From an optimization exercise on the open Yosys and OpenROAD flow, aimed at small area, a short achievable clock period and few clock cycles per item; shortcuts taken in it are not production practice. RTL that was checked went through simulation tests only; none was proved equivalent to the original. Not every run is shown, and edits may drop behaviour that the tests do not exercise. Function not checked in runs 2 to 9, 12 and 13: the RTL went through the layout flow alone.

==> design.v <==
module LUT (input [3:0] adr, output [15:0] data);
reg [15:0] datat;
	always @(adr) begin
		case(adr)
			0: datat = 16'hFFFF;
			1: datat = 16'h8000; 
			2: datat = 16'h5555; 
			3: datat = 16'h4000; 
			4: datat = 16'h3333; 
			5: datat = 16'h2AAA; 
			6: datat = 16'h2492; 
			7: datat = 16'h2000; 
			default : datat = 16'h0;
		endcase
	end
assign data = datat;
endmodule
`timescale 1 ns/ 100 ps
module counter (input clk,rst,zero,ld,enb, input [2:0] in ,output reg [3:0] out, output  co);
	always@(posedge clk, posedge rst)begin
		if(rst == 1'b1)
			out <= 0;
		else
			if(zero == 1'b1)
				out <= 0;
			else if(ld == 1'b1)
				out <= in;
			else if(enb == 1'b1)
				out <= out + 1'b1;
	end
	assign co = (out >= 4'b1000)? 1'b1: 1'b0;
endmodule 
`timescale 1 ns/ 100 ps
module register (input clk,rst,zero,init,ld, input [15:0] r_in, output reg [15:0] r_out);
	always@(posedge clk, posedge rst)begin
		if(rst == 1'b1)
			r_out <= 0;
		else
			if(zero == 1'b1)
				r_out <= 0;
			else if (init == 1'b1)
				r_out <= 16'hFFFF;
			else if(ld == 1'b1)
				r_out <= r_in;
	end
 endmodule
`timescale 1 ns/ 100 ps
module register18 (input clk,rst,zero,init,ld, input [17:0] r_in, output reg [17:0] r_out);
	always@(posedge clk, posedge rst)begin
		if(rst == 1'b1)
			r_out <= 0;
		else
			if(zero == 1'b1)
				r_out <= 0;
			else if (init == 1'b1)
				r_out <= 16'hFFFF;
			else if(ld == 1'b1)
				r_out <= r_in;
	end
 endmodule
`timescale 1 ns/ 100 ps
module mux2to1(input [15:0] a,b, input s, output [15:0] y);
	assign y = (~s)? a:b;
endmodule 
`timescale 1 ns/ 100 ps
module multiplier(input [15:0] a,b, output [15:0] c);
wire [31:0]temp;
	assign temp = a*b;
	assign c = temp[31:16];
endmodule
module adder(input [17:0] a,b, output [17:0] s);
assign s = a+b;
endmodule
module datapath(input clk,rst, zx,initx,ldx, zt,initt,ldt, zr,initr,ldr, zc,ldc,enc, s,
		 input [15:0] x, output co,output [17:0]result);
	wire [15:0] xptwo;
	wire [2:0] c_in = 0;
	wire [15:0] data,m_out,temp_in,ymux;
	wire [15:0] xptwor,temp_out, xr;
	wire [17:0] res_in;
	wire [3:0] adr;
	register regx(clk,rst,zx,initx,ldx,x,xr);
	counter count(clk,rst,zc,ldc,enc,c_in,adr,co);
	LUT lut(adr,data);
	mux2to1 mux(xr,data,s,m_out);
	multiplier mult(m_out,temp_out,temp_in);
	register rtemp(clk,rst,zt,initt,ldt,temp_in,temp_out);
	adder add(result,{2'b00,temp_out},res_in);
	register18 rres(clk,rst,zr,initr,ldr,res_in,result);
endmodule
module controller(input clk,rst,start,co,
		    output reg done, zx,initx,ldx, zt,initt,ldt, zr,initr,ldr, zc,ldc,enc, s);
	reg [2:0] ps, ns;
	parameter [2:0]
	Idle = 0, Initialization = 1, Begin = 2, Mult1 = 3, Mult2 = 4, Add=5;
	always@(ps,co,start)begin
		ns = Idle;
		case(ps)
			Idle:
				ns = (start)? Initialization : Idle;
			Initialization:
				ns = (start)? Initialization : Begin;
			Begin:
				ns = Mult1;
			Mult1:
				ns = Mult2;
			Mult2:
				ns = Add;
			Add:
				ns = (co)? Idle : Mult1;
		endcase
	end
	always@(ps,co,start)begin
	done = 1'b0; zx = 1'b0; initx = 1'b0; ldx = 1'b0; zt = 1'b0; initt = 1'b0; ldt = 1'b0; 
	zr = 1'b0; initr = 1'b0; ldr = 1'b0;  zc = 1'b0; ldc = 1'b0; enc = 1'b0; s = 1'b0;
		case(ps)
			Idle:begin
				zx = 1'b1;
				zt = 1'b1;
				zc = 1'b1;
				done = 1'b1;
			end
			Initialization: begin
				ldx = 1'b1;
			end
			Begin:begin
				initr = 1'b1;
				initt = 1'b1;
			end
			Mult1:begin
				s = 1'b0;
				ldt = 1'b1;
			end
			Mult2:begin
				s = 1'b1;
				ldt = 1'b1;
			end
			Add:begin
				enc =1'b1;
				ldr = 1'b1;
			end
		endcase
	end
	always@(posedge clk,posedge rst)begin
		if(rst == 1'b1)
			ps <= Idle;
		else
			ps <= ns;
	end
endmodule
module exponential(input clk,rst,start, input [15:0] x, 
		   output done, output[1:0] intpart, output [15:0]fracpart);
	wire co,zx,initx,ldx,zt,initt,ldt,zr,initr,ldr,zc,ldc,enc,s;
	controller control(clk,rst,start,co,done, zx,initx,ldx, 
			  zt,initt,ldt, zr,initr,ldr, zc,ldc,enc, s);
	datapath dP(clk,rst, zx,initx,ldx, zt,initt,ldt,
		    zr,initr,ldr, zc,ldc,enc, s,x,co,{intpart,fracpart});
endmodule
==> run.sh <==
#!/bin/bash
# synth_recipe.tcl (not shown) runs the flow's synth.tcl, then flattens the netlist and writes it again
# the make line also repeats each setting of config.mk as NAME=value (left out here)
make -C /OpenROAD-flow-scripts/flow DESIGN_CONFIG=/design/flow/config.mk WORK_HOME=/design/flow/orfs CLKGATE_MAP_FILE= SYNTH_SCRIPT=/design/flow/synth_recipe.tcl finish
==> config.mk <==
export PLATFORM = sky130hd
export DESIGN_NAME = exponential
export DESIGN_NICKNAME = exponential
export VERILOG_FILES = /design/flow/design.v
export SDC_FILE = /design/flow/constraint.sdc
export NUM_CORES = 4
export LEC_CHECK = 0
export CAP_MARGIN = 20
export CORE_MARGIN = 2
export CORE_UTILIZATION = 40
export SLEW_MARGIN = 20
==> constraint.sdc <==
create_clock -name core_clock -period 9.0 [get_ports {clk}]
set_input_delay 1.8000 -clock core_clock [delete_from_list [all_inputs] [get_ports {clk}]]
set_output_delay 1.8000 -clock core_clock [all_outputs]
set_load 0.01 [all_outputs]
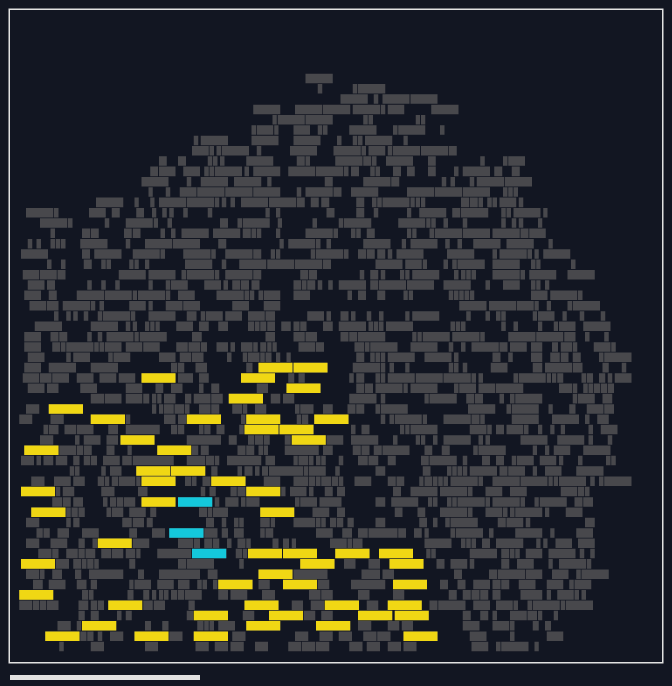
run_1/hierarchy.png
Bar = 50 µm. Other cells in grey.
[cyan] `control` | flops: 3
[yellow] `dP` | flops: 54
non-filler instance count after layout: 1,636
Die Area: 29,500 µm²
Core Util, Final: 44.4%

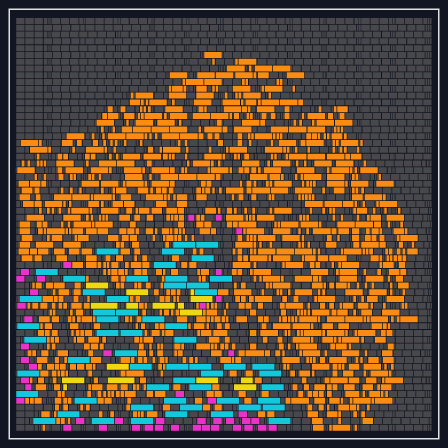
run_1/cell_classes.png
Fill, decap, tap and diode cells in grey.
[orange] all other logic | cells: 1,140
[cyan] flip-flops | cells: 57
[yellow] clock drivers and dummy loads | cells: 16
[magenta] other buffers and delay cells | cells: 45
core box area: 27,700 µm²
row count: 61
fraction of area in registers: 11.6%
post-route design area: 12,300 µm²

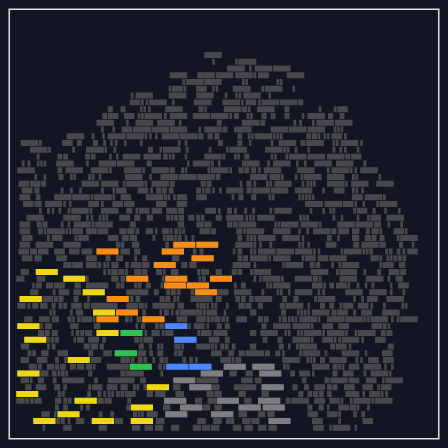
run_1/registers.png
Other sequential cells in the stronger grey, the rest of the logic in the fainter grey.
[blue] `dP.count.out` | flops: 4 | where: bottom middle
[orange] `dP.rtemp.r_out` | flops: 16
[yellow] `dP.rres.r_out` | flops: 18 | where: bottom left
[green] `control.ps` | flops: 3
not coloured: 16
Storage cell area: 1430 µm²

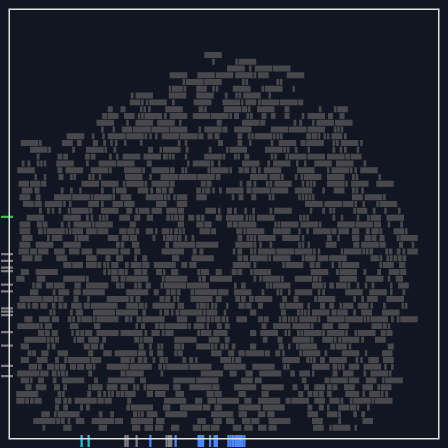
run_1/pins.png
Pins as bars across the die edge, other pins in grey.
[blue] `x` | pins: 16 | direction: input | edge: bottom
[green] `clk` | pins: 1 | direction: input | edge: left
[cyan] `intpart` | pins: 2 | direction: output | edge: bottom
# port buffers: 37
chip width: 172 µm
die height: 172 µm

==> flow_summary.yaml, run 1 <==
synth:
  yosysWarnings: 5
  syn_inst: 1253
  syn_avg_cell_area_um2: 8.98
  synth-simple-area-share_pct: 16.5
  yosys.cell_count.top_type: "inv_1"
  synth.top_cell.area_share_pct: 34.5
  synth_cell_type_count: 60
  synth_compound_area_share_pct: 10.1
  synth-xor-area-share_pct: 2.18
  ys_top_cells_by_area: "fa_1 35%, ha_1 14%, dfrtp_1 13%"
  synth.net_count: 1588
grt:
  antenna_found_initial: 0
  grt_pass1_wl_um: 45800
  grt_start_max_net_pins: 58
  overflow: 0
  grt_usage_pct: 19.8
  grt_util_met3_pct: 2.55
detailed_routing:
  routed_via_density: 5.05
  wl_per_cell_um: 16.5
  ant_nets: 0
  drt-total-wl_um: 27000
sta:
  setup_viol: 0
  hold-worst-slack_ps: 484
  tightest_slew_ps: 1100
  period_needed_ps: 8340
  rsz0062_at_grt: "false"
  finalClockSkew_ps: 7.53
  hold_viol_final: 0
  finalSetupTns_ps: 0
cells_and_area:
  nClkBuffers: 11
  reg_top3: "dP.rres.r_out x18, dP.regx.r_out x16, dP.rtemp.r_out x16"
  final_common_cell: "inv_1"
  signal_buffer_area_fraction_pct: 3.50
  fill_cells: 2711
  multi_input_area_um2: 8740
  insertedDiodeCount: 0
worst_setup_path:
  r2r-end: "dP.rtemp.r_out[15]"
  worstSetupPathType: "register to register"
  crit_family: "adder cells"
  cp.depth: 24
  worstPathMaxFanout: 31
  reg2reg_slack_ps: 660
  start_kind: "register"
  cp_slowest_cell: "dfrtp_1"
  required_ps: 9190
  setup.worst_path.end_class: "register"
  r2r-start: "control.ps[2]"
  crit_top_cell: "fa_1"
  r2r_cells: 24
clock_network:
  path_clk_slew_ps: 60
  htreeDepth: 3
  cts_tree: "done"
  insertion_delay_ps: 330
  postCtsHoldBufs: 0
  clk_path_buf_depth: 2
hold_path:
  min_path_type: "register to register"
  min_path_cells: 1
  holdCritStartpoint: "dP.rres.r_out[17]"
floorplanning:
  io_pins: 38
job:
  drv_cap: 0
run_status:
  status: "finished clean"
Testbench counts for the RTL of run 1, summed over its fixed seeds: cycles 240,000, items 8,000.
run_1/final_routing.png
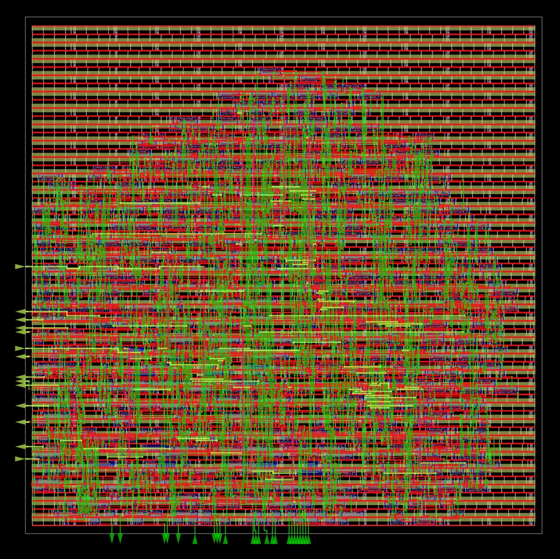

==> run 2: changes to the inputs <==
==> design.v (replaced) <==
module exponential(input clk, rst, start, input [15:0] x,
                   output done, output [1:0] intpart, output [15:0] fracpart);
  reg  [3:0]  s;
  wire        idle = ~|s;
  reg  [15:0] u;
  reg  [17:0] r;
  always @(posedge clk or posedge rst)
    if (rst) s <= 4'b0;
    else     s <= {s[2:0], idle & start};
  assign done = idle;
  wire [30:0] p5555 = 16'h5555 * u[14:0];
  wire [27:0] p3333 = 16'h3333 * u[11:0];
  wire [25:0] p2aaa = 16'h2AAA * u[9:0];
  reg  [15:0] t;
  always @* begin
    case (1'b1)
      s[0]:    t = {1'b0, u[15:1]};
      s[1]:    t = {2'b0, p5555[29:16]};
      s[2]:    t = {2'b0, u[15:2]};
      s[3]:    t = {4'b0, p3333[27:16]};
      default: t = {6'b0, p2aaa[25:16]};
    endcase
  end
  wire        xge2 = |x[15:1];
  wire [15:0] t0 = xge2 ? x - 16'd2 : 16'd0;
  wire [3:0] t67 = (x >= 16'd46904) + (x >= 16'd51031) + (x >= 16'd53627) +
                   (x >= 16'd55899) + (x >= 16'd57544) + (x >= 16'd58980) +
                   (x >= 16'd60309) + (x >= 16'd61357) +
                   ((x >= 16'd62481) ? 4'd2 : 4'd0) +
                   (x >= 16'd63365) + (x >= 16'd64192) + (x >= 16'd64957);
  wire [17:0] r0 = 18'h0FFFF + {2'b0, t0} + {14'b0, t67};
  wire [15:0] b = idle ? t0 : t;
  wire [31:0] prod = x * b;
  wire [17:0] sum = r + {2'b0, t};
  always @(posedge clk)
    if (start | ~idle) begin
      u <= prod[31:16];
      r <= idle ? r0 : sum;
    end
  assign {intpart, fracpart} = sum;
endmodule
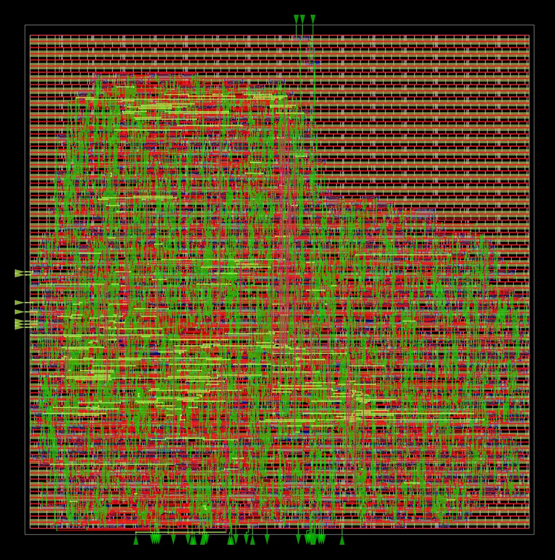
run_2/final_routing.png
WL met2: 29,000 µm
routed via count: 16,700
final wirelength: 59,100 µm
uppermost layer routed: met4
Tot GR Track Use: 23.7%

==> run 2 against run 1 <==
Against the previous run:
- the layout now fails its checks (setup timing)
- hold slack better by 35 ps
- critical path type unchanged
- global-route usage up 3.8 points
==> flow_summary.yaml, run 2 <==
cells_and_area:
  reg_top3: "r x18, u x16, s x4"
  nClkBuffers: 5
  seq_cells: 38
  insertedDiodeCount: 0
  multi_input_area_um2: 17500
  layoutNonFillerInstCount: 3189
  fill_cells: 4343
  drive_above_1_share_pct: 25.6
  nets: 3279
  clk_share_pct: 0.773
  final_area_um2: 25100
  regArea_um2: 1120
  multi_input_area_share_pct: 69.7
  inverters: 433
  layout_common_cells: "420 x inv_1, 419 x buf_4, 361 x ha_1, 285 x fa_1, 180 x nand2_1"
  areaGrowthSynthToFinish_pct: 28.5
  signal_buffer_area_fraction_pct: 15.5
  final_common_cell: "inv_1"
sta:
  finalSetupTns_ps: -32000
  hold_viol_final: 0
  period_share_pct: 121
  tightest_slew_ps: 1020
  finalClockSkew_ps: 14.9
  setup_viol: 24
  clock.fmax_mhz: 91.8
  period_needed_ps: 10890
  setup_ws_ps: -1890
  rsz0062_at_grt: "true"
  hold-worst-slack_ps: 519
floorplanning:
  die_area_um2: 50600
  chipWidth_um: 225
  die_h_um: 225
  io_pins: 38
  initial_core_util_pct: 40.7
  core_area_um2: 47900
synth:
  synth.top_cell.area_share_pct: 31.1
  synth-simple-area-share_pct: 12.9
  async_reset_ff_share_pct: 10.5
  syn_avg_cell_area_um2: 9.07
  ys_top_cells_by_count: "433 x inv_1, 384 x ha_1, 303 x fa_1"
  yosysWarnings: 1
  syn_inst: 2152
  synth-xor-area-share_pct: 3.82
  synth.net_count: 2858
  synth_edf_count: 34
  synth_top_family_by_area: "adder cells"
  synth-adder-area-share_pct: 55.7
  synth-seq-area-share_pct: 5.75
  synth_compound_area_share_pct: 11.3
  yosys.cell_count.top_type: "inv_1"
  ys_top_cells_by_area: "fa_1 31%, ha_1 25%, inv_1 8.3%"
  synth_cell_type_count: 89
worst_setup_path:
  crit_family: "adder cells"
  setup.worst_path.end_class: "register"
  worstSetupPathType: "register to register"
  crit_top_cell: "fa_1"
  crit_buf_inv: 10
  r2r-start: "u[9]"
  worstPathMaxFanout: 6
  start_kind: "register"
  cp_slowest_cell: "fa_1"
  r2r_cells: 41
  cp.depth: 41
  required_ps: 9070
  r2r-end: "u[13]"
  critPathArrivalTime_ps: 10960
  startpoint: "u[9]"
  reg2reg_slack_ps: -1890
placement:
  placed_cell_area_um2: 23700
  dp.cells: 3129
  numPortBuffers: 37
  post-dp-hpwl_um: 48000
clock_network:
  clk_path_buf_depth: 2
  htreeDepth: 2
  path_clk_slew_ps: 70
  postCtsHoldBufs: 0
  cts.repair.resized: 133
  cts_buffers: 5
  cts_tree: "done"
  insertion_delay_ps: 320
detailed_routing:
  routed_via_density: 5.24
  wl_per_cell_um: 18.5
  firstDrtPassIters: 6
  ant_nets: 0
  met1_length_um: 26000
  drc_errors: 0
grt:
  gr-max-usage-layer: "met2"
  antenna_found_initial: 0
  grt_util_met3_pct: 2.26
  grt_pass1_wl_um: 94400
  grt_pass1_vias: 17900
  overflow: 0
  grt_start_max_net_pins: 36
hold_path:
  holdCritStartpoint: "s[1]"
  holdPathEnd: "s[2]"
  min_path_type: "register to register"
  min_path_cells: 0
run_status:
  status: "finished with violations"
  so_faults: "setup timing"
job:
  drv_cap: 0
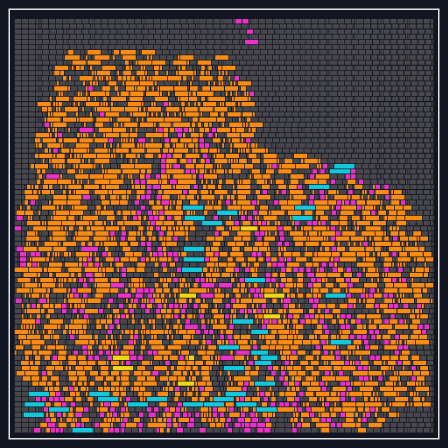
run_2/cell_classes.png
Fill, decap, tap and diode cells in grey.
[yellow] clock drivers and dummy loads | cells: 8
[cyan] flip-flops | cells: 38
[magenta] other buffers and delay cells | cells: 484
[orange] all other logic | cells: 2,044
row count: 80
Core Util, Final: 52.3%
fraction of area in registers: 4.47%

run_2/clock_map.png
Bar = 50 µm.
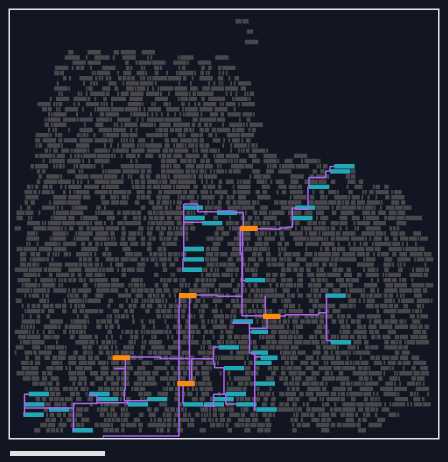

==> run 3: changes to the inputs <==
--- a/design.v
+++ b/design.v
@@ -32,3 +32,4 @@
   wire [15:0] b = idle ? t0 : t;
-  wire [31:0] prod = x * b;
+  wire [15:0] prod_hi;
+  booth_mul16 mul(.a(x), .b(b), .hi(prod_hi));
   wire [17:0] sum = r + {2'b0, t};
@@ -36,3 +37,3 @@
     if (start | ~idle) begin
-      u <= prod[31:16];
+      u <= prod_hi;
       r <= idle ? r0 : sum;
@@ -41 +42,24 @@
 endmodule
+module booth_mul16(input [15:0] a, input [15:0] b, output [15:0] hi);
+  wire [17:0] ae = {1'b0, a, 1'b0};
+  wire [31:0] rows [0:8];
+  wire [8:0]  neg;
+  genvar i;
+  generate
+    for (i = 0; i < 8; i = i + 1) begin : g
+      wire x0 = ae[2*i], x1 = ae[2*i+1], x2 = ae[2*i+2];
+      wire one = x1 ^ x0;
+      wire two = (x2 & ~x1 & ~x0) | (~x2 & x1 & x0);
+      assign neg[i] = x2;
+      wire [16:0] m = ({17{one}} & {1'b0, b}) | ({17{two}} & {b, 1'b0});
+      wire [16:0] p = m ^ {17{x2}};
+      assign rows[i] = {13'b0, ~x2, p} << (2*i);
+    end
+  endgenerate
+  assign neg[8] = 1'b0;
+  assign rows[8] = a[15] ? {b, 16'b0} : 32'b0;
+  localparam [31:0] K = 32'h5556_0000;
+  wire [31:0] negs = {15'b0, 1'b0, neg[7], 1'b0, neg[6], 1'b0, neg[5], 1'b0, neg[4], 1'b0, neg[3], 1'b0, neg[2], 1'b0, neg[1], 1'b0, neg[0]};
+  wire [31:0] s = rows[0] + rows[1] + rows[2] + rows[3] + rows[4] + rows[5] + rows[6] + rows[7] + rows[8] + negs + K;
+  assign hi = s[31:16];
+endmodule
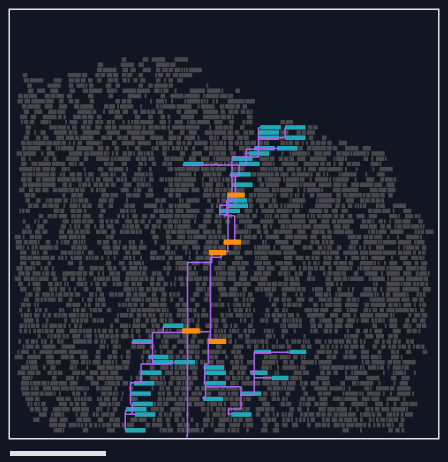
run_3/clock_map.png
Bar = 50 µm.
[orange] cells driving clock nets | count: 5
[purple] clock wires | length: 689 µm
[cyan] flip-flops | count: 38
routed clock nets: 6
clk latency of the worst-skew pair: 290 ps
skew final: 7.17 ps

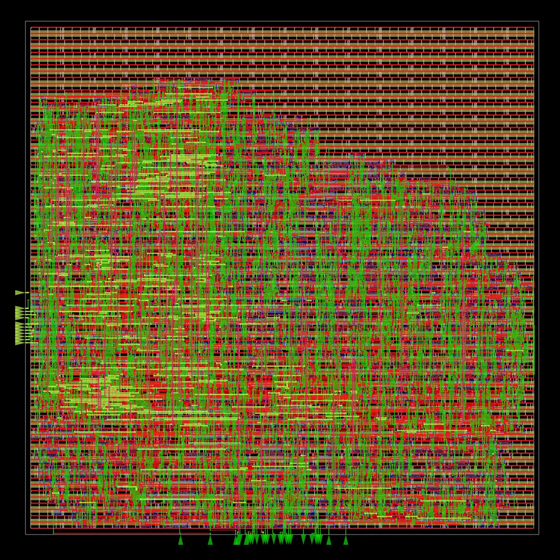
run_3/final_routing.png
WL met2: 30,800 µm
final wirelength: 64,500 µm
WL met3: 3530 µm
M1 WL: 27,100 µm
Wirelength per Cell: 19.4 µm

==> run 3 against run 2 <==
Against the previous run:
- hold slack better by 74 ps
- the layout still fails its checks (setup timing)
- sequential share of layout area hardly changed
- critical endpoint is now u[8]
==> flow_summary.yaml, run 3 <==
cells_and_area:
  multi_input_area_share_pct: 69.5
  layout_common_cells: "514 x buf_4, 368 x ha_1, 312 x inv_1, 179 x fa_1, 147 x xnor2_1"
  top_register: "r"
  areaGrowthSynthToFinish_pct: 30.1
  seq_cells: 38
  utilization_pct: 52.5
  inverters: 328
  final_area_um2: 25000
  clk_share_pct: 0.566
  signal_buffer_area_fraction_pct: 17.4
  nets: 3313
  nClkBuffers: 5
  drive_above_1_share_pct: 27.5
  final_common_cell: "buf_4"
  seq_share_pct: 4.49
  multi_input_gates: 1773
  multi_input_area_um2: 17400
  insertedDiodeCount: 1
  reg_top3: "r x18, u x16, s x4"
  fill_cells: 4413
  dominant_cells: "multi-input gates"
  regArea_um2: 1120
  layoutNonFillerInstCount: 3327
placement:
  numPortBuffers: 37
  post-dp-hpwl_um: 52200
  dp.cells: 3278
  placed_cell_area_um2: 23800
floorplanning:
  die_area_um2: 49700
  die_h_um: 223
  rows: 80
  initial_core_util_pct: 40.3
  io_pins: 38
  chipWidth_um: 223
  core_area_um2: 47500
sta:
  hold_viol_final: 0
  hold-worst-slack_ps: 593
  setup_viol: 28
  clock.fmax_mhz: 83.3
  tightest_slew_ps: 819
  rsz0062_at_grt: "true"
  finalSetupTns_ps: -56240
  final_max_slew_viol_count: 0
  period_share_pct: 133
  setup_ws_ps: -3000
  period_needed_ps: 12000
hold_path:
  min_path_cells: 0
  holdPathEnd: "s[3]"
  holdCritStartpoint: "s[2]"
  min_path_type: "register to register"
detailed_routing:
  ant_nets: 0
  dr_total_vias: 18500
  routed_via_density: 5.57
  firstDrtPassIters: 5
  top_layer_used: "met4"
  drc_errors: 0
clock_network:
  cts.repair.resized: 131
  cts_tree: "done"
  cts_buffers: 5
  clk_path_buf_depth: 2
  clock_sinks: 38
  postCtsHoldBufs: 0
  path_clk_slew_ps: 60
  htreeDepth: 2
grt:
  gr-max-usage-layer: "met2"
  grt_start_max_net_pins: 35
  grt_pass1_wl_um: 103000
  grt_pass1_vias: 19200
  overflow: 0
  antenna_found_initial: 1
  grt_usage_pct: 25.9
  grt_util_met3_pct: 1.57
synth:
  synth.net_count: 2843
  synth_cell_type_count: 87
  synth_top_flop_cell: "edfxtp_1"
  synth.top_cell.area_share_pct: 25.4
  syn_inst: 2240
  synth-adder-area-share_pct: 45.8
  yosys.cell_count.top_type: "ha_1"
  synth_top_family_by_area: "adder cells"
  yosysWarnings: 2
  synth_edf_count: 34
  async_reset_ff_share_pct: 10.5
  synth-xor-area-share_pct: 8.13
  synth_compound_area_share_pct: 19.1
  ys_top_cells_by_count: "389 x ha_1, 321 x inv_1, 195 x fa_1"
  synthesis.area_um2: 19200
  synth-seq-area-share_pct: 5.84
  synth-simple-area-share_pct: 10.9
  ys_top_cells_by_area: "ha_1 25%, fa_1 20%, xnor2_1 7.2%"
  syn_avg_cell_area_um2: 8.56
worst_setup_path:
  cp_slowest_cell: "fa_2"
  worstPathMaxFanout: 4
  crit_buf_inv: 10
  required_ps: 9040
  r2r-start: "u[0]"
  startpoint: "u[0]"
  critPathArrivalTime_ps: 12040
  cp.depth: 52
  reg2reg_slack_ps: -3000
  endpoint: "u[8]"
  worstSetupPathType: "register to register"
  start_kind: "register"
  setup.worst_path.end_class: "register"
  r2r-end: "u[8]"
  r2r_cells: 52
  crit_family: "adder cells"
run_status:
  status: "finished with violations"
  so_faults: "setup timing"
job:
  drv_cap: 0
run_3/pins.png
Pins as bars across the die edge, other pins in grey.
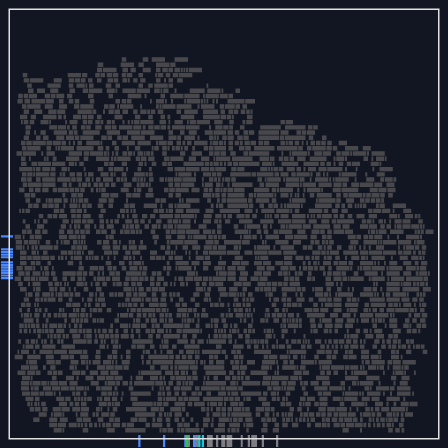

==> run 4: changes to the inputs <==
==> design.v (replaced) <==
module exponential(input clk, rst, start, input [15:0] x,
                   output done, output [1:0] intpart, output [15:0] fracpart);
  reg  [5:0]  s;           
  wire        idle = ~|s;
  reg  [15:0] u;
  reg  [17:0] r;
  always @(posedge clk or posedge rst)
    if (rst) s <= 6'b0;
    else     s <= {s[4:0], idle & start};
  assign done = idle;
  wire        xge2 = |x[15:1];
  wire [15:0] t0 = xge2 ? x - 16'd2 : 16'd0;
  wire [11:0] g;
  assign g[0]  = x >= 16'd46904;
  assign g[1]  = x >= 16'd51031;
  assign g[2]  = x >= 16'd53627;
  assign g[3]  = x >= 16'd55899;
  assign g[4]  = x >= 16'd57544;
  assign g[5]  = x >= 16'd58980;
  assign g[6]  = x >= 16'd60309;
  assign g[7]  = x >= 16'd61357;
  assign g[8]  = x >= 16'd62481;
  assign g[9]  = x >= 16'd63365;
  assign g[10] = x >= 16'd64192;
  assign g[11] = x >= 16'd64957;
  reg [3:0] t67;
  always @* begin
    casez (g)
      12'b1???????????: t67 = 4'd13;
      12'b01??????????: t67 = 4'd12;
      12'b001?????????: t67 = 4'd11;
      12'b0001????????: t67 = 4'd10;
      12'b00001???????: t67 = 4'd8;
      12'b000001??????: t67 = 4'd7;
      12'b0000001?????: t67 = 4'd6;
      12'b00000001????: t67 = 4'd5;
      12'b000000001???: t67 = 4'd4;
      12'b0000000001??: t67 = 4'd3;
      12'b00000000001?: t67 = 4'd2;
      12'b000000000001: t67 = 4'd1;
      default:          t67 = 4'd0;
    endcase
  end
  wire [17:0] r0 = 18'h0FFFF + {2'b0, t0} + {14'b0, t67};
  wire [15:0] b = idle ? t0 : s[0] ? {1'b0, u[15:1]} : s[3] ? {2'b0, u[15:2]} : u;
  wire [15:0] a = s[1] ? 16'h5555 : s[4] ? 16'h3333 : x;
  wire [15:0] hi;
  mul16hi mul(.a(a), .b(b), .hi(hi));
  wire [21:0] p5 = 12'h2AA * u[9:0];
  wire [15:0] t5 = {9'b0, p5[18:12]};
  wire [17:0] sum = r + {2'b0, idle ? t5 : b};
  always @(posedge clk) begin
    if (start | ~idle) u <= hi;
    if (idle & start)  r <= r0;
    else if (s[0] | s[2] | s[3] | s[5]) r <= sum;
  end
  assign {intpart, fracpart} = sum;
endmodule
module mul16hi(input [15:0] a, input [15:0] b, output [15:0] hi);
  wire [17:0] be = {1'b0, b, 1'b0};
  wire [31:0] rows [0:8];
  wire [7:0]  neg;
  genvar i;
  generate
    for (i = 0; i < 8; i = i + 1) begin : g
      wire y0 = be[2*i], y1 = be[2*i+1], y2 = be[2*i+2];
      wire one = y1 ^ y0;
      wire two = (y2 & ~y1 & ~y0) | (~y2 & y1 & y0);
      assign neg[i] = y2;
      wire [16:0] m = ({17{one}} & {1'b0, a}) | ({17{two}} & {a, 1'b0});
      wire [16:0] p = m ^ {17{y2}};
      assign rows[i] = {13'b0, ~y2, p} << (2*i);
    end
  endgenerate
  assign rows[8] = b[15] ? {a, 16'b0} : 32'b0;
  wire [31:0] negs = {16'b0, 1'b0, neg[7], 1'b0, neg[6], 1'b0, neg[5], 1'b0, neg[4],
                      1'b0, neg[3], 1'b0, neg[2], 1'b0, neg[1], 1'b0, neg[0]};
  wire [31:0] s = rows[0] + rows[1] + rows[2] + rows[3] + rows[4] + rows[5] +
                  rows[6] + rows[7] + rows[8] + negs + 32'h5556_0000;
  assign hi = s[31:16];
endmodule
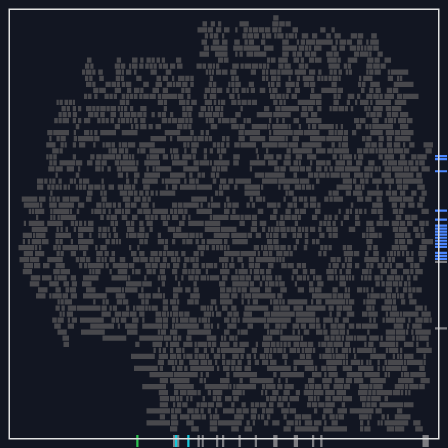
run_4/pins.png
Pins as bars across the die edge, other pins in grey.
chip width: 193 µm
die height: 193 µm

==> run 4 against run 3 <==
Against the previous run:
- sequential share of layout area grew 2.1 points
- largest cell class unchanged
- the layout still fails its checks (setup timing)
- via count shrank 15%
- final area shrank 29%
- critical endpoint unchanged
==> flow_summary.yaml, run 4 <==
floorplanning:
  rows: 69
  die_area_um2: 37100
  core_area_um2: 35300
synth:
  synth_top_flop_cell: "edfxtp_1"
  synth-seq-area-share_pct: 8.23
  synth.net_count: 2194
  synth.top_cell.area_share_pct: 14.8
  yosysWarnings: 2
  synth_cell_type_count: 82
  synth_top_family_by_area: "compound AO/OA/AOI/OAI gates"
  synthesis.area_um2: 14200
  synth_edf_count: 34
  syn_inst: 1904
  synth-simple-area-share_pct: 14.0
  synth-adder-area-share_pct: 30.2
  ys_top_cells_by_count: "204 x a21oi_1, 178 x o21ai_0, 166 x ha_1"
  syn_avg_cell_area_um2: 7.47
  async_reset_ff_share_pct: 15.0
  synth_compound_area_share_pct: 31.8
  ys_top_cells_by_area: "fa_1 15%, ha_1 15%, a21oi_1 7.2%"
  yosys.cell_count.top_type: "a21oi_1"
  synth-xor-area-share_pct: 5.23
detailed_routing:
  met1_length_um: 22700
  drc_errors: 0
  wl_per_cell_um: 21.0
  routed_via_density: 6.13
  dr_total_vias: 15800
  drt-total-wl_um: 54100
  dr_wl_met3_um: 4370
  top_layer_used: "met4"
  firstDrtPassIters: 8
  met2_length_um: 24900
  ant_nets: 0
worst_setup_path:
  cp_slowest_cell: "fa_2"
  setup.worst_path.end_class: "register"
  startpoint: "x[1]"
  worstPathMaxFanout: 8
  r2r_cells: 33
  r2r-end: "u[8]"
  crit_family: "adder cells"
  crit_buf_inv: 4
  required_ps: 9040
  crit_top_cell: "ha_4"
  critPathArrivalTime_ps: 9420
  start_kind: "primary input"
  reg2reg_slack_ps: 540
  r2r-start: "s[3]"
  worstSetupPathType: "primary input to register"
  endpoint: "u[8]"
grt:
  grt_start_max_net_pins: 30
  grt_pass1_vias: 15200
  antenna_found_initial: 0
  overflow: 0
  gr-max-usage-layer: "met2"
  grt_util_met3_pct: 3.75
  grt_usage_pct: 29.1
  grt_pass1_wl_um: 84300
clock_network:
  clk_path_buf_depth: 2
  postCtsHoldBufs: 0
  htreeDepth: 2
  cts_tree: "done"
  path_clk_slew_ps: 60
  clock_sinks: 40
  cts_setup_buffers: 11
cells_and_area:
  nets: 2408
  drive_above_1_share_pct: 23.1
  reg_top3: "r x18, u x16, s x6"
  signal_buffer_area_fraction_pct: 16.5
  layout_common_cells: "326 x buf_4, 188 x a21oi_1, 168 x o21ai_0, 161 x inv_1, 157 x ha_1"
  multi_input_area_share_pct: 69.1
  final_area_um2: 17800
  seq_cells: 40
  dominant_cells: "multi-input gates"
  fill_cells: 3453
  multi_input_area_um2: 12300
  final_common_cell: "buf_4"
  clk_share_pct: 0.891
  insertedDiodeCount: 0
  layoutNonFillerInstCount: 2580
  multi_input_gates: 1527
  nClkBuffers: 7
sta:
  final_max_slew_viol_count: 0
  setup_ws_ps: -381
  period_needed_ps: 9380
  clock.fmax_mhz: 107
  finalSetupTns_ps: -3870
  tightest_slew_ps: 878
  hold-worst-slack_ps: 393
  finalClockSkew_ps: 7.64
  period_share_pct: 104
  setup_viol: 12
  hold_viol_final: 0
run_status:
  so_faults: "setup timing"
  status: "finished with violations"
hold_path:
  holdCritStartpoint: "s[2]"
  min_path_type: "register to register"
  holdPathEnd: "s[3]"
  min_path_cells: 0
placement:
  dp.cells: 2547
  post-dp-hpwl_um: 42500
  placed_cell_area_um2: 17200
  numPortBuffers: 37
job:
  drv_cap: 0
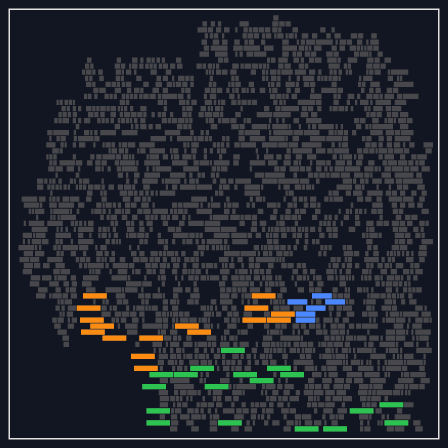
run_4/registers.png
Other cells in grey.
[blue] `s` | flops: 6
[green] `r` | flops: 18
[orange] `u` | flops: 16
Storage cell area: 1170 µm²
Core Util, Final: 50.5%
fraction of area in registers: 6.57%

run_4/clock_map.png
Bar = 50 µm.
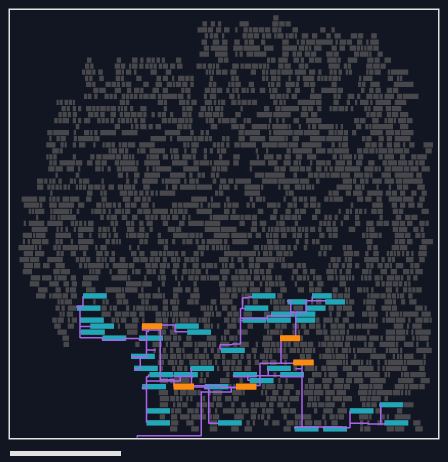

## Run 5: files that changed since run 4, shown whole
==> design.v <==
module mul16hi(input [15:0] b, input [7:0] one, input [7:0] two, input [7:0] neg,
               input d8, output [15:0] hi);
  wire [16:0] pp0, pp1, pp2, pp3, pp4, pp5, pp6, pp7;
  wire [15:0] p8 = b & {16{d8}};
  wire [7:0] ng = neg, nn = ~neg;
  wire [17:0] be = {1'b0, b, 1'b0};
  assign pp0 = (({17{one[0]}} & {1'b0, b}) | ({17{two[0]}} & {b, 1'b0})) ^ {17{neg[0]}};
  assign pp1 = (({17{one[1]}} & {1'b0, b}) | ({17{two[1]}} & {b, 1'b0})) ^ {17{neg[1]}};
  assign pp2 = (({17{one[2]}} & {1'b0, b}) | ({17{two[2]}} & {b, 1'b0})) ^ {17{neg[2]}};
  assign pp3 = (({17{one[3]}} & {1'b0, b}) | ({17{two[3]}} & {b, 1'b0})) ^ {17{neg[3]}};
  assign pp4 = (({17{one[4]}} & {1'b0, b}) | ({17{two[4]}} & {b, 1'b0})) ^ {17{neg[4]}};
  assign pp5 = (({17{one[5]}} & {1'b0, b}) | ({17{two[5]}} & {b, 1'b0})) ^ {17{neg[5]}};
  assign pp6 = (({17{one[6]}} & {1'b0, b}) | ({17{two[6]}} & {b, 1'b0})) ^ {17{neg[6]}};
  assign pp7 = (({17{one[7]}} & {1'b0, b}) | ({17{two[7]}} & {b, 1'b0})) ^ {17{neg[7]}};
  wire n1, n2, n3, n4, n5, n6, n7, n8, n9, n10, n11, n12, n13, n14, n15, n16, n17, n18, n19, n20, n21, n22, n23, n24, n25, n26, n27, n28, n29, n30, n31, n32, n33, n34, n35, n36, n37, n38, n39, n40, n41, n42, n43, n44, n45, n46, n47, n48, n49, n50, n51, n52, n53, n54, n55, n56, n57, n58, n59, n60, n61, n62, n63, n64, n65, n66, n67, n68, n69, n70, n71, n72, n73, n74, n75, n76, n77, n78, n79, n80, n81, n82, n83, n84, n85, n86, n87, n88, n89, n90, n91, n92, n93, n94, n95, n96, n97, n98, n99, n100, n101, n102, n103, n104, n105, n106, n107, n108, n109, n110, n111, n112, n113, n114, n115, n116, n117, n118, n119, n120, n121, n122, n123, n124, n125, n126, n127, n128, n129, n130, n131, n132, n133, n134, n135, n136, n137, n138, n139, n140, n141, n142, n143, n144, n145, n146, n147, n148, n149, n150, n151, n152, n153, n154, n155, n156, n157, n158, n159, n160, n161, n162, n163, n164, n165, n166, n167, n168, n169, n170, n171, n172, n173, n174, n175, n176, n177, n178, n179, n180, n181, n182, n183, n184, n185, n186, n187, n188, n189, n190, n191, n192, n193, n194, n195, n196, n197, n198, n199, n200, n201, n202, n203, n204, n205, n206, n207, n208, n209, n210, n211, n212, n213, n214, n215, n216, n217, n218, n219, n220, n221, n222, n223, n224, n225, n226, n227, n228, n229, n230, n231, n232, n233, n234, n235, n236, n237, n238, n239, n240, n241, n242, n243, n244, n245, n246, n247, n248, n249, n250, n251, n252, n253, n254, n255, n256, n257, n258, n259, n260, n261, n262, n263, n264, n265, n266, n267, n268;
  assign n1 = nn[0] ^ pp1[15];
  assign n2 = nn[0] & pp1[15];
  assign n3 = pp1[16] ^ pp2[14];
  assign n4 = pp1[16] & pp2[14];
  assign n5 = pp0[10] ^ pp1[8];
  assign n6 = pp0[10] & pp1[8];
  assign n7 = pp0[11] ^ pp1[9];
  assign n8 = pp0[11] & pp1[9];
  assign n9 = pp0[12] ^ pp1[10] ^ pp2[8];
  assign n10 = (pp0[12] & pp1[10]) | (pp0[12] & pp2[8]) | (pp1[10] & pp2[8]);
  assign n11 = pp3[6] ^ pp4[4];
  assign n12 = pp3[6] & pp4[4];
  assign n13 = pp0[13] ^ pp1[11] ^ pp2[9];
  assign n14 = (pp0[13] & pp1[11]) | (pp0[13] & pp2[9]) | (pp1[11] & pp2[9]);
  assign n15 = pp3[7] ^ pp4[5];
  assign n16 = pp3[7] & pp4[5];
  assign n17 = pp0[14] ^ pp1[12] ^ pp2[10];
  assign n18 = (pp0[14] & pp1[12]) | (pp0[14] & pp2[10]) | (pp1[12] & pp2[10]);
  assign n19 = pp3[8] ^ pp4[6] ^ pp5[4];
  assign n20 = (pp3[8] & pp4[6]) | (pp3[8] & pp5[4]) | (pp4[6] & pp5[4]);
  assign n21 = pp6[2] ^ pp7[0];
  assign n22 = pp6[2] & pp7[0];
  assign n23 = pp0[15] ^ pp1[13] ^ pp2[11];
  assign n24 = (pp0[15] & pp1[13]) | (pp0[15] & pp2[11]) | (pp1[13] & pp2[11]);
  assign n25 = pp3[9] ^ pp4[7] ^ pp5[5];
  assign n26 = (pp3[9] & pp4[7]) | (pp3[9] & pp5[5]) | (pp4[7] & pp5[5]);
  assign n27 = pp6[3] ^ pp7[1];
  assign n28 = pp6[3] & pp7[1];
  assign n29 = pp0[16] ^ pp1[14] ^ pp2[12];
  assign n30 = (pp0[16] & pp1[14]) | (pp0[16] & pp2[12]) | (pp1[14] & pp2[12]);
  assign n31 = pp3[10] ^ pp4[8] ^ pp5[6];
  assign n32 = (pp3[10] & pp4[8]) | (pp3[10] & pp5[6]) | (pp4[8] & pp5[6]);
  assign n33 = pp6[4] ^ pp7[2] ^ p8[0];
  assign n34 = (pp6[4] & pp7[2]) | (pp6[4] & p8[0]) | (pp7[2] & p8[0]);
  assign n35 = pp2[13] ^ pp3[11] ^ pp4[9];
  assign n36 = (pp2[13] & pp3[11]) | (pp2[13] & pp4[9]) | (pp3[11] & pp4[9]);
  assign n37 = pp5[7] ^ pp6[5] ^ pp7[3];
  assign n38 = (pp5[7] & pp6[5]) | (pp5[7] & pp7[3]) | (pp6[5] & pp7[3]);
  assign n39 = p8[1] ^ 1'b1 ^ n1;
  assign n40 = (p8[1] & 1'b1) | (p8[1] & n1) | (1'b1 & n1);
  assign n41 = pp3[12] ^ pp4[10] ^ pp5[8];
  assign n42 = (pp3[12] & pp4[10]) | (pp3[12] & pp5[8]) | (pp4[10] & pp5[8]);
  assign n43 = pp6[6] ^ pp7[4] ^ p8[2];
  assign n44 = (pp6[6] & pp7[4]) | (pp6[6] & p8[2]) | (pp7[4] & p8[2]);
  assign n45 = 1'b1 ^ n2 ^ n3;
  assign n46 = (1'b1 & n2) | (1'b1 & n3) | (n2 & n3);
  assign n47 = nn[1] ^ pp2[15] ^ pp3[13];
  assign n48 = (nn[1] & pp2[15]) | (nn[1] & pp3[13]) | (pp2[15] & pp3[13]);
  assign n49 = pp4[11] ^ pp5[9] ^ pp6[7];
  assign n50 = (pp4[11] & pp5[9]) | (pp4[11] & pp6[7]) | (pp5[9] & pp6[7]);
  assign n51 = pp7[5] ^ p8[3] ^ n4;
  assign n52 = (pp7[5] & p8[3]) | (pp7[5] & n4) | (p8[3] & n4);
  assign n53 = pp2[16] ^ pp3[14] ^ pp4[12];
  assign n54 = (pp2[16] & pp3[14]) | (pp2[16] & pp4[12]) | (pp3[14] & pp4[12]);
  assign n55 = pp5[10] ^ pp6[8] ^ pp7[6];
  assign n56 = (pp5[10] & pp6[8]) | (pp5[10] & pp7[6]) | (pp6[8] & pp7[6]);
  assign n57 = p8[4] ^ 1'b1;
  assign n58 = p8[4] & 1'b1;
  assign n59 = nn[2] ^ pp3[15] ^ pp4[13];
  assign n60 = (nn[2] & pp3[15]) | (nn[2] & pp4[13]) | (pp3[15] & pp4[13]);
  assign n61 = pp5[11] ^ pp6[9] ^ pp7[7];
  assign n62 = (pp5[11] & pp6[9]) | (pp5[11] & pp7[7]) | (pp6[9] & pp7[7]);
  assign n63 = pp3[16] ^ pp4[14] ^ pp5[12];
  assign n64 = (pp3[16] & pp4[14]) | (pp3[16] & pp5[12]) | (pp4[14] & pp5[12]);
  assign n65 = pp6[10] ^ pp7[8];
  assign n66 = pp6[10] & pp7[8];
  assign n67 = nn[3] ^ pp4[15] ^ pp5[13];
  assign n68 = (nn[3] & pp4[15]) | (nn[3] & pp5[13]) | (pp4[15] & pp5[13]);
  assign n69 = pp4[16] ^ pp5[14];
  assign n70 = pp4[16] & pp5[14];
  assign n71 = pp0[6] ^ pp1[4];
  assign n72 = pp0[6] & pp1[4];
  assign n73 = pp0[7] ^ pp1[5];
  assign n74 = pp0[7] & pp1[5];
  assign n75 = pp0[8] ^ pp1[6] ^ pp2[4];
  assign n76 = (pp0[8] & pp1[6]) | (pp0[8] & pp2[4]) | (pp1[6] & pp2[4]);
  assign n77 = pp3[2] ^ pp4[0];
  assign n78 = pp3[2] & pp4[0];
  assign n79 = pp0[9] ^ pp1[7] ^ pp2[5];
  assign n80 = (pp0[9] & pp1[7]) | (pp0[9] & pp2[5]) | (pp1[7] & pp2[5]);
  assign n81 = pp3[3] ^ pp4[1];
  assign n82 = pp3[3] & pp4[1];
  assign n83 = pp2[6] ^ pp3[4] ^ pp4[2];
  assign n84 = (pp2[6] & pp3[4]) | (pp2[6] & pp4[2]) | (pp3[4] & pp4[2]);
  assign n85 = pp5[0] ^ ng[5] ^ n5;
  assign n86 = (pp5[0] & ng[5]) | (pp5[0] & n5) | (ng[5] & n5);
  assign n87 = pp2[7] ^ pp3[5] ^ pp4[3];
  assign n88 = (pp2[7] & pp3[5]) | (pp2[7] & pp4[3]) | (pp3[5] & pp4[3]);
  assign n89 = pp5[1] ^ n6 ^ n7;
  assign n90 = (pp5[1] & n6) | (pp5[1] & n7) | (n6 & n7);
  assign n91 = pp5[2] ^ pp6[0] ^ ng[6];
  assign n92 = (pp5[2] & pp6[0]) | (pp5[2] & ng[6]) | (pp6[0] & ng[6]);
  assign n93 = n8 ^ n9 ^ n11;
  assign n94 = (n8 & n9) | (n8 & n11) | (n9 & n11);
  assign n95 = pp5[3] ^ pp6[1] ^ n10;
  assign n96 = (pp5[3] & pp6[1]) | (pp5[3] & n10) | (pp6[1] & n10);
  assign n97 = n12 ^ n13 ^ n15;
  assign n98 = (n12 & n13) | (n12 & n15) | (n13 & n15);
  assign n99 = ng[7] ^ n14 ^ n16;
  assign n100 = (ng[7] & n14) | (ng[7] & n16) | (n14 & n16);
  assign n101 = n17 ^ n19 ^ n21;
  assign n102 = (n17 & n19) | (n17 & n21) | (n19 & n21);
  assign n103 = n18 ^ n20 ^ n22;
  assign n104 = (n18 & n20) | (n18 & n22) | (n20 & n22);
  assign n105 = n23 ^ n25 ^ n27;
  assign n106 = (n23 & n25) | (n23 & n27) | (n25 & n27);
  assign n107 = n24 ^ n26 ^ n28;
  assign n108 = (n24 & n26) | (n24 & n28) | (n26 & n28);
  assign n109 = n29 ^ n31 ^ n33;
  assign n110 = (n29 & n31) | (n29 & n33) | (n31 & n33);
  assign n111 = n30 ^ n32 ^ n34;
  assign n112 = (n30 & n32) | (n30 & n34) | (n32 & n34);
  assign n113 = n35 ^ n37 ^ n39;
  assign n114 = (n35 & n37) | (n35 & n39) | (n37 & n39);
  assign n115 = n36 ^ n38 ^ n40;
  assign n116 = (n36 & n38) | (n36 & n40) | (n38 & n40);
  assign n117 = n41 ^ n43 ^ n45;
  assign n118 = (n41 & n43) | (n41 & n45) | (n43 & n45);
  assign n119 = n42 ^ n44 ^ n46;
  assign n120 = (n42 & n44) | (n42 & n46) | (n44 & n46);
  assign n121 = n47 ^ n49 ^ n51;
  assign n122 = (n47 & n49) | (n47 & n51) | (n49 & n51);
  assign n123 = n48 ^ n50 ^ n52;
  assign n124 = (n48 & n50) | (n48 & n52) | (n50 & n52);
  assign n125 = n53 ^ n55 ^ n57;
  assign n126 = (n53 & n55) | (n53 & n57) | (n55 & n57);
  assign n127 = p8[5] ^ n54 ^ n56;
  assign n128 = (p8[5] & n54) | (p8[5] & n56) | (n54 & n56);
  assign n129 = n58 ^ n59 ^ n61;
  assign n130 = (n58 & n59) | (n58 & n61) | (n59 & n61);
  assign n131 = p8[6] ^ 1'b1 ^ n60;
  assign n132 = (p8[6] & 1'b1) | (p8[6] & n60) | (1'b1 & n60);
  assign n133 = n62 ^ n63 ^ n65;
  assign n134 = (n62 & n63) | (n62 & n65) | (n63 & n65);
  assign n135 = pp6[11] ^ pp7[9] ^ p8[7];
  assign n136 = (pp6[11] & pp7[9]) | (pp6[11] & p8[7]) | (pp7[9] & p8[7]);
  assign n137 = n64 ^ n66 ^ n67;
  assign n138 = (n64 & n66) | (n64 & n67) | (n66 & n67);
  assign n139 = pp6[12] ^ pp7[10] ^ p8[8];
  assign n140 = (pp6[12] & pp7[10]) | (pp6[12] & p8[8]) | (pp7[10] & p8[8]);
  assign n141 = 1'b1 ^ n68 ^ n69;
  assign n142 = (1'b1 & n68) | (1'b1 & n69) | (n68 & n69);
  assign n143 = nn[4] ^ pp5[15] ^ pp6[13];
  assign n144 = (nn[4] & pp5[15]) | (nn[4] & pp6[13]) | (pp5[15] & pp6[13]);
  assign n145 = pp7[11] ^ p8[9] ^ n70;
  assign n146 = (pp7[11] & p8[9]) | (pp7[11] & n70) | (p8[9] & n70);
  assign n147 = pp5[16] ^ pp6[14] ^ pp7[12];
  assign n148 = (pp5[16] & pp6[14]) | (pp5[16] & pp7[12]) | (pp6[14] & pp7[12]);
  assign n149 = p8[10] ^ 1'b1;
  assign n150 = p8[10] & 1'b1;
  assign n151 = nn[5] ^ pp6[15] ^ pp7[13];
  assign n152 = (nn[5] & pp6[15]) | (nn[5] & pp7[13]) | (pp6[15] & pp7[13]);
  assign n153 = pp6[16] ^ pp7[14];
  assign n154 = pp6[16] & pp7[14];
  assign n155 = pp0[4] ^ pp1[2];
  assign n156 = pp0[4] & pp1[2];
  assign n157 = pp0[5] ^ pp1[3];
  assign n158 = pp0[5] & pp1[3];
  assign n159 = pp2[2] ^ pp3[0] ^ ng[3];
  assign n160 = (pp2[2] & pp3[0]) | (pp2[2] & ng[3]) | (pp3[0] & ng[3]);
  assign n161 = pp2[3] ^ pp3[1] ^ n72;
  assign n162 = (pp2[3] & pp3[1]) | (pp2[3] & n72) | (pp3[1] & n72);
  assign n163 = ng[4] ^ n74 ^ n75;
  assign n164 = (ng[4] & n74) | (ng[4] & n75) | (n74 & n75);
  assign n165 = n76 ^ n78 ^ n79;
  assign n166 = (n76 & n78) | (n76 & n79) | (n78 & n79);
  assign n167 = n80 ^ n82 ^ n83;
  assign n168 = (n80 & n82) | (n80 & n83) | (n82 & n83);
  assign n169 = n84 ^ n86 ^ n87;
  assign n170 = (n84 & n86) | (n84 & n87) | (n86 & n87);
  assign n171 = n88 ^ n90 ^ n91;
  assign n172 = (n88 & n90) | (n88 & n91) | (n90 & n91);
  assign n173 = n92 ^ n94 ^ n95;
  assign n174 = (n92 & n94) | (n92 & n95) | (n94 & n95);
  assign n175 = n96 ^ n98 ^ n99;
  assign n176 = (n96 & n98) | (n96 & n99) | (n98 & n99);
  assign n177 = n100 ^ n102 ^ n103;
  assign n178 = (n100 & n102) | (n100 & n103) | (n102 & n103);
  assign n179 = n104 ^ n106 ^ n107;
  assign n180 = (n104 & n106) | (n104 & n107) | (n106 & n107);
  assign n181 = n108 ^ n110 ^ n111;
  assign n182 = (n108 & n110) | (n108 & n111) | (n110 & n111);
  assign n183 = n112 ^ n114 ^ n115;
  assign n184 = (n112 & n114) | (n112 & n115) | (n114 & n115);
  assign n185 = n116 ^ n118 ^ n119;
  assign n186 = (n116 & n118) | (n116 & n119) | (n118 & n119);
  assign n187 = n120 ^ n122 ^ n123;
  assign n188 = (n120 & n122) | (n120 & n123) | (n122 & n123);
  assign n189 = n124 ^ n126 ^ n127;
  assign n190 = (n124 & n126) | (n124 & n127) | (n126 & n127);
  assign n191 = n128 ^ n130 ^ n131;
  assign n192 = (n128 & n130) | (n128 & n131) | (n130 & n131);
  assign n193 = n132 ^ n134 ^ n135;
  assign n194 = (n132 & n134) | (n132 & n135) | (n134 & n135);
  assign n195 = n136 ^ n138 ^ n139;
  assign n196 = (n136 & n138) | (n136 & n139) | (n138 & n139);
  assign n197 = n140 ^ n142 ^ n143;
  assign n198 = (n140 & n142) | (n140 & n143) | (n142 & n143);
  assign n199 = n144 ^ n146 ^ n147;
  assign n200 = (n144 & n146) | (n144 & n147) | (n146 & n147);
  assign n201 = p8[11] ^ n148 ^ n150;
  assign n202 = (p8[11] & n148) | (p8[11] & n150) | (n148 & n150);
  assign n203 = p8[12] ^ 1'b1 ^ n152;
  assign n204 = (p8[12] & 1'b1) | (p8[12] & n152) | (1'b1 & n152);
  assign n205 = nn[6] ^ pp7[15] ^ p8[13];
  assign n206 = (nn[6] & pp7[15]) | (nn[6] & p8[13]) | (pp7[15] & p8[13]);
  assign n207 = pp7[16] ^ p8[14];
  assign n208 = pp7[16] & p8[14];
  assign n209 = pp0[2] ^ pp1[0];
  assign n210 = pp0[2] & pp1[0];
  assign n211 = pp0[3] ^ pp1[1];
  assign n212 = pp0[3] & pp1[1];
  assign n213 = pp2[0] ^ ng[2] ^ n155;
  assign n214 = (pp2[0] & ng[2]) | (pp2[0] & n155) | (ng[2] & n155);
  assign n215 = pp2[1] ^ n156 ^ n157;
  assign n216 = (pp2[1] & n156) | (pp2[1] & n157) | (n156 & n157);
  assign n217 = n71 ^ n158 ^ n159;
  assign n218 = (n71 & n158) | (n71 & n159) | (n158 & n159);
  assign n219 = n73 ^ n160 ^ n161;
  assign n220 = (n73 & n160) | (n73 & n161) | (n160 & n161);
  assign n221 = n77 ^ n162 ^ n163;
  assign n222 = (n77 & n162) | (n77 & n163) | (n162 & n163);
  assign n223 = n81 ^ n164 ^ n165;
  assign n224 = (n81 & n164) | (n81 & n165) | (n164 & n165);
  assign n225 = n85 ^ n166 ^ n167;
  assign n226 = (n85 & n166) | (n85 & n167) | (n166 & n167);
  assign n227 = n89 ^ n168 ^ n169;
  assign n228 = (n89 & n168) | (n89 & n169) | (n168 & n169);
  assign n229 = n93 ^ n170 ^ n171;
  assign n230 = (n93 & n170) | (n93 & n171) | (n170 & n171);
  assign n231 = n97 ^ n172 ^ n173;
  assign n232 = (n97 & n172) | (n97 & n173) | (n172 & n173);
  assign n233 = n101 ^ n174 ^ n175;
  assign n234 = (n101 & n174) | (n101 & n175) | (n174 & n175);
  assign n235 = n105 ^ n176 ^ n177;
  assign n236 = (n105 & n176) | (n105 & n177) | (n176 & n177);
  assign n237 = n109 ^ n178 ^ n179;
  assign n238 = (n109 & n178) | (n109 & n179) | (n178 & n179);
  assign n239 = n113 ^ n180 ^ n181;
  assign n240 = (n113 & n180) | (n113 & n181) | (n180 & n181);
  assign n241 = n117 ^ n182 ^ n183;
  assign n242 = (n117 & n182) | (n117 & n183) | (n182 & n183);
  assign n243 = n121 ^ n184 ^ n185;
  assign n244 = (n121 & n184) | (n121 & n185) | (n184 & n185);
  assign n245 = n125 ^ n186 ^ n187;
  assign n246 = (n125 & n186) | (n125 & n187) | (n186 & n187);
  assign n247 = n129 ^ n188 ^ n189;
  assign n248 = (n129 & n188) | (n129 & n189) | (n188 & n189);
  assign n249 = n133 ^ n190 ^ n191;
  assign n250 = (n133 & n190) | (n133 & n191) | (n190 & n191);
  assign n251 = n137 ^ n192 ^ n193;
  assign n252 = (n137 & n192) | (n137 & n193) | (n192 & n193);
  assign n253 = n141 ^ n194 ^ n195;
  assign n254 = (n141 & n194) | (n141 & n195) | (n194 & n195);
  assign n255 = n145 ^ n196 ^ n197;
  assign n256 = (n145 & n196) | (n145 & n197) | (n196 & n197);
  assign n257 = n149 ^ n198 ^ n199;
  assign n258 = (n149 & n198) | (n149 & n199) | (n198 & n199);
  assign n259 = n151 ^ n200 ^ n201;
  assign n260 = (n151 & n200) | (n151 & n201) | (n200 & n201);
  assign n261 = n153 ^ n202 ^ n203;
  assign n262 = (n153 & n202) | (n153 & n203) | (n202 & n203);
  assign n263 = n154 ^ n204 ^ n205;
  assign n264 = (n154 & n204) | (n154 & n205) | (n204 & n205);
  assign n265 = 1'b1 ^ n206 ^ n207;
  assign n266 = (1'b1 & n206) | (1'b1 & n207) | (n206 & n207);
  assign n267 = nn[7] ^ p8[15] ^ n208;
  assign n268 = (nn[7] & p8[15]) | (nn[7] & n208) | (p8[15] & n208);
  wire [31:0] ra = {n266, n264, n262, n260, n258, n256, n254, n252, n250, n248, n246, n244, n242, n240, n238, n236, n234, n232, n230, n228, n226, n224, n222, n220, n218, n216, n214, n212, n210, ng[1], pp0[1], pp0[0]};
  wire [31:0] rb = {n267, n265, n263, n261, n259, n257, n255, n253, n251, n249, n247, n245, n243, n241, n239, n237, n235, n233, n231, n229, n227, n225, n223, n221, n219, n217, n215, n213, n211, n209, 1'b0, ng[0]};
  wire [31:0] s = ra + rb;
  assign hi = s[31:16];
endmodule
module exponential(input clk, rst, start, input [15:0] x,
                   output done, output [1:0] intpart, output [15:0] fracpart);
  reg  [7:1]  s;           
  wire        idle = ~|s;
  reg  [15:0] u;
  reg  [17:0] r;
  reg  [7:0]  xone, xtwo, xneg;    
  reg         x15;
  always @(posedge clk or posedge rst)
    if (rst) s <= 7'b0;
    else     s <= {s[6:1], idle & start};
  assign done = idle;
  wire [16:0] xe = {x, 1'b0};
  wire [7:0]  eone, etwo, eneg;
  genvar k;
  generate
    for (k = 0; k < 8; k = k + 1) begin : enc
      assign eone[k] = xe[2*k+1] ^ xe[2*k];
      assign etwo[k] = (xe[2*k+2] & ~xe[2*k+1] & ~xe[2*k]) |
                       (~xe[2*k+2] & xe[2*k+1] & xe[2*k]);
      assign eneg[k] = xe[2*k+2];
    end
  endgenerate
  wire [11:0] g;
  assign g[0]  = x >= 16'd46904;
  assign g[1]  = x >= 16'd51031;
  assign g[2]  = x >= 16'd53627;
  assign g[3]  = x >= 16'd55899;
  assign g[4]  = x >= 16'd57544;
  assign g[5]  = x >= 16'd58980;
  assign g[6]  = x >= 16'd60309;
  assign g[7]  = x >= 16'd61357;
  assign g[8]  = x >= 16'd62481;
  assign g[9]  = x >= 16'd63365;
  assign g[10] = x >= 16'd64192;
  assign g[11] = x >= 16'd64957;
  reg [17:0] r0;
  always @* begin
    casez (g)
      12'b1???????????: r0 = 18'h0FFFF + 18'd13;
      12'b01??????????: r0 = 18'h0FFFF + 18'd12;
      12'b001?????????: r0 = 18'h0FFFF + 18'd11;
      12'b0001????????: r0 = 18'h0FFFF + 18'd10;
      12'b00001???????: r0 = 18'h0FFFF + 18'd8;
      12'b000001??????: r0 = 18'h0FFFF + 18'd7;
      12'b0000001?????: r0 = 18'h0FFFF + 18'd6;
      12'b00000001????: r0 = 18'h0FFFF + 18'd5;
      12'b000000001???: r0 = 18'h0FFFF + 18'd4;
      12'b0000000001??: r0 = 18'h0FFFF + 18'd3;
      12'b00000000001?: r0 = 18'h0FFFF + 18'd2;
      12'b000000000001: r0 = 18'h0FFFF + 18'd1;
      default:          r0 = 18'h0FFFF;
    endcase
  end
  wire [15:0] t0 = |x[15:1] ? x - 16'd2 : 16'd0;
  wire c5 = s[3], c3 = s[6], c = c5 | c3;
  wire [7:0] one = c ? 8'hFF : xone;
  wire [7:0] two = c ? 8'h00 : xtwo;
  wire [7:0] neg = c5 ? 8'h00 : c3 ? 8'h55 : xneg;
  wire       d8  = ~c & x15;
  wire [15:0] b = s[2] ? {1'b0, u[15:1]} : s[5] ? {2'b0, u[15:2]} : u;
  wire [15:0] hi;
  mul16hi mul(.b(b), .one(one), .two(two), .neg(neg), .d8(d8), .hi(hi));
  wire [21:0] p5 = 12'h2AA * u[9:0];
  wire [6:0]  t5 = p5[18:12];
  always @(posedge clk) begin
    if (idle & start) begin
      xone <= eone; xtwo <= etwo; xneg <= eneg; x15 <= x[15];
      u <= t0;
      r <= r0;
    end else if (~idle) begin
      u <= hi;
      if (s[1] | s[2] | s[4] | s[5] | s[7]) r <= r + {2'b0, b};
    end
  end
  assign {intpart, fracpart} = r + {11'b0, t5};
endmodule
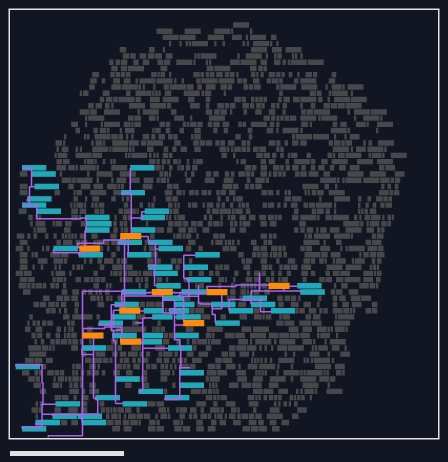
run_5/clock_map.png
Bar = 50 µm.
clk latency of the worst-skew pair: 340 ps

==> run 5 against run 4 <==
Against the previous run:
- the run now finishes clean
- non-clock buffer count decreased by 285
- first-iteration DRC count is 28% lower
- sequential cell count up 25
- count of clock-buffer cells in the layout up 3
- maximum frequency increased by 15%
- highest routed layer unchanged
- utilization is 6.7 points lower
- register-to-register slack better by 1100 ps
- area after synthesis is 5.4% lower
- die area is 5.3% lower
- wire length fell by 18%
==> flow_summary.yaml, run 5 <==
grt:
  grt_util_met3_pct: 3.41
  overflow: 0
  grt_usage_pct: 25.0
  antenna_found_initial: 0
worst_setup_path:
  required_ps: 7200
  crit_buf_inv: 4
  endpoint: "fracpart[13]"
  start_kind: "register"
  r2r-end: "u[14]"
  reg2reg_slack_ps: 1620
  worstSetupPathType: "register to output pin"
  r2r-start: "s[5]"
  startpoint: "u[2]"
  crit_family: "adder cells"
  r2r_cells: 19
detailed_routing:
  drc_errors: 0
  routed_via_density: 6.09
  met1_length_um: 19400
  dr_total_vias: 12300
  wl_per_cell_um: 21.8
  firstDrtPassIters: 6
  top_layer_used: "met4"
  met2_length_um: 19500
  dr_wl_met3_um: 3670
  ant_nets: 0
synth:
  synth_edf_count: 58
  synth.net_count: 1861
  ys_top_cells_by_area: "fa_1 18%, edfxtp_1 13%, ha_1 12%"
  async_reset_ff_share_pct: 10.8
  synth_top_family_by_area: "adder cells"
  synth_compound_area_share_pct: 25.5
  synth.top_cell.area_share_pct: 17.8
  ys_top_cells_by_count: "198 x inv_1, 132 x ha_1, 120 x fa_1"
  synth-xor-area-share_pct: 8.20
  synth_top_flop_cell: "edfxtp_1"
  syn_avg_cell_area_um2: 8.46
  yosys.cell_count.top_type: "inv_1"
  synth-simple-area-share_pct: 11.6
  syn_inst: 1590
floorplanning:
  core_area_um2: 33400
  rows: 67
  io_pins: 38
  die_area_um2: 35100
cells_and_area:
  final_area_um2: 14600
  seq_share_pct: 13.1
  multi_input_area_share_pct: 70.7
  reg_top3: "r x18, u x16"
  final_common_cell: "inv_1"
  multi_input_gates: 1208
  drive_above_1_share_pct: 7.73
  signal_buffer_area_fraction_pct: 5.10
  regArea_um2: 1920
  dominant_cells: "multi-input gates"
  insertedDiodeCount: 0
  fill_cells: 3352
  inverters: 202
  clk_share_pct: 2.03
  multi_input_area_um2: 10300
  utilization_pct: 43.8
  layoutNonFillerInstCount: 2026
  areaGrowthSynthToFinish_pct: 8.65
clock_network:
  cts_setup_buffers: 0
  postCtsHoldBufs: 0
  htreeDepth: 3
  cts_buffers: 9
  path_clk_slew_ps: 60
  clk_path_buf_depth: 2
sta:
  finalClockSkew_ps: 11.0
  final_max_slew_viol_count: 0
  clock.fmax_mhz: 123
  setup_ws_ps: 852
  period_needed_ps: 8150
  hold-worst-slack_ps: 377
  hold_viol_final: 0
  setup_viol: 0
placement:
  placed_cell_area_um2: 14300
  dp.cells: 2010
job:
  drv_cap: 0
hold_path:
  holdCritStartpoint: "s[4]"
  holdPathEnd: "s[5]"
  min_path_type: "register to register"
  min_path_cells: 0
run_status:
  status: "finished clean"
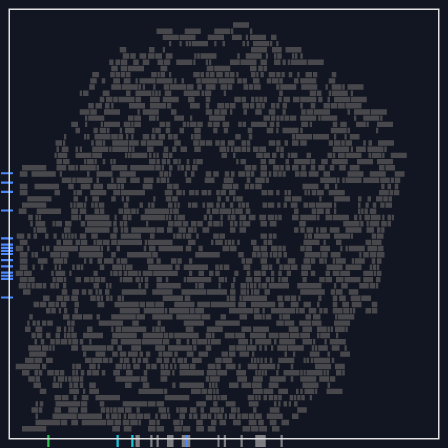
run_5/pins.png
Pins as bars across the die edge, other pins in grey.
[cyan] `intpart` | pins: 2 | direction: output | edge: bottom
[green] `clk` | pins: 1 | direction: input | edge: bottom
[blue] `x` | pins: 16 | direction: input | edge: 15 left, 1 bottom
die height: 187 µm
chip width: 187 µm

run_5/registers.png
Other sequential cells in the stronger grey, the rest of the logic in the fainter grey.
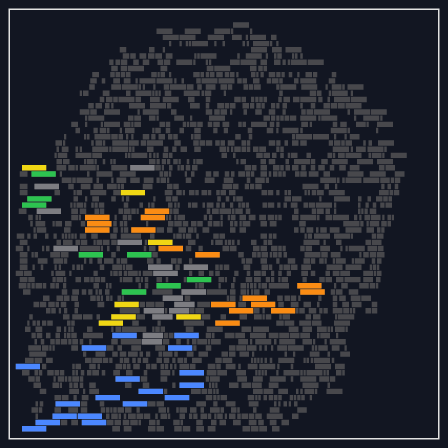

==> run 6: changes to the inputs <==
--- a/design.v
+++ b/design.v
@@ -290,3 +290,3 @@
                    output done, output [1:0] intpart, output [15:0] fracpart);
-  reg  [7:1]  s;           
+  reg  [8:1]  s;           
   wire        idle = ~|s;
@@ -297,29 +297,44 @@
   always @(posedge clk or posedge rst)
-    if (rst) s <= 7'b0;
-    else     s <= {s[6:1], idle & start};
+    if (rst) s <= 8'b0;
+    else     s <= {s[7:1], idle & start};
   assign done = idle;
-  wire [16:0] xe = {x, 1'b0};
-  wire [7:0]  eone, etwo, eneg;
-  genvar k;
-  generate
-    for (k = 0; k < 8; k = k + 1) begin : enc
-      assign eone[k] = xe[2*k+1] ^ xe[2*k];
-      assign etwo[k] = (xe[2*k+2] & ~xe[2*k+1] & ~xe[2*k]) |
-                       (~xe[2*k+2] & xe[2*k+1] & xe[2*k]);
-      assign eneg[k] = xe[2*k+2];
+  function ge(input [15:0] v, input [15:0] k);
+    integer i;
+    reg q;
+    begin
+      q = 1'b1;
+      for (i = 0; i < 16; i = i + 1)
+        q = k[i] ? (v[i] & q) : (v[i] | q);
+      ge = q;
     end
-  endgenerate
+  endfunction
+  function [23:0] enc(input [15:0] v);
+    integer i;
+    reg [16:0] e;
+    reg [7:0] o, t, n;
+    begin
+      e = {v, 1'b0};
+      for (i = 0; i < 8; i = i + 1) begin
+        o[i] = e[2*i+1] ^ e[2*i];
+        t[i] = (e[2*i+2] & ~e[2*i+1] & ~e[2*i]) | (~e[2*i+2] & e[2*i+1] & e[2*i]);
+        n[i] = e[2*i+2];
+      end
+      enc = {o, t, n};
+    end
+  endfunction
+  wire [7:0] eone, etwo, eneg;
+  assign {eone, etwo, eneg} = enc(x);
   wire [11:0] g;
-  assign g[0]  = x >= 16'd46904;
-  assign g[1]  = x >= 16'd51031;
-  assign g[2]  = x >= 16'd53627;
-  assign g[3]  = x >= 16'd55899;
-  assign g[4]  = x >= 16'd57544;
-  assign g[5]  = x >= 16'd58980;
-  assign g[6]  = x >= 16'd60309;
-  assign g[7]  = x >= 16'd61357;
-  assign g[8]  = x >= 16'd62481;
-  assign g[9]  = x >= 16'd63365;
-  assign g[10] = x >= 16'd64192;
-  assign g[11] = x >= 16'd64957;
+  assign g[0] = ge(x, 16'd46904);
+  assign g[1] = ge(x, 16'd51031);
+  assign g[2] = ge(x, 16'd53627);
+  assign g[3] = ge(x, 16'd55899);
+  assign g[4] = ge(x, 16'd57544);
+  assign g[5] = ge(x, 16'd58980);
+  assign g[6] = ge(x, 16'd60309);
+  assign g[7] = ge(x, 16'd61357);
+  assign g[8] = ge(x, 16'd62481);
+  assign g[9] = ge(x, 16'd63365);
+  assign g[10] = ge(x, 16'd64192);
+  assign g[11] = ge(x, 16'd64957);
   reg [17:0] r0;
@@ -343,7 +358,7 @@
   wire [15:0] t0 = |x[15:1] ? x - 16'd2 : 16'd0;
-  wire c5 = s[3], c3 = s[6], c = c5 | c3;
-  wire [7:0] one = c ? 8'hFF : xone;
-  wire [7:0] two = c ? 8'h00 : xtwo;
-  wire [7:0] neg = c5 ? 8'h00 : c3 ? 8'h55 : xneg;
-  wire       d8  = ~c & x15;
+  localparam [23:0] E5 = enc(16'h5555), E3 = enc(16'h3333), E2 = enc(16'h2AAA);
+  wire c5 = s[3], c3 = s[6], c2 = s[8];
+  wire [7:0] one, two, neg;
+  assign {one, two, neg} = c5 ? E5 : c3 ? E3 : c2 ? E2 : {xone, xtwo, xneg};
+  wire       d8  = ~(c5 | c3 | c2) & x15;
   wire [15:0] b = s[2] ? {1'b0, u[15:1]} : s[5] ? {2'b0, u[15:2]} : u;
@@ -351,7 +366,6 @@
   mul16hi mul(.b(b), .one(one), .two(two), .neg(neg), .d8(d8), .hi(hi));
-  wire [21:0] p5 = 12'h2AA * u[9:0];
-  wire [6:0]  t5 = p5[18:12];
+  wire [17:0] sum = r + {2'b0, b};
   always @(posedge clk) begin
+    xone <= eone; xtwo <= etwo; xneg <= eneg; x15 <= x[15];
     if (idle & start) begin
-      xone <= eone; xtwo <= etwo; xneg <= eneg; x15 <= x[15];
       u <= t0;
@@ -360,6 +374,6 @@
       u <= hi;
-      if (s[1] | s[2] | s[4] | s[5] | s[7]) r <= r + {2'b0, b};
+      if (s[1] | s[2] | s[4] | s[5] | s[7]) r <= sum;
     end
   end
-  assign {intpart, fracpart} = r + {11'b0, t5};
+  assign {intpart, fracpart} = sum;
 endmodule
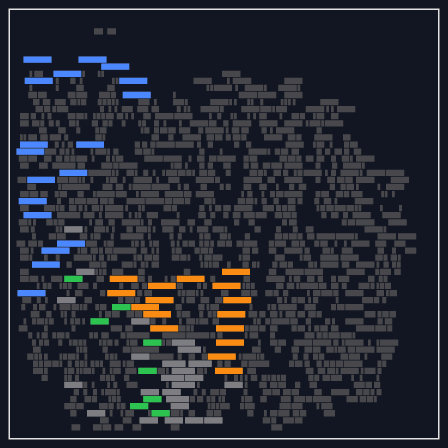
run_6/registers.png
Other sequential cells in the stronger grey, the rest of the logic in the fainter grey.
fraction of area in registers: 14.9%
Storage cell area: 1700 µm²
Core Util, Final: 45.1%

==> run 6 against run 5 <==
Against the previous run:
- still clean
- area after synthesis decreased by 23%
- sequential cell count increased by 1
- clock skew fell by 2.9 ps
- cell count shrank 24%
- first-iteration DRC count is 52% lower
- critical path depth is 4 lower
- worst setup slack better by 990 ps
- hold slack about the same
- utilization increased by 1.3 points
- sequential share of layout area rose by 1.8 points
- die area fell by 23%
- largest cell class unchanged
==> flow_summary.yaml, run 6 <==
run_status:
  status: "finished clean"
synth:
  synth_compound_area_share_pct: 19.5
  async_reset_ff_share_pct: 12.1
  synthesis.area_um2: 10300
  yosys.cell_count.top_type: "xnor2_1"
  syn_inst: 1194
  synth-seq-area-share_pct: 16.5
  synth_top_family_by_area: "adder cells"
  syn_avg_cell_area_um2: 8.64
  synth-simple-area-share_pct: 10.2
  ys_top_cells_by_count: "142 x xnor2_1, 140 x inv_1, 129 x o22ai_1"
  synth_edf_count: 34
  synth_cell_type_count: 66
  synth-adder-area-share_pct: 29.4
  ys_top_cells_by_area: "fa_1 20%, xnor2_1 12%, edfxtp_1 9.9%"
clock_network:
  clk_path_buf_depth: 2
  cts_buffers: 9
  htreeDepth: 3
  postCtsHoldBufs: 0
  path_clk_slew_ps: 60
  cts_tree: "done"
cells_and_area:
  reg_top3: "r x18, u x16"
  areaGrowthSynthToFinish_pct: 10.4
  drive_above_1_share_pct: 5.31
  final_area_um2: 11400
  final_common_cell: "xnor2_1"
  top_register: "r"
  dominant_cells: "multi-input gates"
  layout_common_cells: "142 x xnor2_1, 140 x inv_1, 129 x o22ai_1, 102 x fa_1, 83 x nor2_1"
  nClkBuffers: 9
  signal_buffer_area_fraction_pct: 5.20
  inverters: 144
  fill_cells: 2538
floorplanning:
  die_area_um2: 27100
  initial_core_util_pct: 40.9
  rows: 58
  io_pins: 38
sta:
  finalClockSkew_ps: 8.09
  setup_ws_ps: 1850
  setup_viol: 0
  hold_viol_final: 0
  hold-worst-slack_ps: 377
  finalSetupTns_ps: 0
  tightest_slew_ps: 1140
  period_needed_ps: 7150
detailed_routing:
  met1_length_um: 13600
  drc_errors: 0
  top_layer_used: "met4"
  met2_length_um: 14700
  ant_nets: 0
  firstDrtPassIters: 5
  routed_via_density: 5.88
  dr_total_vias: 9034
placement:
  dp.cells: 1520
  numPortBuffers: 37
grt:
  antenna_found_initial: 1
  grt_pass1_wl_um: 50500
  grt_util_met3_pct: 3.19
  gr-max-usage-layer: "met2"
  grt_start_max_net_pins: 35
  grt_usage_pct: 24.0
worst_setup_path:
  required_ps: 9080
  start_kind: "register"
  crit_top_cell: "fa_1"
  worstPathMaxFanout: 16
  crit_family: "compound AO/OA/AOI/OAI gates"
  crit_buf_inv: 1
  r2r-end: "u[15]"
  endpoint: "u[15]"
  setup.worst_path.end_class: "register"
  critPathArrivalTime_ps: 7230
  r2r-start: "s[5]"
hold_path:
  min_path_cells: 0
  holdPathEnd: "s[5]"
job:
  drv_cap: 0
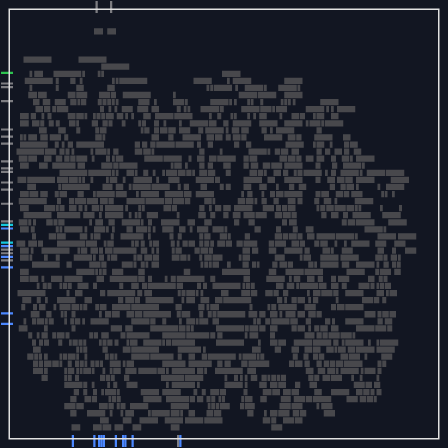
run_6/pins.png
Pins as bars across the die edge, other pins in grey.
die height: 165 µm
chip width: 165 µm

run_6/final_routing.png
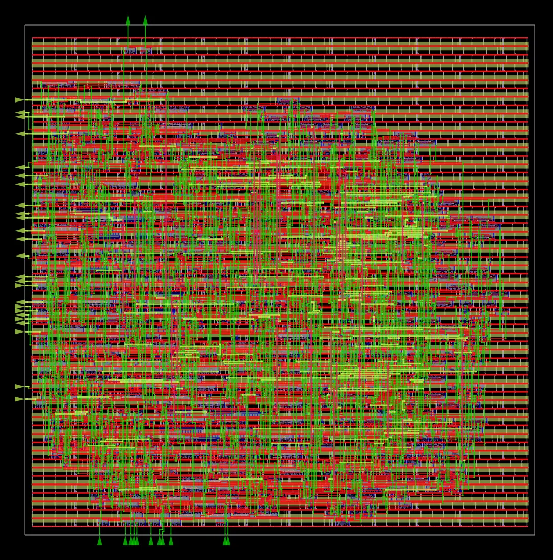

==> run 7: changes to the inputs <==
--- a/config.mk
+++ b/config.mk
@@ -10,2 +10,3 @@
 export CORE_UTILIZATION = 40
+export SETUP_SLACK_MARGIN = 2.5
 export SLEW_MARGIN = 20
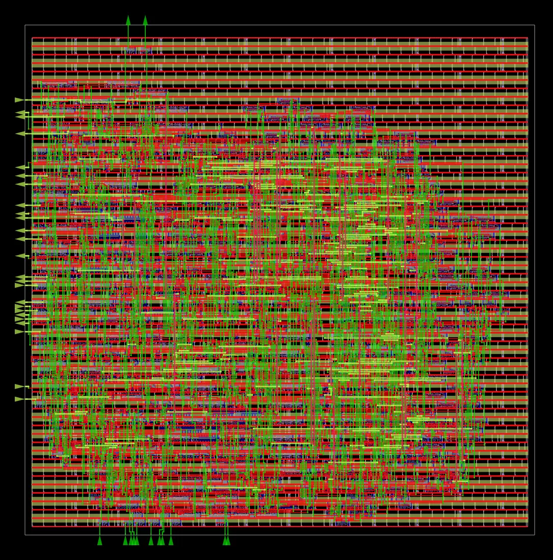
run_7/final_routing.png
Wirelength per Cell: 20.3 µm
Tot GR Track Use: 24.2%
M1 WL: 13,900 µm

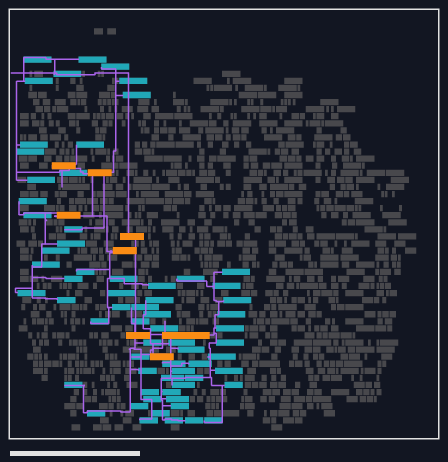
run_7/clock_map.png
Bar = 50 µm.
skew final: 6.75 ps
clk latency of the worst-skew pair: 330 ps

==> run 7 against run 6 <==
Against the previous run:
- area after synthesis unchanged
- utilization up 0.98 points
- worst setup slack better by 960 ps
- maximum frequency up 15%
- via count about the same
- critical path depth up 3
- highest routed layer unchanged
==> flow_summary.yaml, run 7 <==
run_status:
  status: "finished clean"
sta:
  period_share_pct: 68.9
  period_needed_ps: 6200
  final_max_slew_viol_count: 0
  setup_ws_ps: 2800
  tightest_slew_ps: 1000
  hold_viol_final: 0
  setup_viol: 0
  finalSetupTns_ps: 0
  clock.fmax_mhz: 161
  hold-worst-slack_ps: 379
  rsz0062_at_grt: "true"
  slew_headroom_pct: 33.1
synth:
  ys_ff_latch: 66
  ys_top_cells_by_count: "142 x xnor2_1, 140 x inv_1, 129 x o22ai_1"
  ys_top_cells_by_area: "fa_1 20%, xnor2_1 12%, edfxtp_1 9.9%"
  synth.net_count: 1394
  synth-adder-area-share_pct: 29.4
  synth_compound_area_share_pct: 19.5
  synth-seq-area-share_pct: 16.5
  synth_top_family_by_area: "adder cells"
  synth-simple-area-share_pct: 10.2
  synth_mux_area_share_pct: 2.15
  async_reset_ff_share_pct: 12.1
  syn_inst: 1194
  synth_top_flop_cell: "edfxtp_1"
  yosysWarnings: 1
  synth_edf_count: 34
  synth_area_leader_cell: "fa_1"
  yosys.cell_count.top_type: "xnor2_1"
  syn_avg_cell_area_um2: 8.64
  synth_cell_type_count: 66
  synthesis.area_um2: 10300
  synth-xor-area-share_pct: 14.4
  synth.top_cell.area_share_pct: 19.8
cells_and_area:
  seq_cells: 66
  multi_input_area_um2: 7910
  signal_buffer_area_fraction_pct: 6.16
  buffers: 81
  multi_input_area_share_pct: 68.0
  regArea_um2: 1710
  seq_share_pct: 14.7
  drive_above_1_share_pct: 8.68
  layoutNonFillerInstCount: 1552
  largest_reg_flops: 18
  dominant_cells: "multi-input gates"
  fill_cells: 2512
  utilization_pct: 46.1
  nClkBuffers: 9
  inverters: 144
  nets: 1416
  final_area_um2: 11600
  areaGrowthSynthToFinish_pct: 12.8
  top_register: "r"
  reg_top3: "r x18, u x16"
  insertedDiodeCount: 1
  multi_input_gates: 914
  layout_common_cells: "142 x xnor2_1, 136 x inv_1, 129 x o22ai_1, 102 x fa_1, 80 x nor2_1"
  final_common_cell: "xnor2_1"
  clk_share_pct: 2.81
worst_setup_path:
  slowest_delay_ps: 550
  crit_buf_inv: 6
  r2r_cells: 22
  worstSetupPathType: "register to register"
  setup.worst_path.end_class: "register"
  cp.depth: 22
  r2r-start: "s[3]"
  crit_top_cell: "fa_1"
  crit_chain: "nor2_2 > o21a_1 > clkinvlp_4 > buf_4 > buf_4 > buf_4 > xnor2_1 > fa_1 > inv_1 > fa_1 > inv_1 > fa_1 > fa_1 > ha_1 > a21o_1 > a21oi_1 > o21ai_0 > a21oi_1 > o21ai_0 > o31ai_1 > nand4_1 > o311ai_0"
  cp_slowest_cell: "fa_1"
  endpoint: "u[13]"
  required_ps: 9120
  start_kind: "register"
  worstPathMaxFanout: 8
  r2r-end: "u[13]"
  startpoint: "s[3]"
  critPathArrivalTime_ps: 6320
  crit_family: "adder cells"
  reg2reg_slack_ps: 2800
detailed_routing:
  ant_nets: 0
  drt-total-wl_um: 31600
  firstDrtPassIters: 5
  top_layer_used: "met4"
  initialDrtViolationCount: 651
  drc_errors: 0
  routed_via_density: 5.82
  dr_wl_met3_um: 2010
  met2_length_um: 14700
  dr_total_vias: 9033
placement:
  place.gp.congestion: 0.904
  numPortBuffers: 37
  post-dp-hpwl_um: 23800
  dp_slack_ps: 1930
  dp.cells: 1520
  placed_cell_area_um2: 11100
hold_path:
  min_path_cells: 0
  holdCritStartpoint: "s[4]"
  holdPathEnd: "s[5]"
  min_path_type: "register to register"
grt:
  overflow: 0
  grtUsageMet2_pct: 39.9
  use_met1_pct: 32.6
  antenna_found_initial: 1
  grt_start_max_net_pins: 35
  gr-max-usage-layer: "met2"
  grt_pass1_wl_um: 50800
  grt_pass1_vias: 9310
  grt_util_met3_pct: 3.16
floorplanning:
  die_h_um: 165
  core_area_um2: 25300
  rows: 58
  die_area_um2: 27100
  initial_core_util_pct: 40.9
  io_pins: 38
  tap_cells: 330
  chipWidth_um: 165
clock_network:
  clock_sinks: 66
  clockRootBuffer: "clkbuf_16"
  postCtsHoldBufs: 0
  htreeDepth: 3
  cts.repair.resized: 20
  cts_setup_buffers: 9
  clk_path_buf_depth: 2
  cts_tree: "done"
  path_clk_slew_ps: 60
  cts_buffers: 9
job:
  drv_cap: 0
run_7/cell_classes.png
Fill, decap, tap and diode cells in grey.
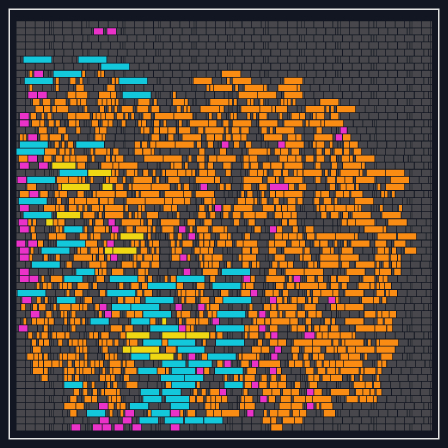

==> run 8: changes to the inputs <==
--- a/config.mk
+++ b/config.mk
@@ -10,3 +10,3 @@
 export CORE_UTILIZATION = 40
-export SETUP_SLACK_MARGIN = 2.5
+export SETUP_SLACK_MARGIN = 4
 export SLEW_MARGIN = 20
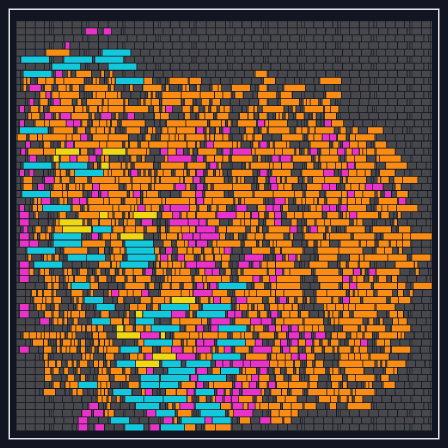
run_8/cell_classes.png
Fill, decap, tap and diode cells in grey.
[yellow] clock drivers and dummy loads | cells: 16
[cyan] flip-flops | cells: 66
[magenta] other buffers and delay cells | cells: 219
[orange] all other logic | cells: 1,058
row count: 58
core box area: 25,300 µm²
post-route design area: 14,100 µm²

==> run 8 against run 7 <==
Against the previous run:
- worst setup slack improved by 490 ps
- cell count rose by 8.8%
- via count rose by 11%
- critical path depth rose by 5
- wire length rose by 17%
- sequential cell count did not move
- count of clock-buffer cells in the layout did not move
- area after synthesis did not move
- final area rose by 21%
- still clean on timing, DRC and antenna
==> flow_summary.yaml, run 8 <==
run_status:
  status: "finished clean"
cells_and_area:
  multi_input_gates: 914
  layout_common_cells: "137 x buf_4, 130 x xnor2_1, 126 x inv_1, 117 x o22ai_1, 79 x fa_1"
  nets: 1554
  multi_input_area_um2: 9100
  clk_share_pct: 2.12
  utilization_pct: 55.9
  multi_input_area_share_pct: 64.5
  seq_share_pct: 12.1
  top_register: "r"
  signal_buffer_area_fraction_pct: 14.3
  largest_reg_flops: 18
  seq_cells: 66
  buffers: 219
  insertedDiodeCount: 0
  areaGrowthSynthToFinish_pct: 36.8
  reg_top3: "r x18, u x16"
  dominant_cells: "multi-input gates"
  fill_cells: 2201
  inverters: 144
  drive_above_1_share_pct: 31.0
  regArea_um2: 1710
  final_common_cell: "buf_4"
  nClkBuffers: 9
  layoutNonFillerInstCount: 1689
detailed_routing:
  wl_per_cell_um: 22.0
  drc_errors: 0
  firstDrtPassIters: 5
  drt-total-wl_um: 37100
  met2_length_um: 18200
  dr_total_vias: 10000
  ant_nets: 0
  initialDrtViolationCount: 743
  met1_length_um: 14800
  dr_wl_met3_um: 2690
  top_layer_used: "met4"
  routed_via_density: 5.94
floorplanning:
  die_area_um2: 27100
  io_pins: 38
  initial_core_util_pct: 40.9
  tap_cells: 330
  chipWidth_um: 165
  die_h_um: 165
clock_network:
  path_clk_slew_ps: 60
  cts.repair.resized: 196
  htreeDepth: 3
  cts_setup_buffers: 125
  cts_tree: "done"
  clk_path_buf_depth: 2
  clock_sinks: 66
  cts_buffers: 9
  clockRootBuffer: "clkbuf_16"
  postCtsHoldBufs: 0
placement:
  placed_cell_area_um2: 11300
  dp_slack_ps: 2330
  dp.cells: 1509
  numPortBuffers: 37
  post-dp-hpwl_um: 24100
  place.gp.congestion: 0.880
synth:
  synth-seq-area-share_pct: 16.5
  synthesis.area_um2: 10300
  ys_ff_latch: 66
  synth_edf_count: 34
  yosys.cell_count.top_type: "xnor2_1"
  syn_avg_cell_area_um2: 8.64
  syn_inst: 1194
  synth.top_cell.area_share_pct: 19.8
  synth_area_leader_cell: "fa_1"
  synth_compound_area_share_pct: 19.5
  synth-adder-area-share_pct: 29.4
  async_reset_ff_share_pct: 12.1
  ys_top_cells_by_area: "fa_1 20%, xnor2_1 12%, edfxtp_1 9.9%"
  synth_top_family_by_area: "adder cells"
  ys_top_cells_by_count: "142 x xnor2_1, 140 x inv_1, 129 x o22ai_1"
  synth-xor-area-share_pct: 14.4
  synth.net_count: 1394
  synth_mux_area_share_pct: 2.15
  synth_top_flop_cell: "edfxtp_1"
  yosysWarnings: 1
  synth_cell_type_count: 66
  synth-simple-area-share_pct: 10.2
grt:
  use_met1_pct: 35.7
  antenna_found_initial: 0
  grt_usage_pct: 27.4
  gr-max-usage-layer: "met2"
  grtUsageMet2_pct: 46.7
  grt_start_max_net_pins: 36
  grt_pass1_wl_um: 56900
  grt_util_met3_pct: 3.24
  grt_pass1_vias: 10200
  overflow: 0
worst_setup_path:
  endpoint: "u[12]"
  slowest_delay_ps: 520
  worstPathMaxFanout: 9
  r2r_cells: 27
  start_kind: "register"
  r2r-start: "s[5]"
  r2r-end: "u[12]"
  critPathArrivalTime_ps: 5770
  worstSetupPathType: "register to register"
  cp.depth: 27
  cp_slowest_cell: "fa_1"
  setup.worst_path.end_class: "register"
  crit_top_cell: "buf_4"
  required_ps: 9060
  reg2reg_slack_ps: 3290
  crit_buf_inv: 10
  crit_family: "adder cells"
  startpoint: "s[5]"
sta:
  slew_headroom_pct: 35.3
  final_max_slew_viol_count: 0
  finalSetupTns_ps: 0
  rsz0062_at_grt: "true"
  hold-worst-slack_ps: 379
  period_needed_ps: 5710
  clock.fmax_mhz: 175
  setup_viol: 0
  setup_ws_ps: 3290
  hold_viol_final: 0
  period_share_pct: 63.4
  tightest_slew_ps: 967
job:
  drv_cap: 0
hold_path:
  holdPathEnd: "s[2]"
  min_path_cells: 0
  min_path_type: "register to register"
  holdCritStartpoint: "s[1]"
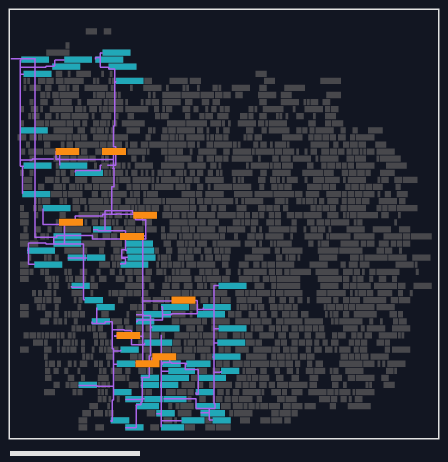
run_8/clock_map.png
Bar = 50 µm.
[purple] clock wires | length: 1,000 µm
[orange] cells driving clock nets | count: 9
[cyan] flip-flops | count: 66
routed clock nets: 10
skew final: 10.5 ps
clk latency of the worst-skew pair: 340 ps

run_8/final_routing.png
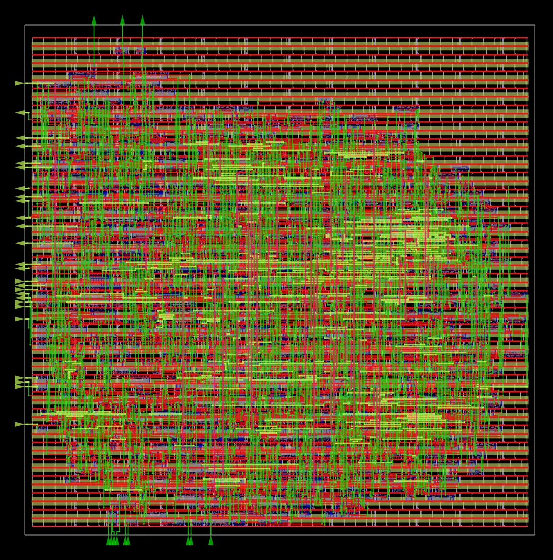

==> run 9: changes to the inputs <==
--- a/design.v
+++ b/design.v
@@ -359,7 +359,5 @@
   localparam [23:0] E5 = enc(16'h5555), E3 = enc(16'h3333), E2 = enc(16'h2AAA);
-  wire c5 = s[3], c3 = s[6], c2 = s[8];
-  wire [7:0] one, two, neg;
-  assign {one, two, neg} = c5 ? E5 : c3 ? E3 : c2 ? E2 : {xone, xtwo, xneg};
-  wire       d8  = ~(c5 | c3 | c2) & x15;
-  wire [15:0] b = s[2] ? {1'b0, u[15:1]} : s[5] ? {2'b0, u[15:2]} : u;
+  wire [7:0] one = xone, two = xtwo, neg = xneg;
+  wire       d8  = x15;
+  wire [15:0] b = u;
   wire [15:0] hi;
@@ -368,3 +366,4 @@
   always @(posedge clk) begin
-    xone <= eone; xtwo <= etwo; xneg <= eneg; x15 <= x[15];
+    {xone, xtwo, xneg} <= s[2] ? E5 : s[5] ? E3 : s[7] ? E2 : {eone, etwo, eneg};
+    x15 <= ~(s[2] | s[5] | s[7]) & x[15];
     if (idle & start) begin
@@ -373,3 +372,3 @@
     end else if (~idle) begin
-      u <= hi;
+      u <= s[1] ? {1'b0, hi[15:1]} : s[4] ? {2'b0, hi[15:2]} : hi;
       if (s[1] | s[2] | s[4] | s[5] | s[7]) r <= sum;
--- a/config.mk
+++ b/config.mk
@@ -10,3 +10,3 @@
 export CORE_UTILIZATION = 40
-export SETUP_SLACK_MARGIN = 4
+export SETUP_SLACK_MARGIN = 3.5
 export SLEW_MARGIN = 20
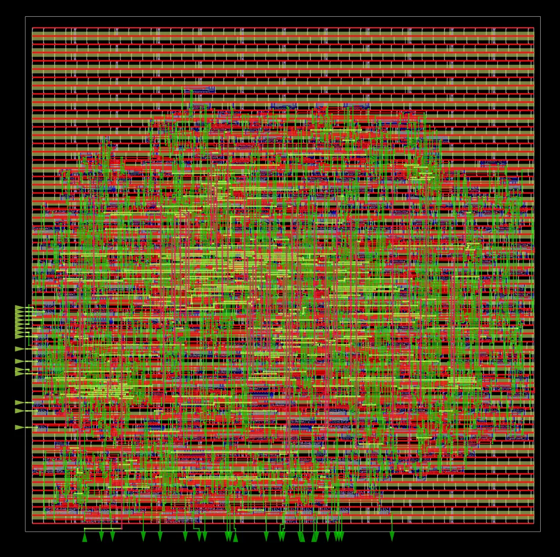
run_9/final_routing.png
WL met2: 16,000 µm
Wirelength per Cell: 20.6 µm
Tot GR Track Use: 23.9%
WL met3: 2480 µm
routed via count: 9,760

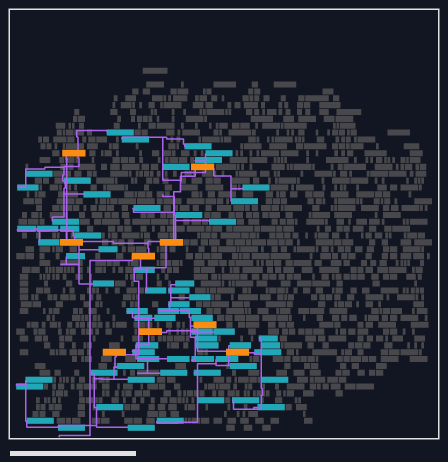
run_9/clock_map.png
Bar = 50 µm.
[purple] clock wires | length: 1,090 µm
[orange] cells driving clock nets | count: 9
[cyan] flip-flops | count: 67
routed clock nets: 10
skew final: 9.05 ps

==> run 9 against run 8 <==
Against the previous run:
- synthesized cell count is 9.0% higher
- area after synthesis is 6.3% higher
- sequential share of layout area is 1.6 points higher
- still clean on timing, DRC and antenna
- final area is 7.6% lower
- count of clock-buffer cells in the layout is 3 higher
==> flow_summary.yaml, run 9 <==
grt:
  antenna_found_initial: 1
  grtUsageMet2_pct: 38.1
  grt_pass1_wl_um: 53200
  grt_util_met3_pct: 4.15
  gr-max-usage-layer: "met2"
  grt_start_max_net_pins: 24
  overflow: 0
worst_setup_path:
  slowest_delay_ps: 600
  endpoint: "u[12]"
  cp.depth: 21
  startpoint: "u[6]"
  setup.worst_path.end_class: "register"
  worstSetupPathType: "register to register"
  r2r_cells: 21
  worstPathMaxFanout: 5
  critPathArrivalTime_ps: 5650
  crit_chain: "buf_4 > buf_4 > a22oi_2 > xnor2_1 > fa_2 > inv_1 > fa_1 > inv_1 > fa_1 > inv_2 > fa_1 > inv_2 > ha_4 > nand4_1 > nor2_4 > a22oi_2 > nand4_1 > a31oi_1 > xor2_1 > o22ai_1 > a221o_1"
synth:
  synth_edf_count: 34
  synth_compound_area_share_pct: 20.3
  synth_mux_area_share_pct: 0.764
  synth-simple-area-share_pct: 10.8
  synthesis.area_um2: 11000
  synth_top_family_by_area: "adder cells"
  synth_cell_type_count: 70
  synth.top_cell.area_share_pct: 18.6
sta:
  slew_headroom_pct: 23.6
  setup_ws_ps: 3430
  tightest_slew_ps: 1140
  final_max_slew_viol_count: 0
  period_share_pct: 61.8
  finalSetupTns_ps: 0
  rsz0062_at_grt: "true"
cells_and_area:
  nClkBuffers: 12
  reg_top3: "r x18, u x16"
  layout_common_cells: "207 x inv_1, 140 x xnor2_1, 93 x fa_1, 90 x a22oi_1, 71 x buf_4"
  fill_cells: 2599
  multi_input_area_share_pct: 66.0
  final_area_um2: 13000
  top_register: "r"
  signal_buffer_area_fraction_pct: 8.22
  utilization_pct: 48.4
  multi_input_area_um2: 8600
  nets: 1534
  layoutNonFillerInstCount: 1681
placement:
  numPortBuffers: 37
  dp_slack_ps: 2670
  placed_cell_area_um2: 11400
  dp.cells: 1584
hold_path:
  holdPathEnd: "s[4]"
  min_path_type: "register to register"
detailed_routing:
  firstDrtPassIters: 5
  drt-total-wl_um: 34700
job:
  drv_cap: 0
clock_network:
  cts_setup_buffers: 51
  clk_path_buf_depth: 2
  path_clk_slew_ps: 60
  htreeDepth: 3
run_status:
  status: "finished clean"
floorplanning:
  core_area_um2: 27000
  tap_cells: 341
run_9/pins.png
Pins as bars across the die edge, other pins in grey.
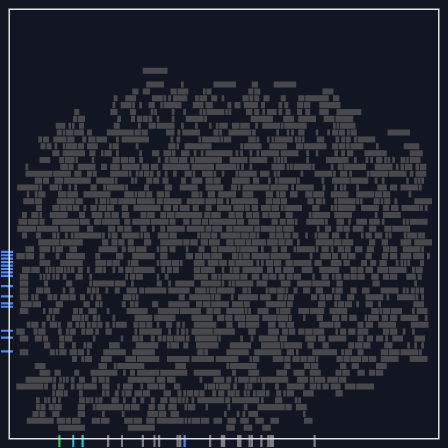

==> run 10: too many edits to list; what changed since run 9 <==
design.v: 378 -> 374 lines; modules unchanged: 1
  mul16hi: edited, 288 -> 284 lines
--- a/config.mk
+++ b/config.mk
@@ -9,4 +9,4 @@
 export CORE_MARGIN = 2
 export CORE_UTILIZATION = 40
-export SETUP_SLACK_MARGIN = 3.5
+export SETUP_SLACK_MARGIN = 2
 export SLEW_MARGIN = 20
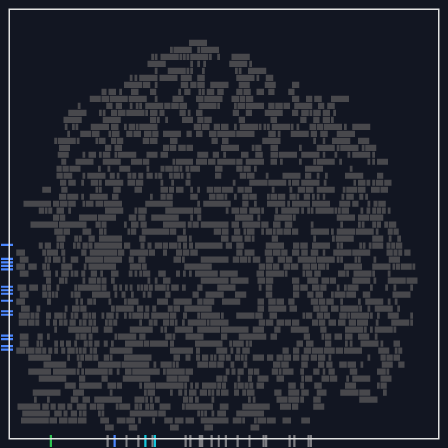
run_10/pins.png
Pins as bars across the die edge, other pins in grey.
[cyan] `intpart` | pins: 2 | direction: output | edge: bottom
[blue] `x` | pins: 16 | direction: input | edge: 15 left, 1 bottom
[green] `clk` | pins: 1 | direction: input | edge: bottom
all pins by edge: 23 bottom, 15 left
chip width: 166 µm
die height: 166 µm

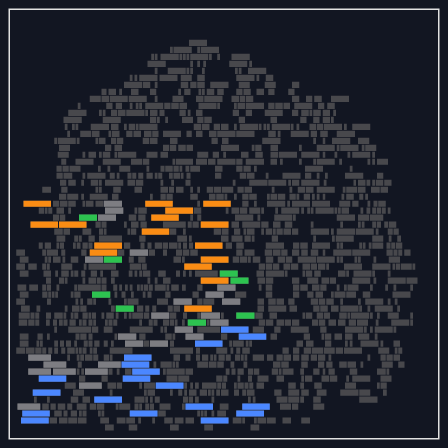
run_10/registers.png
Other sequential cells in the stronger grey, the rest of the logic in the fainter grey.
fraction of area in registers: 15.2%
Core Util, Final: 43.7%

==> run 10 against run 9 <==
Against the previous run:
- maximum frequency fell by 16%
- synthesized cell count shrank 4.3%
- still clean on timing, DRC and antenna
- first-iteration DRC count decreased by 20%
- area after synthesis decreased by 3.8%
- die area fell by 3.7%
- critical path depth down 2
- worst setup slack worse by 1100 ps
- critical endpoint is now u[14]
- critical path type unchanged
- clock skew decreased by 3.4 ps
- via count down 11%
- global-route usage fell by 1.6 points
==> flow_summary.yaml, run 10 <==
run_status:
  status: "finished clean"
hold_path:
  min_path_type: "register to register"
  holdPathEnd: "s[7]"
  min_path_cells: 0
clock_network:
  clk_path_buf_depth: 2
  clockRootBuffer: "clkbuf_16"
  htreeDepth: 3
  cts_setup_buffers: 0
  postCtsHoldBufs: 0
  clock_sinks: 67
  insertion_delay_ps: 330
  cts_buffers: 9
grt:
  use_met1_pct: 31.9
  grt_pass1_wl_um: 49200
  grt_usage_pct: 22.3
  gr-max-usage-layer: "met2"
  antenna_found_initial: 0
  grtUsageMet2_pct: 34.2
  grt_pass1_vias: 8793
  grt_util_met3_pct: 4.04
  grt_start_max_net_pins: 23
cells_and_area:
  multi_input_gates: 879
  top_register: "r"
  drive_above_1_share_pct: 3.47
  nClkBuffers: 11
  inverters: 201
  fill_cells: 2625
  insertedDiodeCount: 0
  seq_cells: 67
  final_common_cell: "inv_1"
  regArea_um2: 1720
  multi_input_area_um2: 7710
  signal_buffer_area_fraction_pct: 4.12
  clk_share_pct: 2.45
  areaGrowthSynthToFinish_pct: 7.55
  reg_top3: "r x18, u x16"
  largest_reg_flops: 18
  final_area_um2: 11400
  nets: 1405
  multi_input_area_share_pct: 67.9
  buffers: 50
  dominant_cells: "multi-input gates"
  layoutNonFillerInstCount: 1547
synth:
  synthesis.area_um2: 10600
  synth-adder-area-share_pct: 28.6
  synth_top_flop_cell: "edfxtp_1"
  yosysWarnings: 1
  syn_inst: 1246
  synth.top_cell.area_share_pct: 19.9
  synth_area_leader_cell: "fa_1"
  synth_top_family_by_area: "adder cells"
  synth_compound_area_share_pct: 19.4
  synth.net_count: 1443
  synth-xor-area-share_pct: 14.6
  synth_edf_count: 34
  synth-simple-area-share_pct: 9.73
  synth_cell_type_count: 66
  ys_top_cells_by_count: "196 x inv_1, 150 x xnor2_1, 125 x a22oi_1"
  synth_mux_area_share_pct: 0.711
  syn_avg_cell_area_um2: 8.47
  async_reset_ff_share_pct: 11.9
  synth-seq-area-share_pct: 16.3
  ys_top_cells_by_area: "fa_1 20%, xnor2_1 12%, edfxtp_1 9.7%"
  yosys.cell_count.top_type: "inv_1"
worst_setup_path:
  endpoint: "u[14]"
  startpoint: "xneg[6]"
  reg2reg_slack_ps: 2370
  required_ps: 9080
  cp_slowest_cell: "dfxtp_1"
  start_kind: "register"
  setup.worst_path.end_class: "register"
  crit_family: "adder cells"
  r2r_cells: 19
  critPathArrivalTime_ps: 6700
  worstSetupPathType: "register to register"
  crit_chain: "inv_1 > xnor2_1 > fa_1 > fa_1 > inv_1 > fa_1 > inv_1 > fa_1 > inv_1 > ha_1 > a211o_1 > o32a_1 > and4_4 > a21boi_4 > o21ai_2 > a311o_1 > a21oi_2 > xor2_1 > a221o_1"
  slowest_delay_ps: 730
  r2r-end: "u[14]"
floorplanning:
  die_area_um2: 27700
  io_pins: 38
  initial_core_util_pct: 40.6
  core_area_um2: 26000
  tap_cells: 335
  rows: 59
detailed_routing:
  wl_per_cell_um: 19.6
  drc_errors: 0
  routed_via_density: 5.61
  top_layer_used: "met4"
  drt-total-wl_um: 30300
  met2_length_um: 13600
  initialDrtViolationCount: 701
  firstDrtPassIters: 6
  dr_total_vias: 8686
sta:
  slew_headroom_pct: 29.3
  rsz0062_at_grt: "false"
  final_max_slew_viol_count: 0
  clock.fmax_mhz: 151
  period_share_pct: 73.6
  setup_viol: 0
  setup_ws_ps: 2370
  tightest_slew_ps: 1050
  hold-worst-slack_ps: 366
  hold_viol_final: 0
  finalSetupTns_ps: 0
job:
  drv_cap: 0
placement:
  dp_slack_ps: 2400
  placed_cell_area_um2: 11100
  numPortBuffers: 37
  post-dp-hpwl_um: 23000
  dp.cells: 1532
Testbench counts for the RTL of run 10, summed over its fixed seeds: cycles 72,000, items 8,000.
run_10/cell_classes.png
Fill, decap, tap and diode cells in grey.
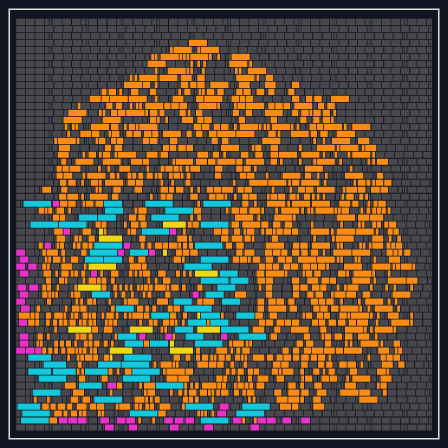

==> run 11: changes to the inputs <==
--- a/config.mk
+++ b/config.mk
@@ -10,3 +10,3 @@
 export CORE_UTILIZATION = 40
-export SETUP_SLACK_MARGIN = 2
+export SETUP_SLACK_MARGIN = 3
 export SLEW_MARGIN = 20
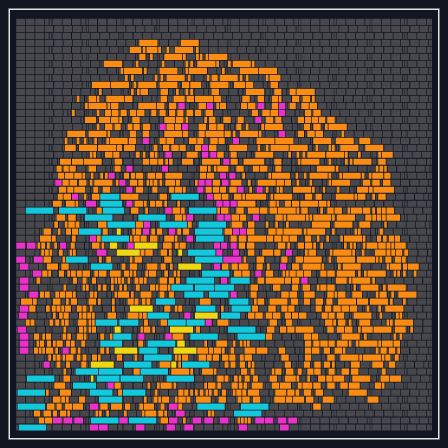
run_11/cell_classes.png
Fill, decap, tap and diode cells in grey.
[magenta] other buffers and delay cells | cells: 109
[orange] all other logic | cells: 1,080
[yellow] clock drivers and dummy loads | cells: 16
[cyan] flip-flops | cells: 67
core box area: 26,000 µm²
post-route design area: 11,900 µm²

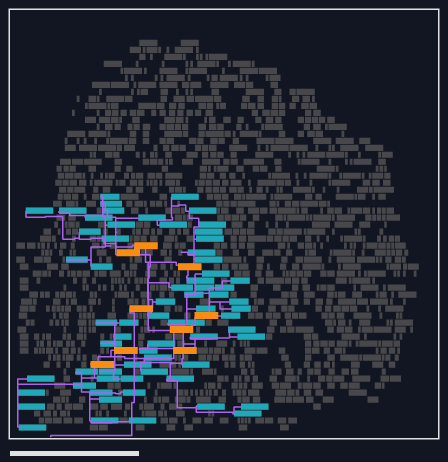
run_11/clock_map.png
Bar = 50 µm.
[cyan] flip-flops | count: 67
[orange] cells driving clock nets | count: 9
[purple] clock wires | length: 924 µm
routed clock nets: 10
skew final: 12.3 ps
clk latency of the worst-skew pair: 330 ps

==> run 11 against run 10 <==
Against the previous run:
- utilization up 2.1 points
- worst setup slack better by 840 ps
==> flow_summary.yaml, run 11 <==
hold_path:
  min_path_cells: 0
  holdPathEnd: "s[7]"
  min_path_type: "register to register"
  holdCritStartpoint: "s[6]"
cells_and_area:
  largest_reg_flops: 18
  areaGrowthSynthToFinish_pct: 12.6
  seq_cells: 67
  nets: 1464
  clk_share_pct: 2.27
  final_common_cell: "inv_1"
  fill_cells: 2593
  utilization_pct: 45.8
  buffers: 109
  seq_share_pct: 14.9
  multi_input_area_um2: 7740
  top_register: "r"
  drive_above_1_share_pct: 10.2
  layout_common_cells: "195 x inv_1, 150 x xnor2_1, 123 x a22oi_1, 103 x fa_1, 81 x nor2_1"
  regArea_um2: 1770
  inverters: 201
  dominant_cells: "multi-input gates"
  nClkBuffers: 10
clock_network:
  clockRootBuffer: "clkbuf_16"
  path_clk_slew_ps: 60
  clk_path_buf_depth: 2
  postCtsHoldBufs: 0
  cts_setup_buffers: 51
  cts_tree: "done"
  cts_buffers: 9
  cts.repair.resized: 21
worst_setup_path:
  cp_slowest_cell: "fa_1"
  crit_family: "adder cells"
  setup.worst_path.end_class: "register"
  worstSetupPathType: "register to register"
  start_kind: "register"
  reg2reg_slack_ps: 3210
  r2r_cells: 20
  critPathArrivalTime_ps: 5860
  crit_buf_inv: 4
  cp.depth: 20
  r2r-end: "u[14]"
  endpoint: "u[14]"
  worstPathMaxFanout: 5
  r2r-start: "u[3]"
  required_ps: 9070
  startpoint: "u[3]"
  slowest_delay_ps: 540
grt:
  grt_pass1_vias: 8897
  gr-max-usage-layer: "met2"
  grtUsageMet2_pct: 35.8
  use_met1_pct: 31.8
  grt_start_max_net_pins: 22
  overflow: 0
synth:
  synthesis.area_um2: 10600
  synth_mux_area_share_pct: 0.711
  async_reset_ff_share_pct: 11.9
  synth_cell_type_count: 66
  yosys.cell_count.top_type: "inv_1"
  synth_area_leader_cell: "fa_1"
  ys_ff_latch: 67
  syn_avg_cell_area_um2: 8.47
  ys_top_cells_by_area: "fa_1 20%, xnor2_1 12%, edfxtp_1 9.7%"
  synth_edf_count: 34
  synth-simple-area-share_pct: 9.73
  synth.net_count: 1443
  synth-adder-area-share_pct: 28.6
  synth.top_cell.area_share_pct: 19.9
  ys_top_cells_by_count: "196 x inv_1, 150 x xnor2_1, 125 x a22oi_1"
  synth_top_flop_cell: "edfxtp_1"
  synth_top_family_by_area: "adder cells"
  synth_compound_area_share_pct: 19.4
  syn_inst: 1246
  synth-xor-area-share_pct: 14.6
sta:
  period_share_pct: 64.3
  clock.fmax_mhz: 173
  finalSetupTns_ps: 0
  rsz0062_at_grt: "true"
  hold_viol_final: 0
  period_needed_ps: 5790
  hold-worst-slack_ps: 369
  final_max_slew_viol_count: 0
  slew_headroom_pct: 29.3
  setup_viol: 0
  setup_ws_ps: 3210
  tightest_slew_ps: 1050
placement:
  numPortBuffers: 37
  post-dp-hpwl_um: 23000
  dp_slack_ps: 2360
  placed_cell_area_um2: 11100
  place.gp.congestion: 0.947
detailed_routing:
  drt-total-wl_um: 31300
  dr_wl_met3_um: 2430
  dr_total_vias: 8880
  top_layer_used: "met4"
  wl_per_cell_um: 19.5
  met2_length_um: 14300
  met1_length_um: 14000
  ant_nets: 0
  drc_errors: 0
  routed_via_density: 5.53
floorplanning:
  die_area_um2: 27700
  initial_core_util_pct: 40.6
  chipWidth_um: 166
  rows: 59
job:
  drv_cap: 0
run_status:
  status: "finished clean"
run_11/pins.png
Pins as bars across the die edge, other pins in grey.
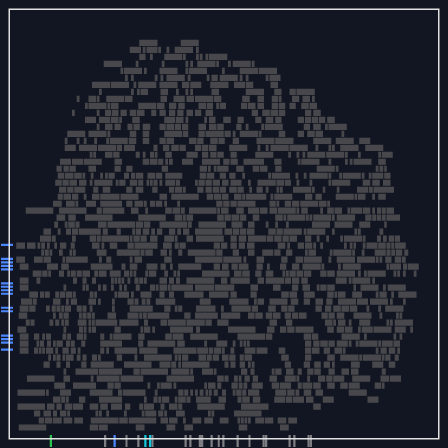

--- run 12: outline of the changes from run 11 ---
design.v: 374 -> 374 lines; modules unchanged: 1
  mul16hi: edited, 284 -> 284 lines
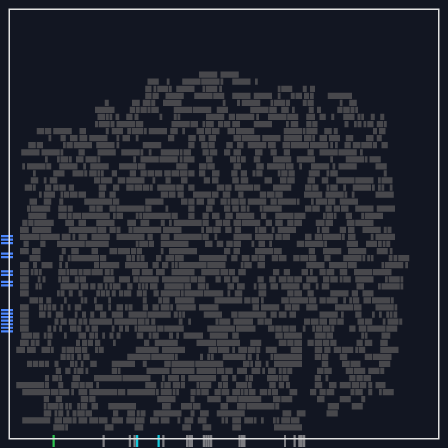
run_12/pins.png
Pins as bars across the die edge, other pins in grey.
[blue] `x` | pins: 16 | direction: input | edge: left
[green] `clk` | pins: 1 | direction: input | edge: bottom
[cyan] `intpart` | pins: 2 | direction: output | edge: bottom
all pins by edge: 22 bottom, 16 left
die height: 165 µm
chip width: 165 µm

==> run 12 against run 11 <==
Against the previous run:
- synthesized cell count is 6.6% lower
- global-route usage is 0.39 points higher
- register-to-register slack better by 140 ps
- largest cell class unchanged
- highest routed layer unchanged
==> flow_summary.yaml, run 12 <==
run_status:
  status: "finished clean"
sta:
  rsz0062_at_grt: "false"
  period_needed_ps: 5790
  hold_viol_final: 0
  setup_viol: 0
  slew_headroom_pct: 40.0
  period_share_pct: 64.4
  final_max_slew_viol_count: 0
  setup_ws_ps: 3210
  hold-worst-slack_ps: 368
  tightest_slew_ps: 897
  finalSetupTns_ps: 0
  clock.fmax_mhz: 173
grt:
  grt_usage_pct: 23.0
  grt_start_max_net_pins: 20
  use_met1_pct: 31.5
  gr-max-usage-layer: "met2"
  grtUsageMet2_pct: 36.5
  grt_pass1_wl_um: 48600
  overflow: 0
  grt_pass1_vias: 8749
  antenna_found_initial: 0
  grt_util_met3_pct: 3.57
worst_setup_path:
  r2r_cells: 18
  crit_chain: "buf_4 > ha_1 > a21o_1 > a21oi_1 > o211ai_1 > a41o_1 > a31o_2 > a2111oi_2 > o31ai_1 > xnor2_1 > clkdlybuf4s50_1"
  endpoint: "fracpart[15]"
  crit_buf_inv: 2
  cp.depth: 11
  start_kind: "register"
  reg2reg_slack_ps: 3350
  startpoint: "u[1]"
  required_ps: 7200
  critPathArrivalTime_ps: 3990
  setup.worst_path.end_class: "output pin"
  crit_family: "compound AO/OA/AOI/OAI gates"
  cp_slowest_cell: "clkdlybuf4s50_1"
  worstPathMaxFanout: 19
  worstSetupPathType: "register to output pin"
  r2r-end: "u[5]"
  r2r-start: "u[10]"
  slowest_delay_ps: 610
synth:
  ys_top_cells_by_area: "fa_1 20%, edfxtp_1 9.8%, xnor2_1 9.6%"
  synth_edf_count: 34
  yosys.cell_count.top_type: "inv_1"
  synth_area_leader_cell: "fa_1"
  synth-seq-area-share_pct: 16.6
  yosysWarnings: 1
  syn_inst: 1164
  synth_cell_type_count: 70
  synth-xor-area-share_pct: 14.9
  synth_top_flop_cell: "edfxtp_1"
  async_reset_ff_share_pct: 11.9
  synth_compound_area_share_pct: 20.8
  synth-adder-area-share_pct: 29.1
  synth-simple-area-share_pct: 9.34
  syn_avg_cell_area_um2: 8.91
  synthesis.area_um2: 10400
  synth.net_count: 1361
  synth_mux_area_share_pct: 0.591
  ys_top_cells_by_count: "131 x inv_1, 121 x a22oi_1, 114 x xnor2_1"
  ys_ff_latch: 67
  synth_top_family_by_area: "adder cells"
  synth.top_cell.area_share_pct: 20.3
detailed_routing:
  routed_via_density: 5.74
  met2_length_um: 14000
  wl_per_cell_um: 20.2
  dr_total_vias: 8607
  drc_errors: 0
  met1_length_um: 13100
  firstDrtPassIters: 6
  top_layer_used: "met4"
  dr_wl_met3_um: 1990
  ant_nets: 0
  initialDrtViolationCount: 778
  drt-total-wl_um: 30200
cells_and_area:
  layoutNonFillerInstCount: 1499
  final_common_cell: "inv_1"
  clk_share_pct: 2.70
  multi_input_gates: 859
  multi_input_area_share_pct: 66.9
  inverters: 137
  seq_cells: 67
  largest_reg_flops: 18
  dominant_cells: "multi-input gates"
  insertedDiodeCount: 0
  utilization_pct: 45.9
  nets: 1361
  seq_share_pct: 15.0
  layout_common_cells: "131 x inv_1, 121 x a22oi_1, 114 x xnor2_1, 105 x fa_1, 73 x ha_1"
  buffers: 90
  top_register: "r"
  fill_cells: 2439
  areaGrowthSynthToFinish_pct: 12.0
  nClkBuffers: 12
  signal_buffer_area_fraction_pct: 7.39
  drive_above_1_share_pct: 9.24
  regArea_um2: 1740
  multi_input_area_um2: 7770
  final_area_um2: 11600
  reg_top3: "r x18, u x16"
floorplanning:
  tap_cells: 330
  core_area_um2: 25300
  rows: 58
  io_pins: 38
  die_area_um2: 27200
  initial_core_util_pct: 40.9
clock_network:
  path_clk_slew_ps: 60
  cts_tree: "done"
  cts_buffers: 9
  htreeDepth: 3
  clockRootBuffer: "clkbuf_16"
  clk_path_buf_depth: 2
  postCtsHoldBufs: 0
  cts.repair.resized: 5
  clock_sinks: 67
  insertion_delay_ps: 330
  cts_setup_buffers: 27
placement:
  dp_slack_ps: 2720
  placed_cell_area_um2: 10900
  place.gp.congestion: 0.863
  numPortBuffers: 37
  dp.cells: 1443
  post-dp-hpwl_um: 22100
job:
  drv_cap: 0
hold_path:
  holdPathEnd: "s[7]"
  holdCritStartpoint: "s[6]"
  min_path_type: "register to register"
  min_path_cells: 0
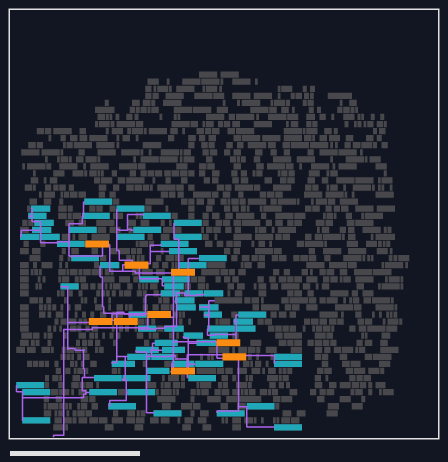
run_12/clock_map.png
Bar = 50 µm.
skew final: 11.2 ps

run_12/registers.png
Other sequential cells in the stronger grey, the rest of the logic in the fainter grey.
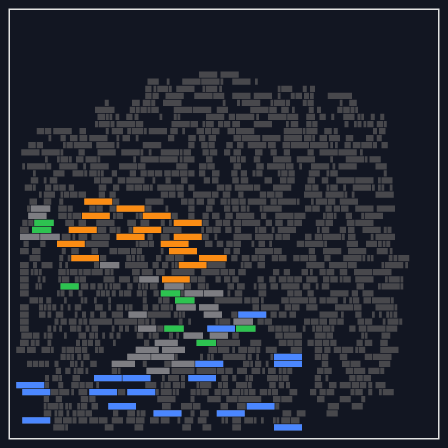

==> run 13: changes to the inputs <==
--- a/config.mk
+++ b/config.mk
@@ -9,3 +9,3 @@
 export CORE_MARGIN = 2
-export CORE_UTILIZATION = 40
+export CORE_UTILIZATION = 65
 export SETUP_SLACK_MARGIN = 3
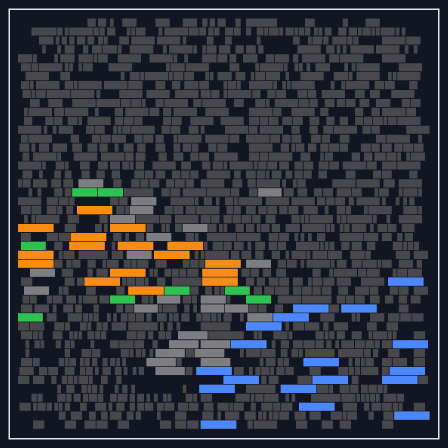
run_13/registers.png
Other sequential cells in the stronger grey, the rest of the logic in the fainter grey.
fraction of area in registers: 15.4%

==> run 13 against run 12 <==
Against the previous run:
- maximum frequency rose by 0.62%
- critical path type is now register to register
- critical path depth rose by 7
- hold slack improved by 10 ps
- largest cell class unchanged
- critical endpoint is now u[13]
- register-to-register slack got worse by 110 ps
- wire length fell by 4.9%
==> flow_summary.yaml, run 13 <==
run_status:
  status: "finished clean"
sta:
  setup_ws_ps: 3240
  finalClockSkew_ps: 5.29
  hold_viol_final: 0
  finalSetupTns_ps: 0
  period_needed_ps: 5760
  setup_viol: 0
  rsz0062_at_grt: "false"
  final_max_slew_viol_count: 0
placement:
  dp_slack_ps: 2810
  post-dp-hpwl_um: 20500
  placed_cell_area_um2: 10700
  numPortBuffers: 37
  dp.cells: 1326
floorplanning:
  rows: 46
  io_pins: 38
  die_area_um2: 17000
  tap_cells: 216
  core_area_um2: 15700
worst_setup_path:
  r2r-end: "u[13]"
  crit_top_cell: "fa_1"
  startpoint: "xneg[1]"
  r2r-start: "xneg[1]"
  worstPathMaxFanout: 15
  endpoint: "u[13]"
  crit_chain: "buf_4 > xnor2_1 > ha_1 > inv_1 > fa_1 > fa_1 > fa_1 > inv_1 > ha_1 > a21oi_1 > o21ai_0 > o21ai_0 > nor2_2 > a221oi_4 > a31oi_4 > a211o_1 > a32o_1 > a221o_1"
  required_ps: 9090
cells_and_area:
  final_common_cell: "inv_1"
  multi_input_area_share_pct: 68.2
  nClkBuffers: 11
  top_register: "r"
  utilization_pct: 72.3
  clk_share_pct: 2.75
  multi_input_area_um2: 7760
  regArea_um2: 1750
  areaGrowthSynthToFinish_pct: 9.59
  signal_buffer_area_fraction_pct: 6.72
  fill_cells: 1253
  nets: 1352
  insertedDiodeCount: 0
  final_area_um2: 11400
  inverters: 137
  layoutNonFillerInstCount: 1376
  drive_above_1_share_pct: 8.53
  layout_common_cells: "131 x inv_1, 121 x a22oi_1, 114 x xnor2_1, 105 x fa_1, 73 x ha_1"
synth:
  synthesis.area_um2: 10400
  yosysWarnings: 1
  synth_mux_area_share_pct: 0.591
  yosys.cell_count.top_type: "inv_1"
  synth-xor-area-share_pct: 14.9
  synth_top_family_by_area: "adder cells"
  async_reset_ff_share_pct: 11.9
  synth.net_count: 1361
detailed_routing:
  met1_length_um: 11900
  firstDrtPassIters: 8
  dr_wl_met3_um: 2550
  initialDrtViolationCount: 1139
grt:
  overflow: 0
  grt_start_max_net_pins: 23
  grt_usage_pct: 34.7
  use_met1_pct: 48.4
  grt_pass1_wl_um: 44800
  grt_util_met3_pct: 5.90
clock_network:
  clock_sinks: 67
  path_clk_slew_ps: 60
  insertion_delay_ps: 330
  cts_setup_buffers: 6
hold_path:
  holdPathEnd: "s[4]"
  min_path_cells: 0
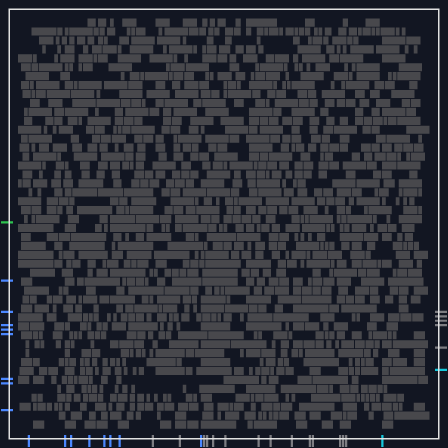
run_13/pins.png
Pins as bars across the die edge, other pins in grey.
chip width: 130 µm
die height: 130 µm

## re-timing with driven ports
Ports are ideal in the flow. The routed layouts listed here were re-timed in OpenROAD. Step 1 assumes that a clkbuf_16 drives the clock port and a buf_2 every other input. Step 2 also shifts input and output timing later by t, the mid clock arrival at the registers, as if the neighbouring blocks saw the same clock. Slacks: ideal ports / drivers / drivers and shift; pairs: ideal ports / drivers.
| run | shift t [ns] | setup WS [ns] | worst setup path at the end | worst slew at a driven data input, ns |
|---|---|---|---|---|
| run 1 | 0.362 | 0.657 / 0.657 / 0.657 | register to register | 0.07 |
| run 2 | 0.351 | -1.890 / -1.890 / -1.890 | register to register | 0.08 |
| run 3 | 0.328 | -3.002 / -3.002 / -3.002 | register to register | 0.07 |
| run 4 | 0.316 | -0.381 / -0.392 / -0.708 | input to register | 0.05 |
| run 5 | 0.373 | 0.852 / 0.811 / 1.184 | register to output | 0.05 |
| run 6 | 0.371 | 1.845 / 1.845 / 1.845 | register to register | 0.03 |
| run 7 | 0.372 | 2.801 / 2.801 / 2.801 | register to register | 0.03 |
| run 8 | 0.378 | 3.290 / 3.290 / 3.290 | register to register | 0.03 |
| run 9 | 0.383 | 3.435 / 3.435 / 3.435 | register to register | 0.05 |
| run 10 | 0.358 | 2.372 / 2.372 / 2.372 | register to register | 0.04 |
| run 11 | 0.358 | 3.210 / 3.210 / 3.210 | register to register | 0.04 |
| run 12 | 0.358 | 3.205 / 3.168 / 3.348 | register to register | 0.04 |
| run 13 | 0.372 | 3.241 / 3.241 / 3.241 | register to register | 0.03 |
For run 4, which loses most, drivers alone change the setup slack by -0.011 ns; drivers and shift together by -0.327 ns.
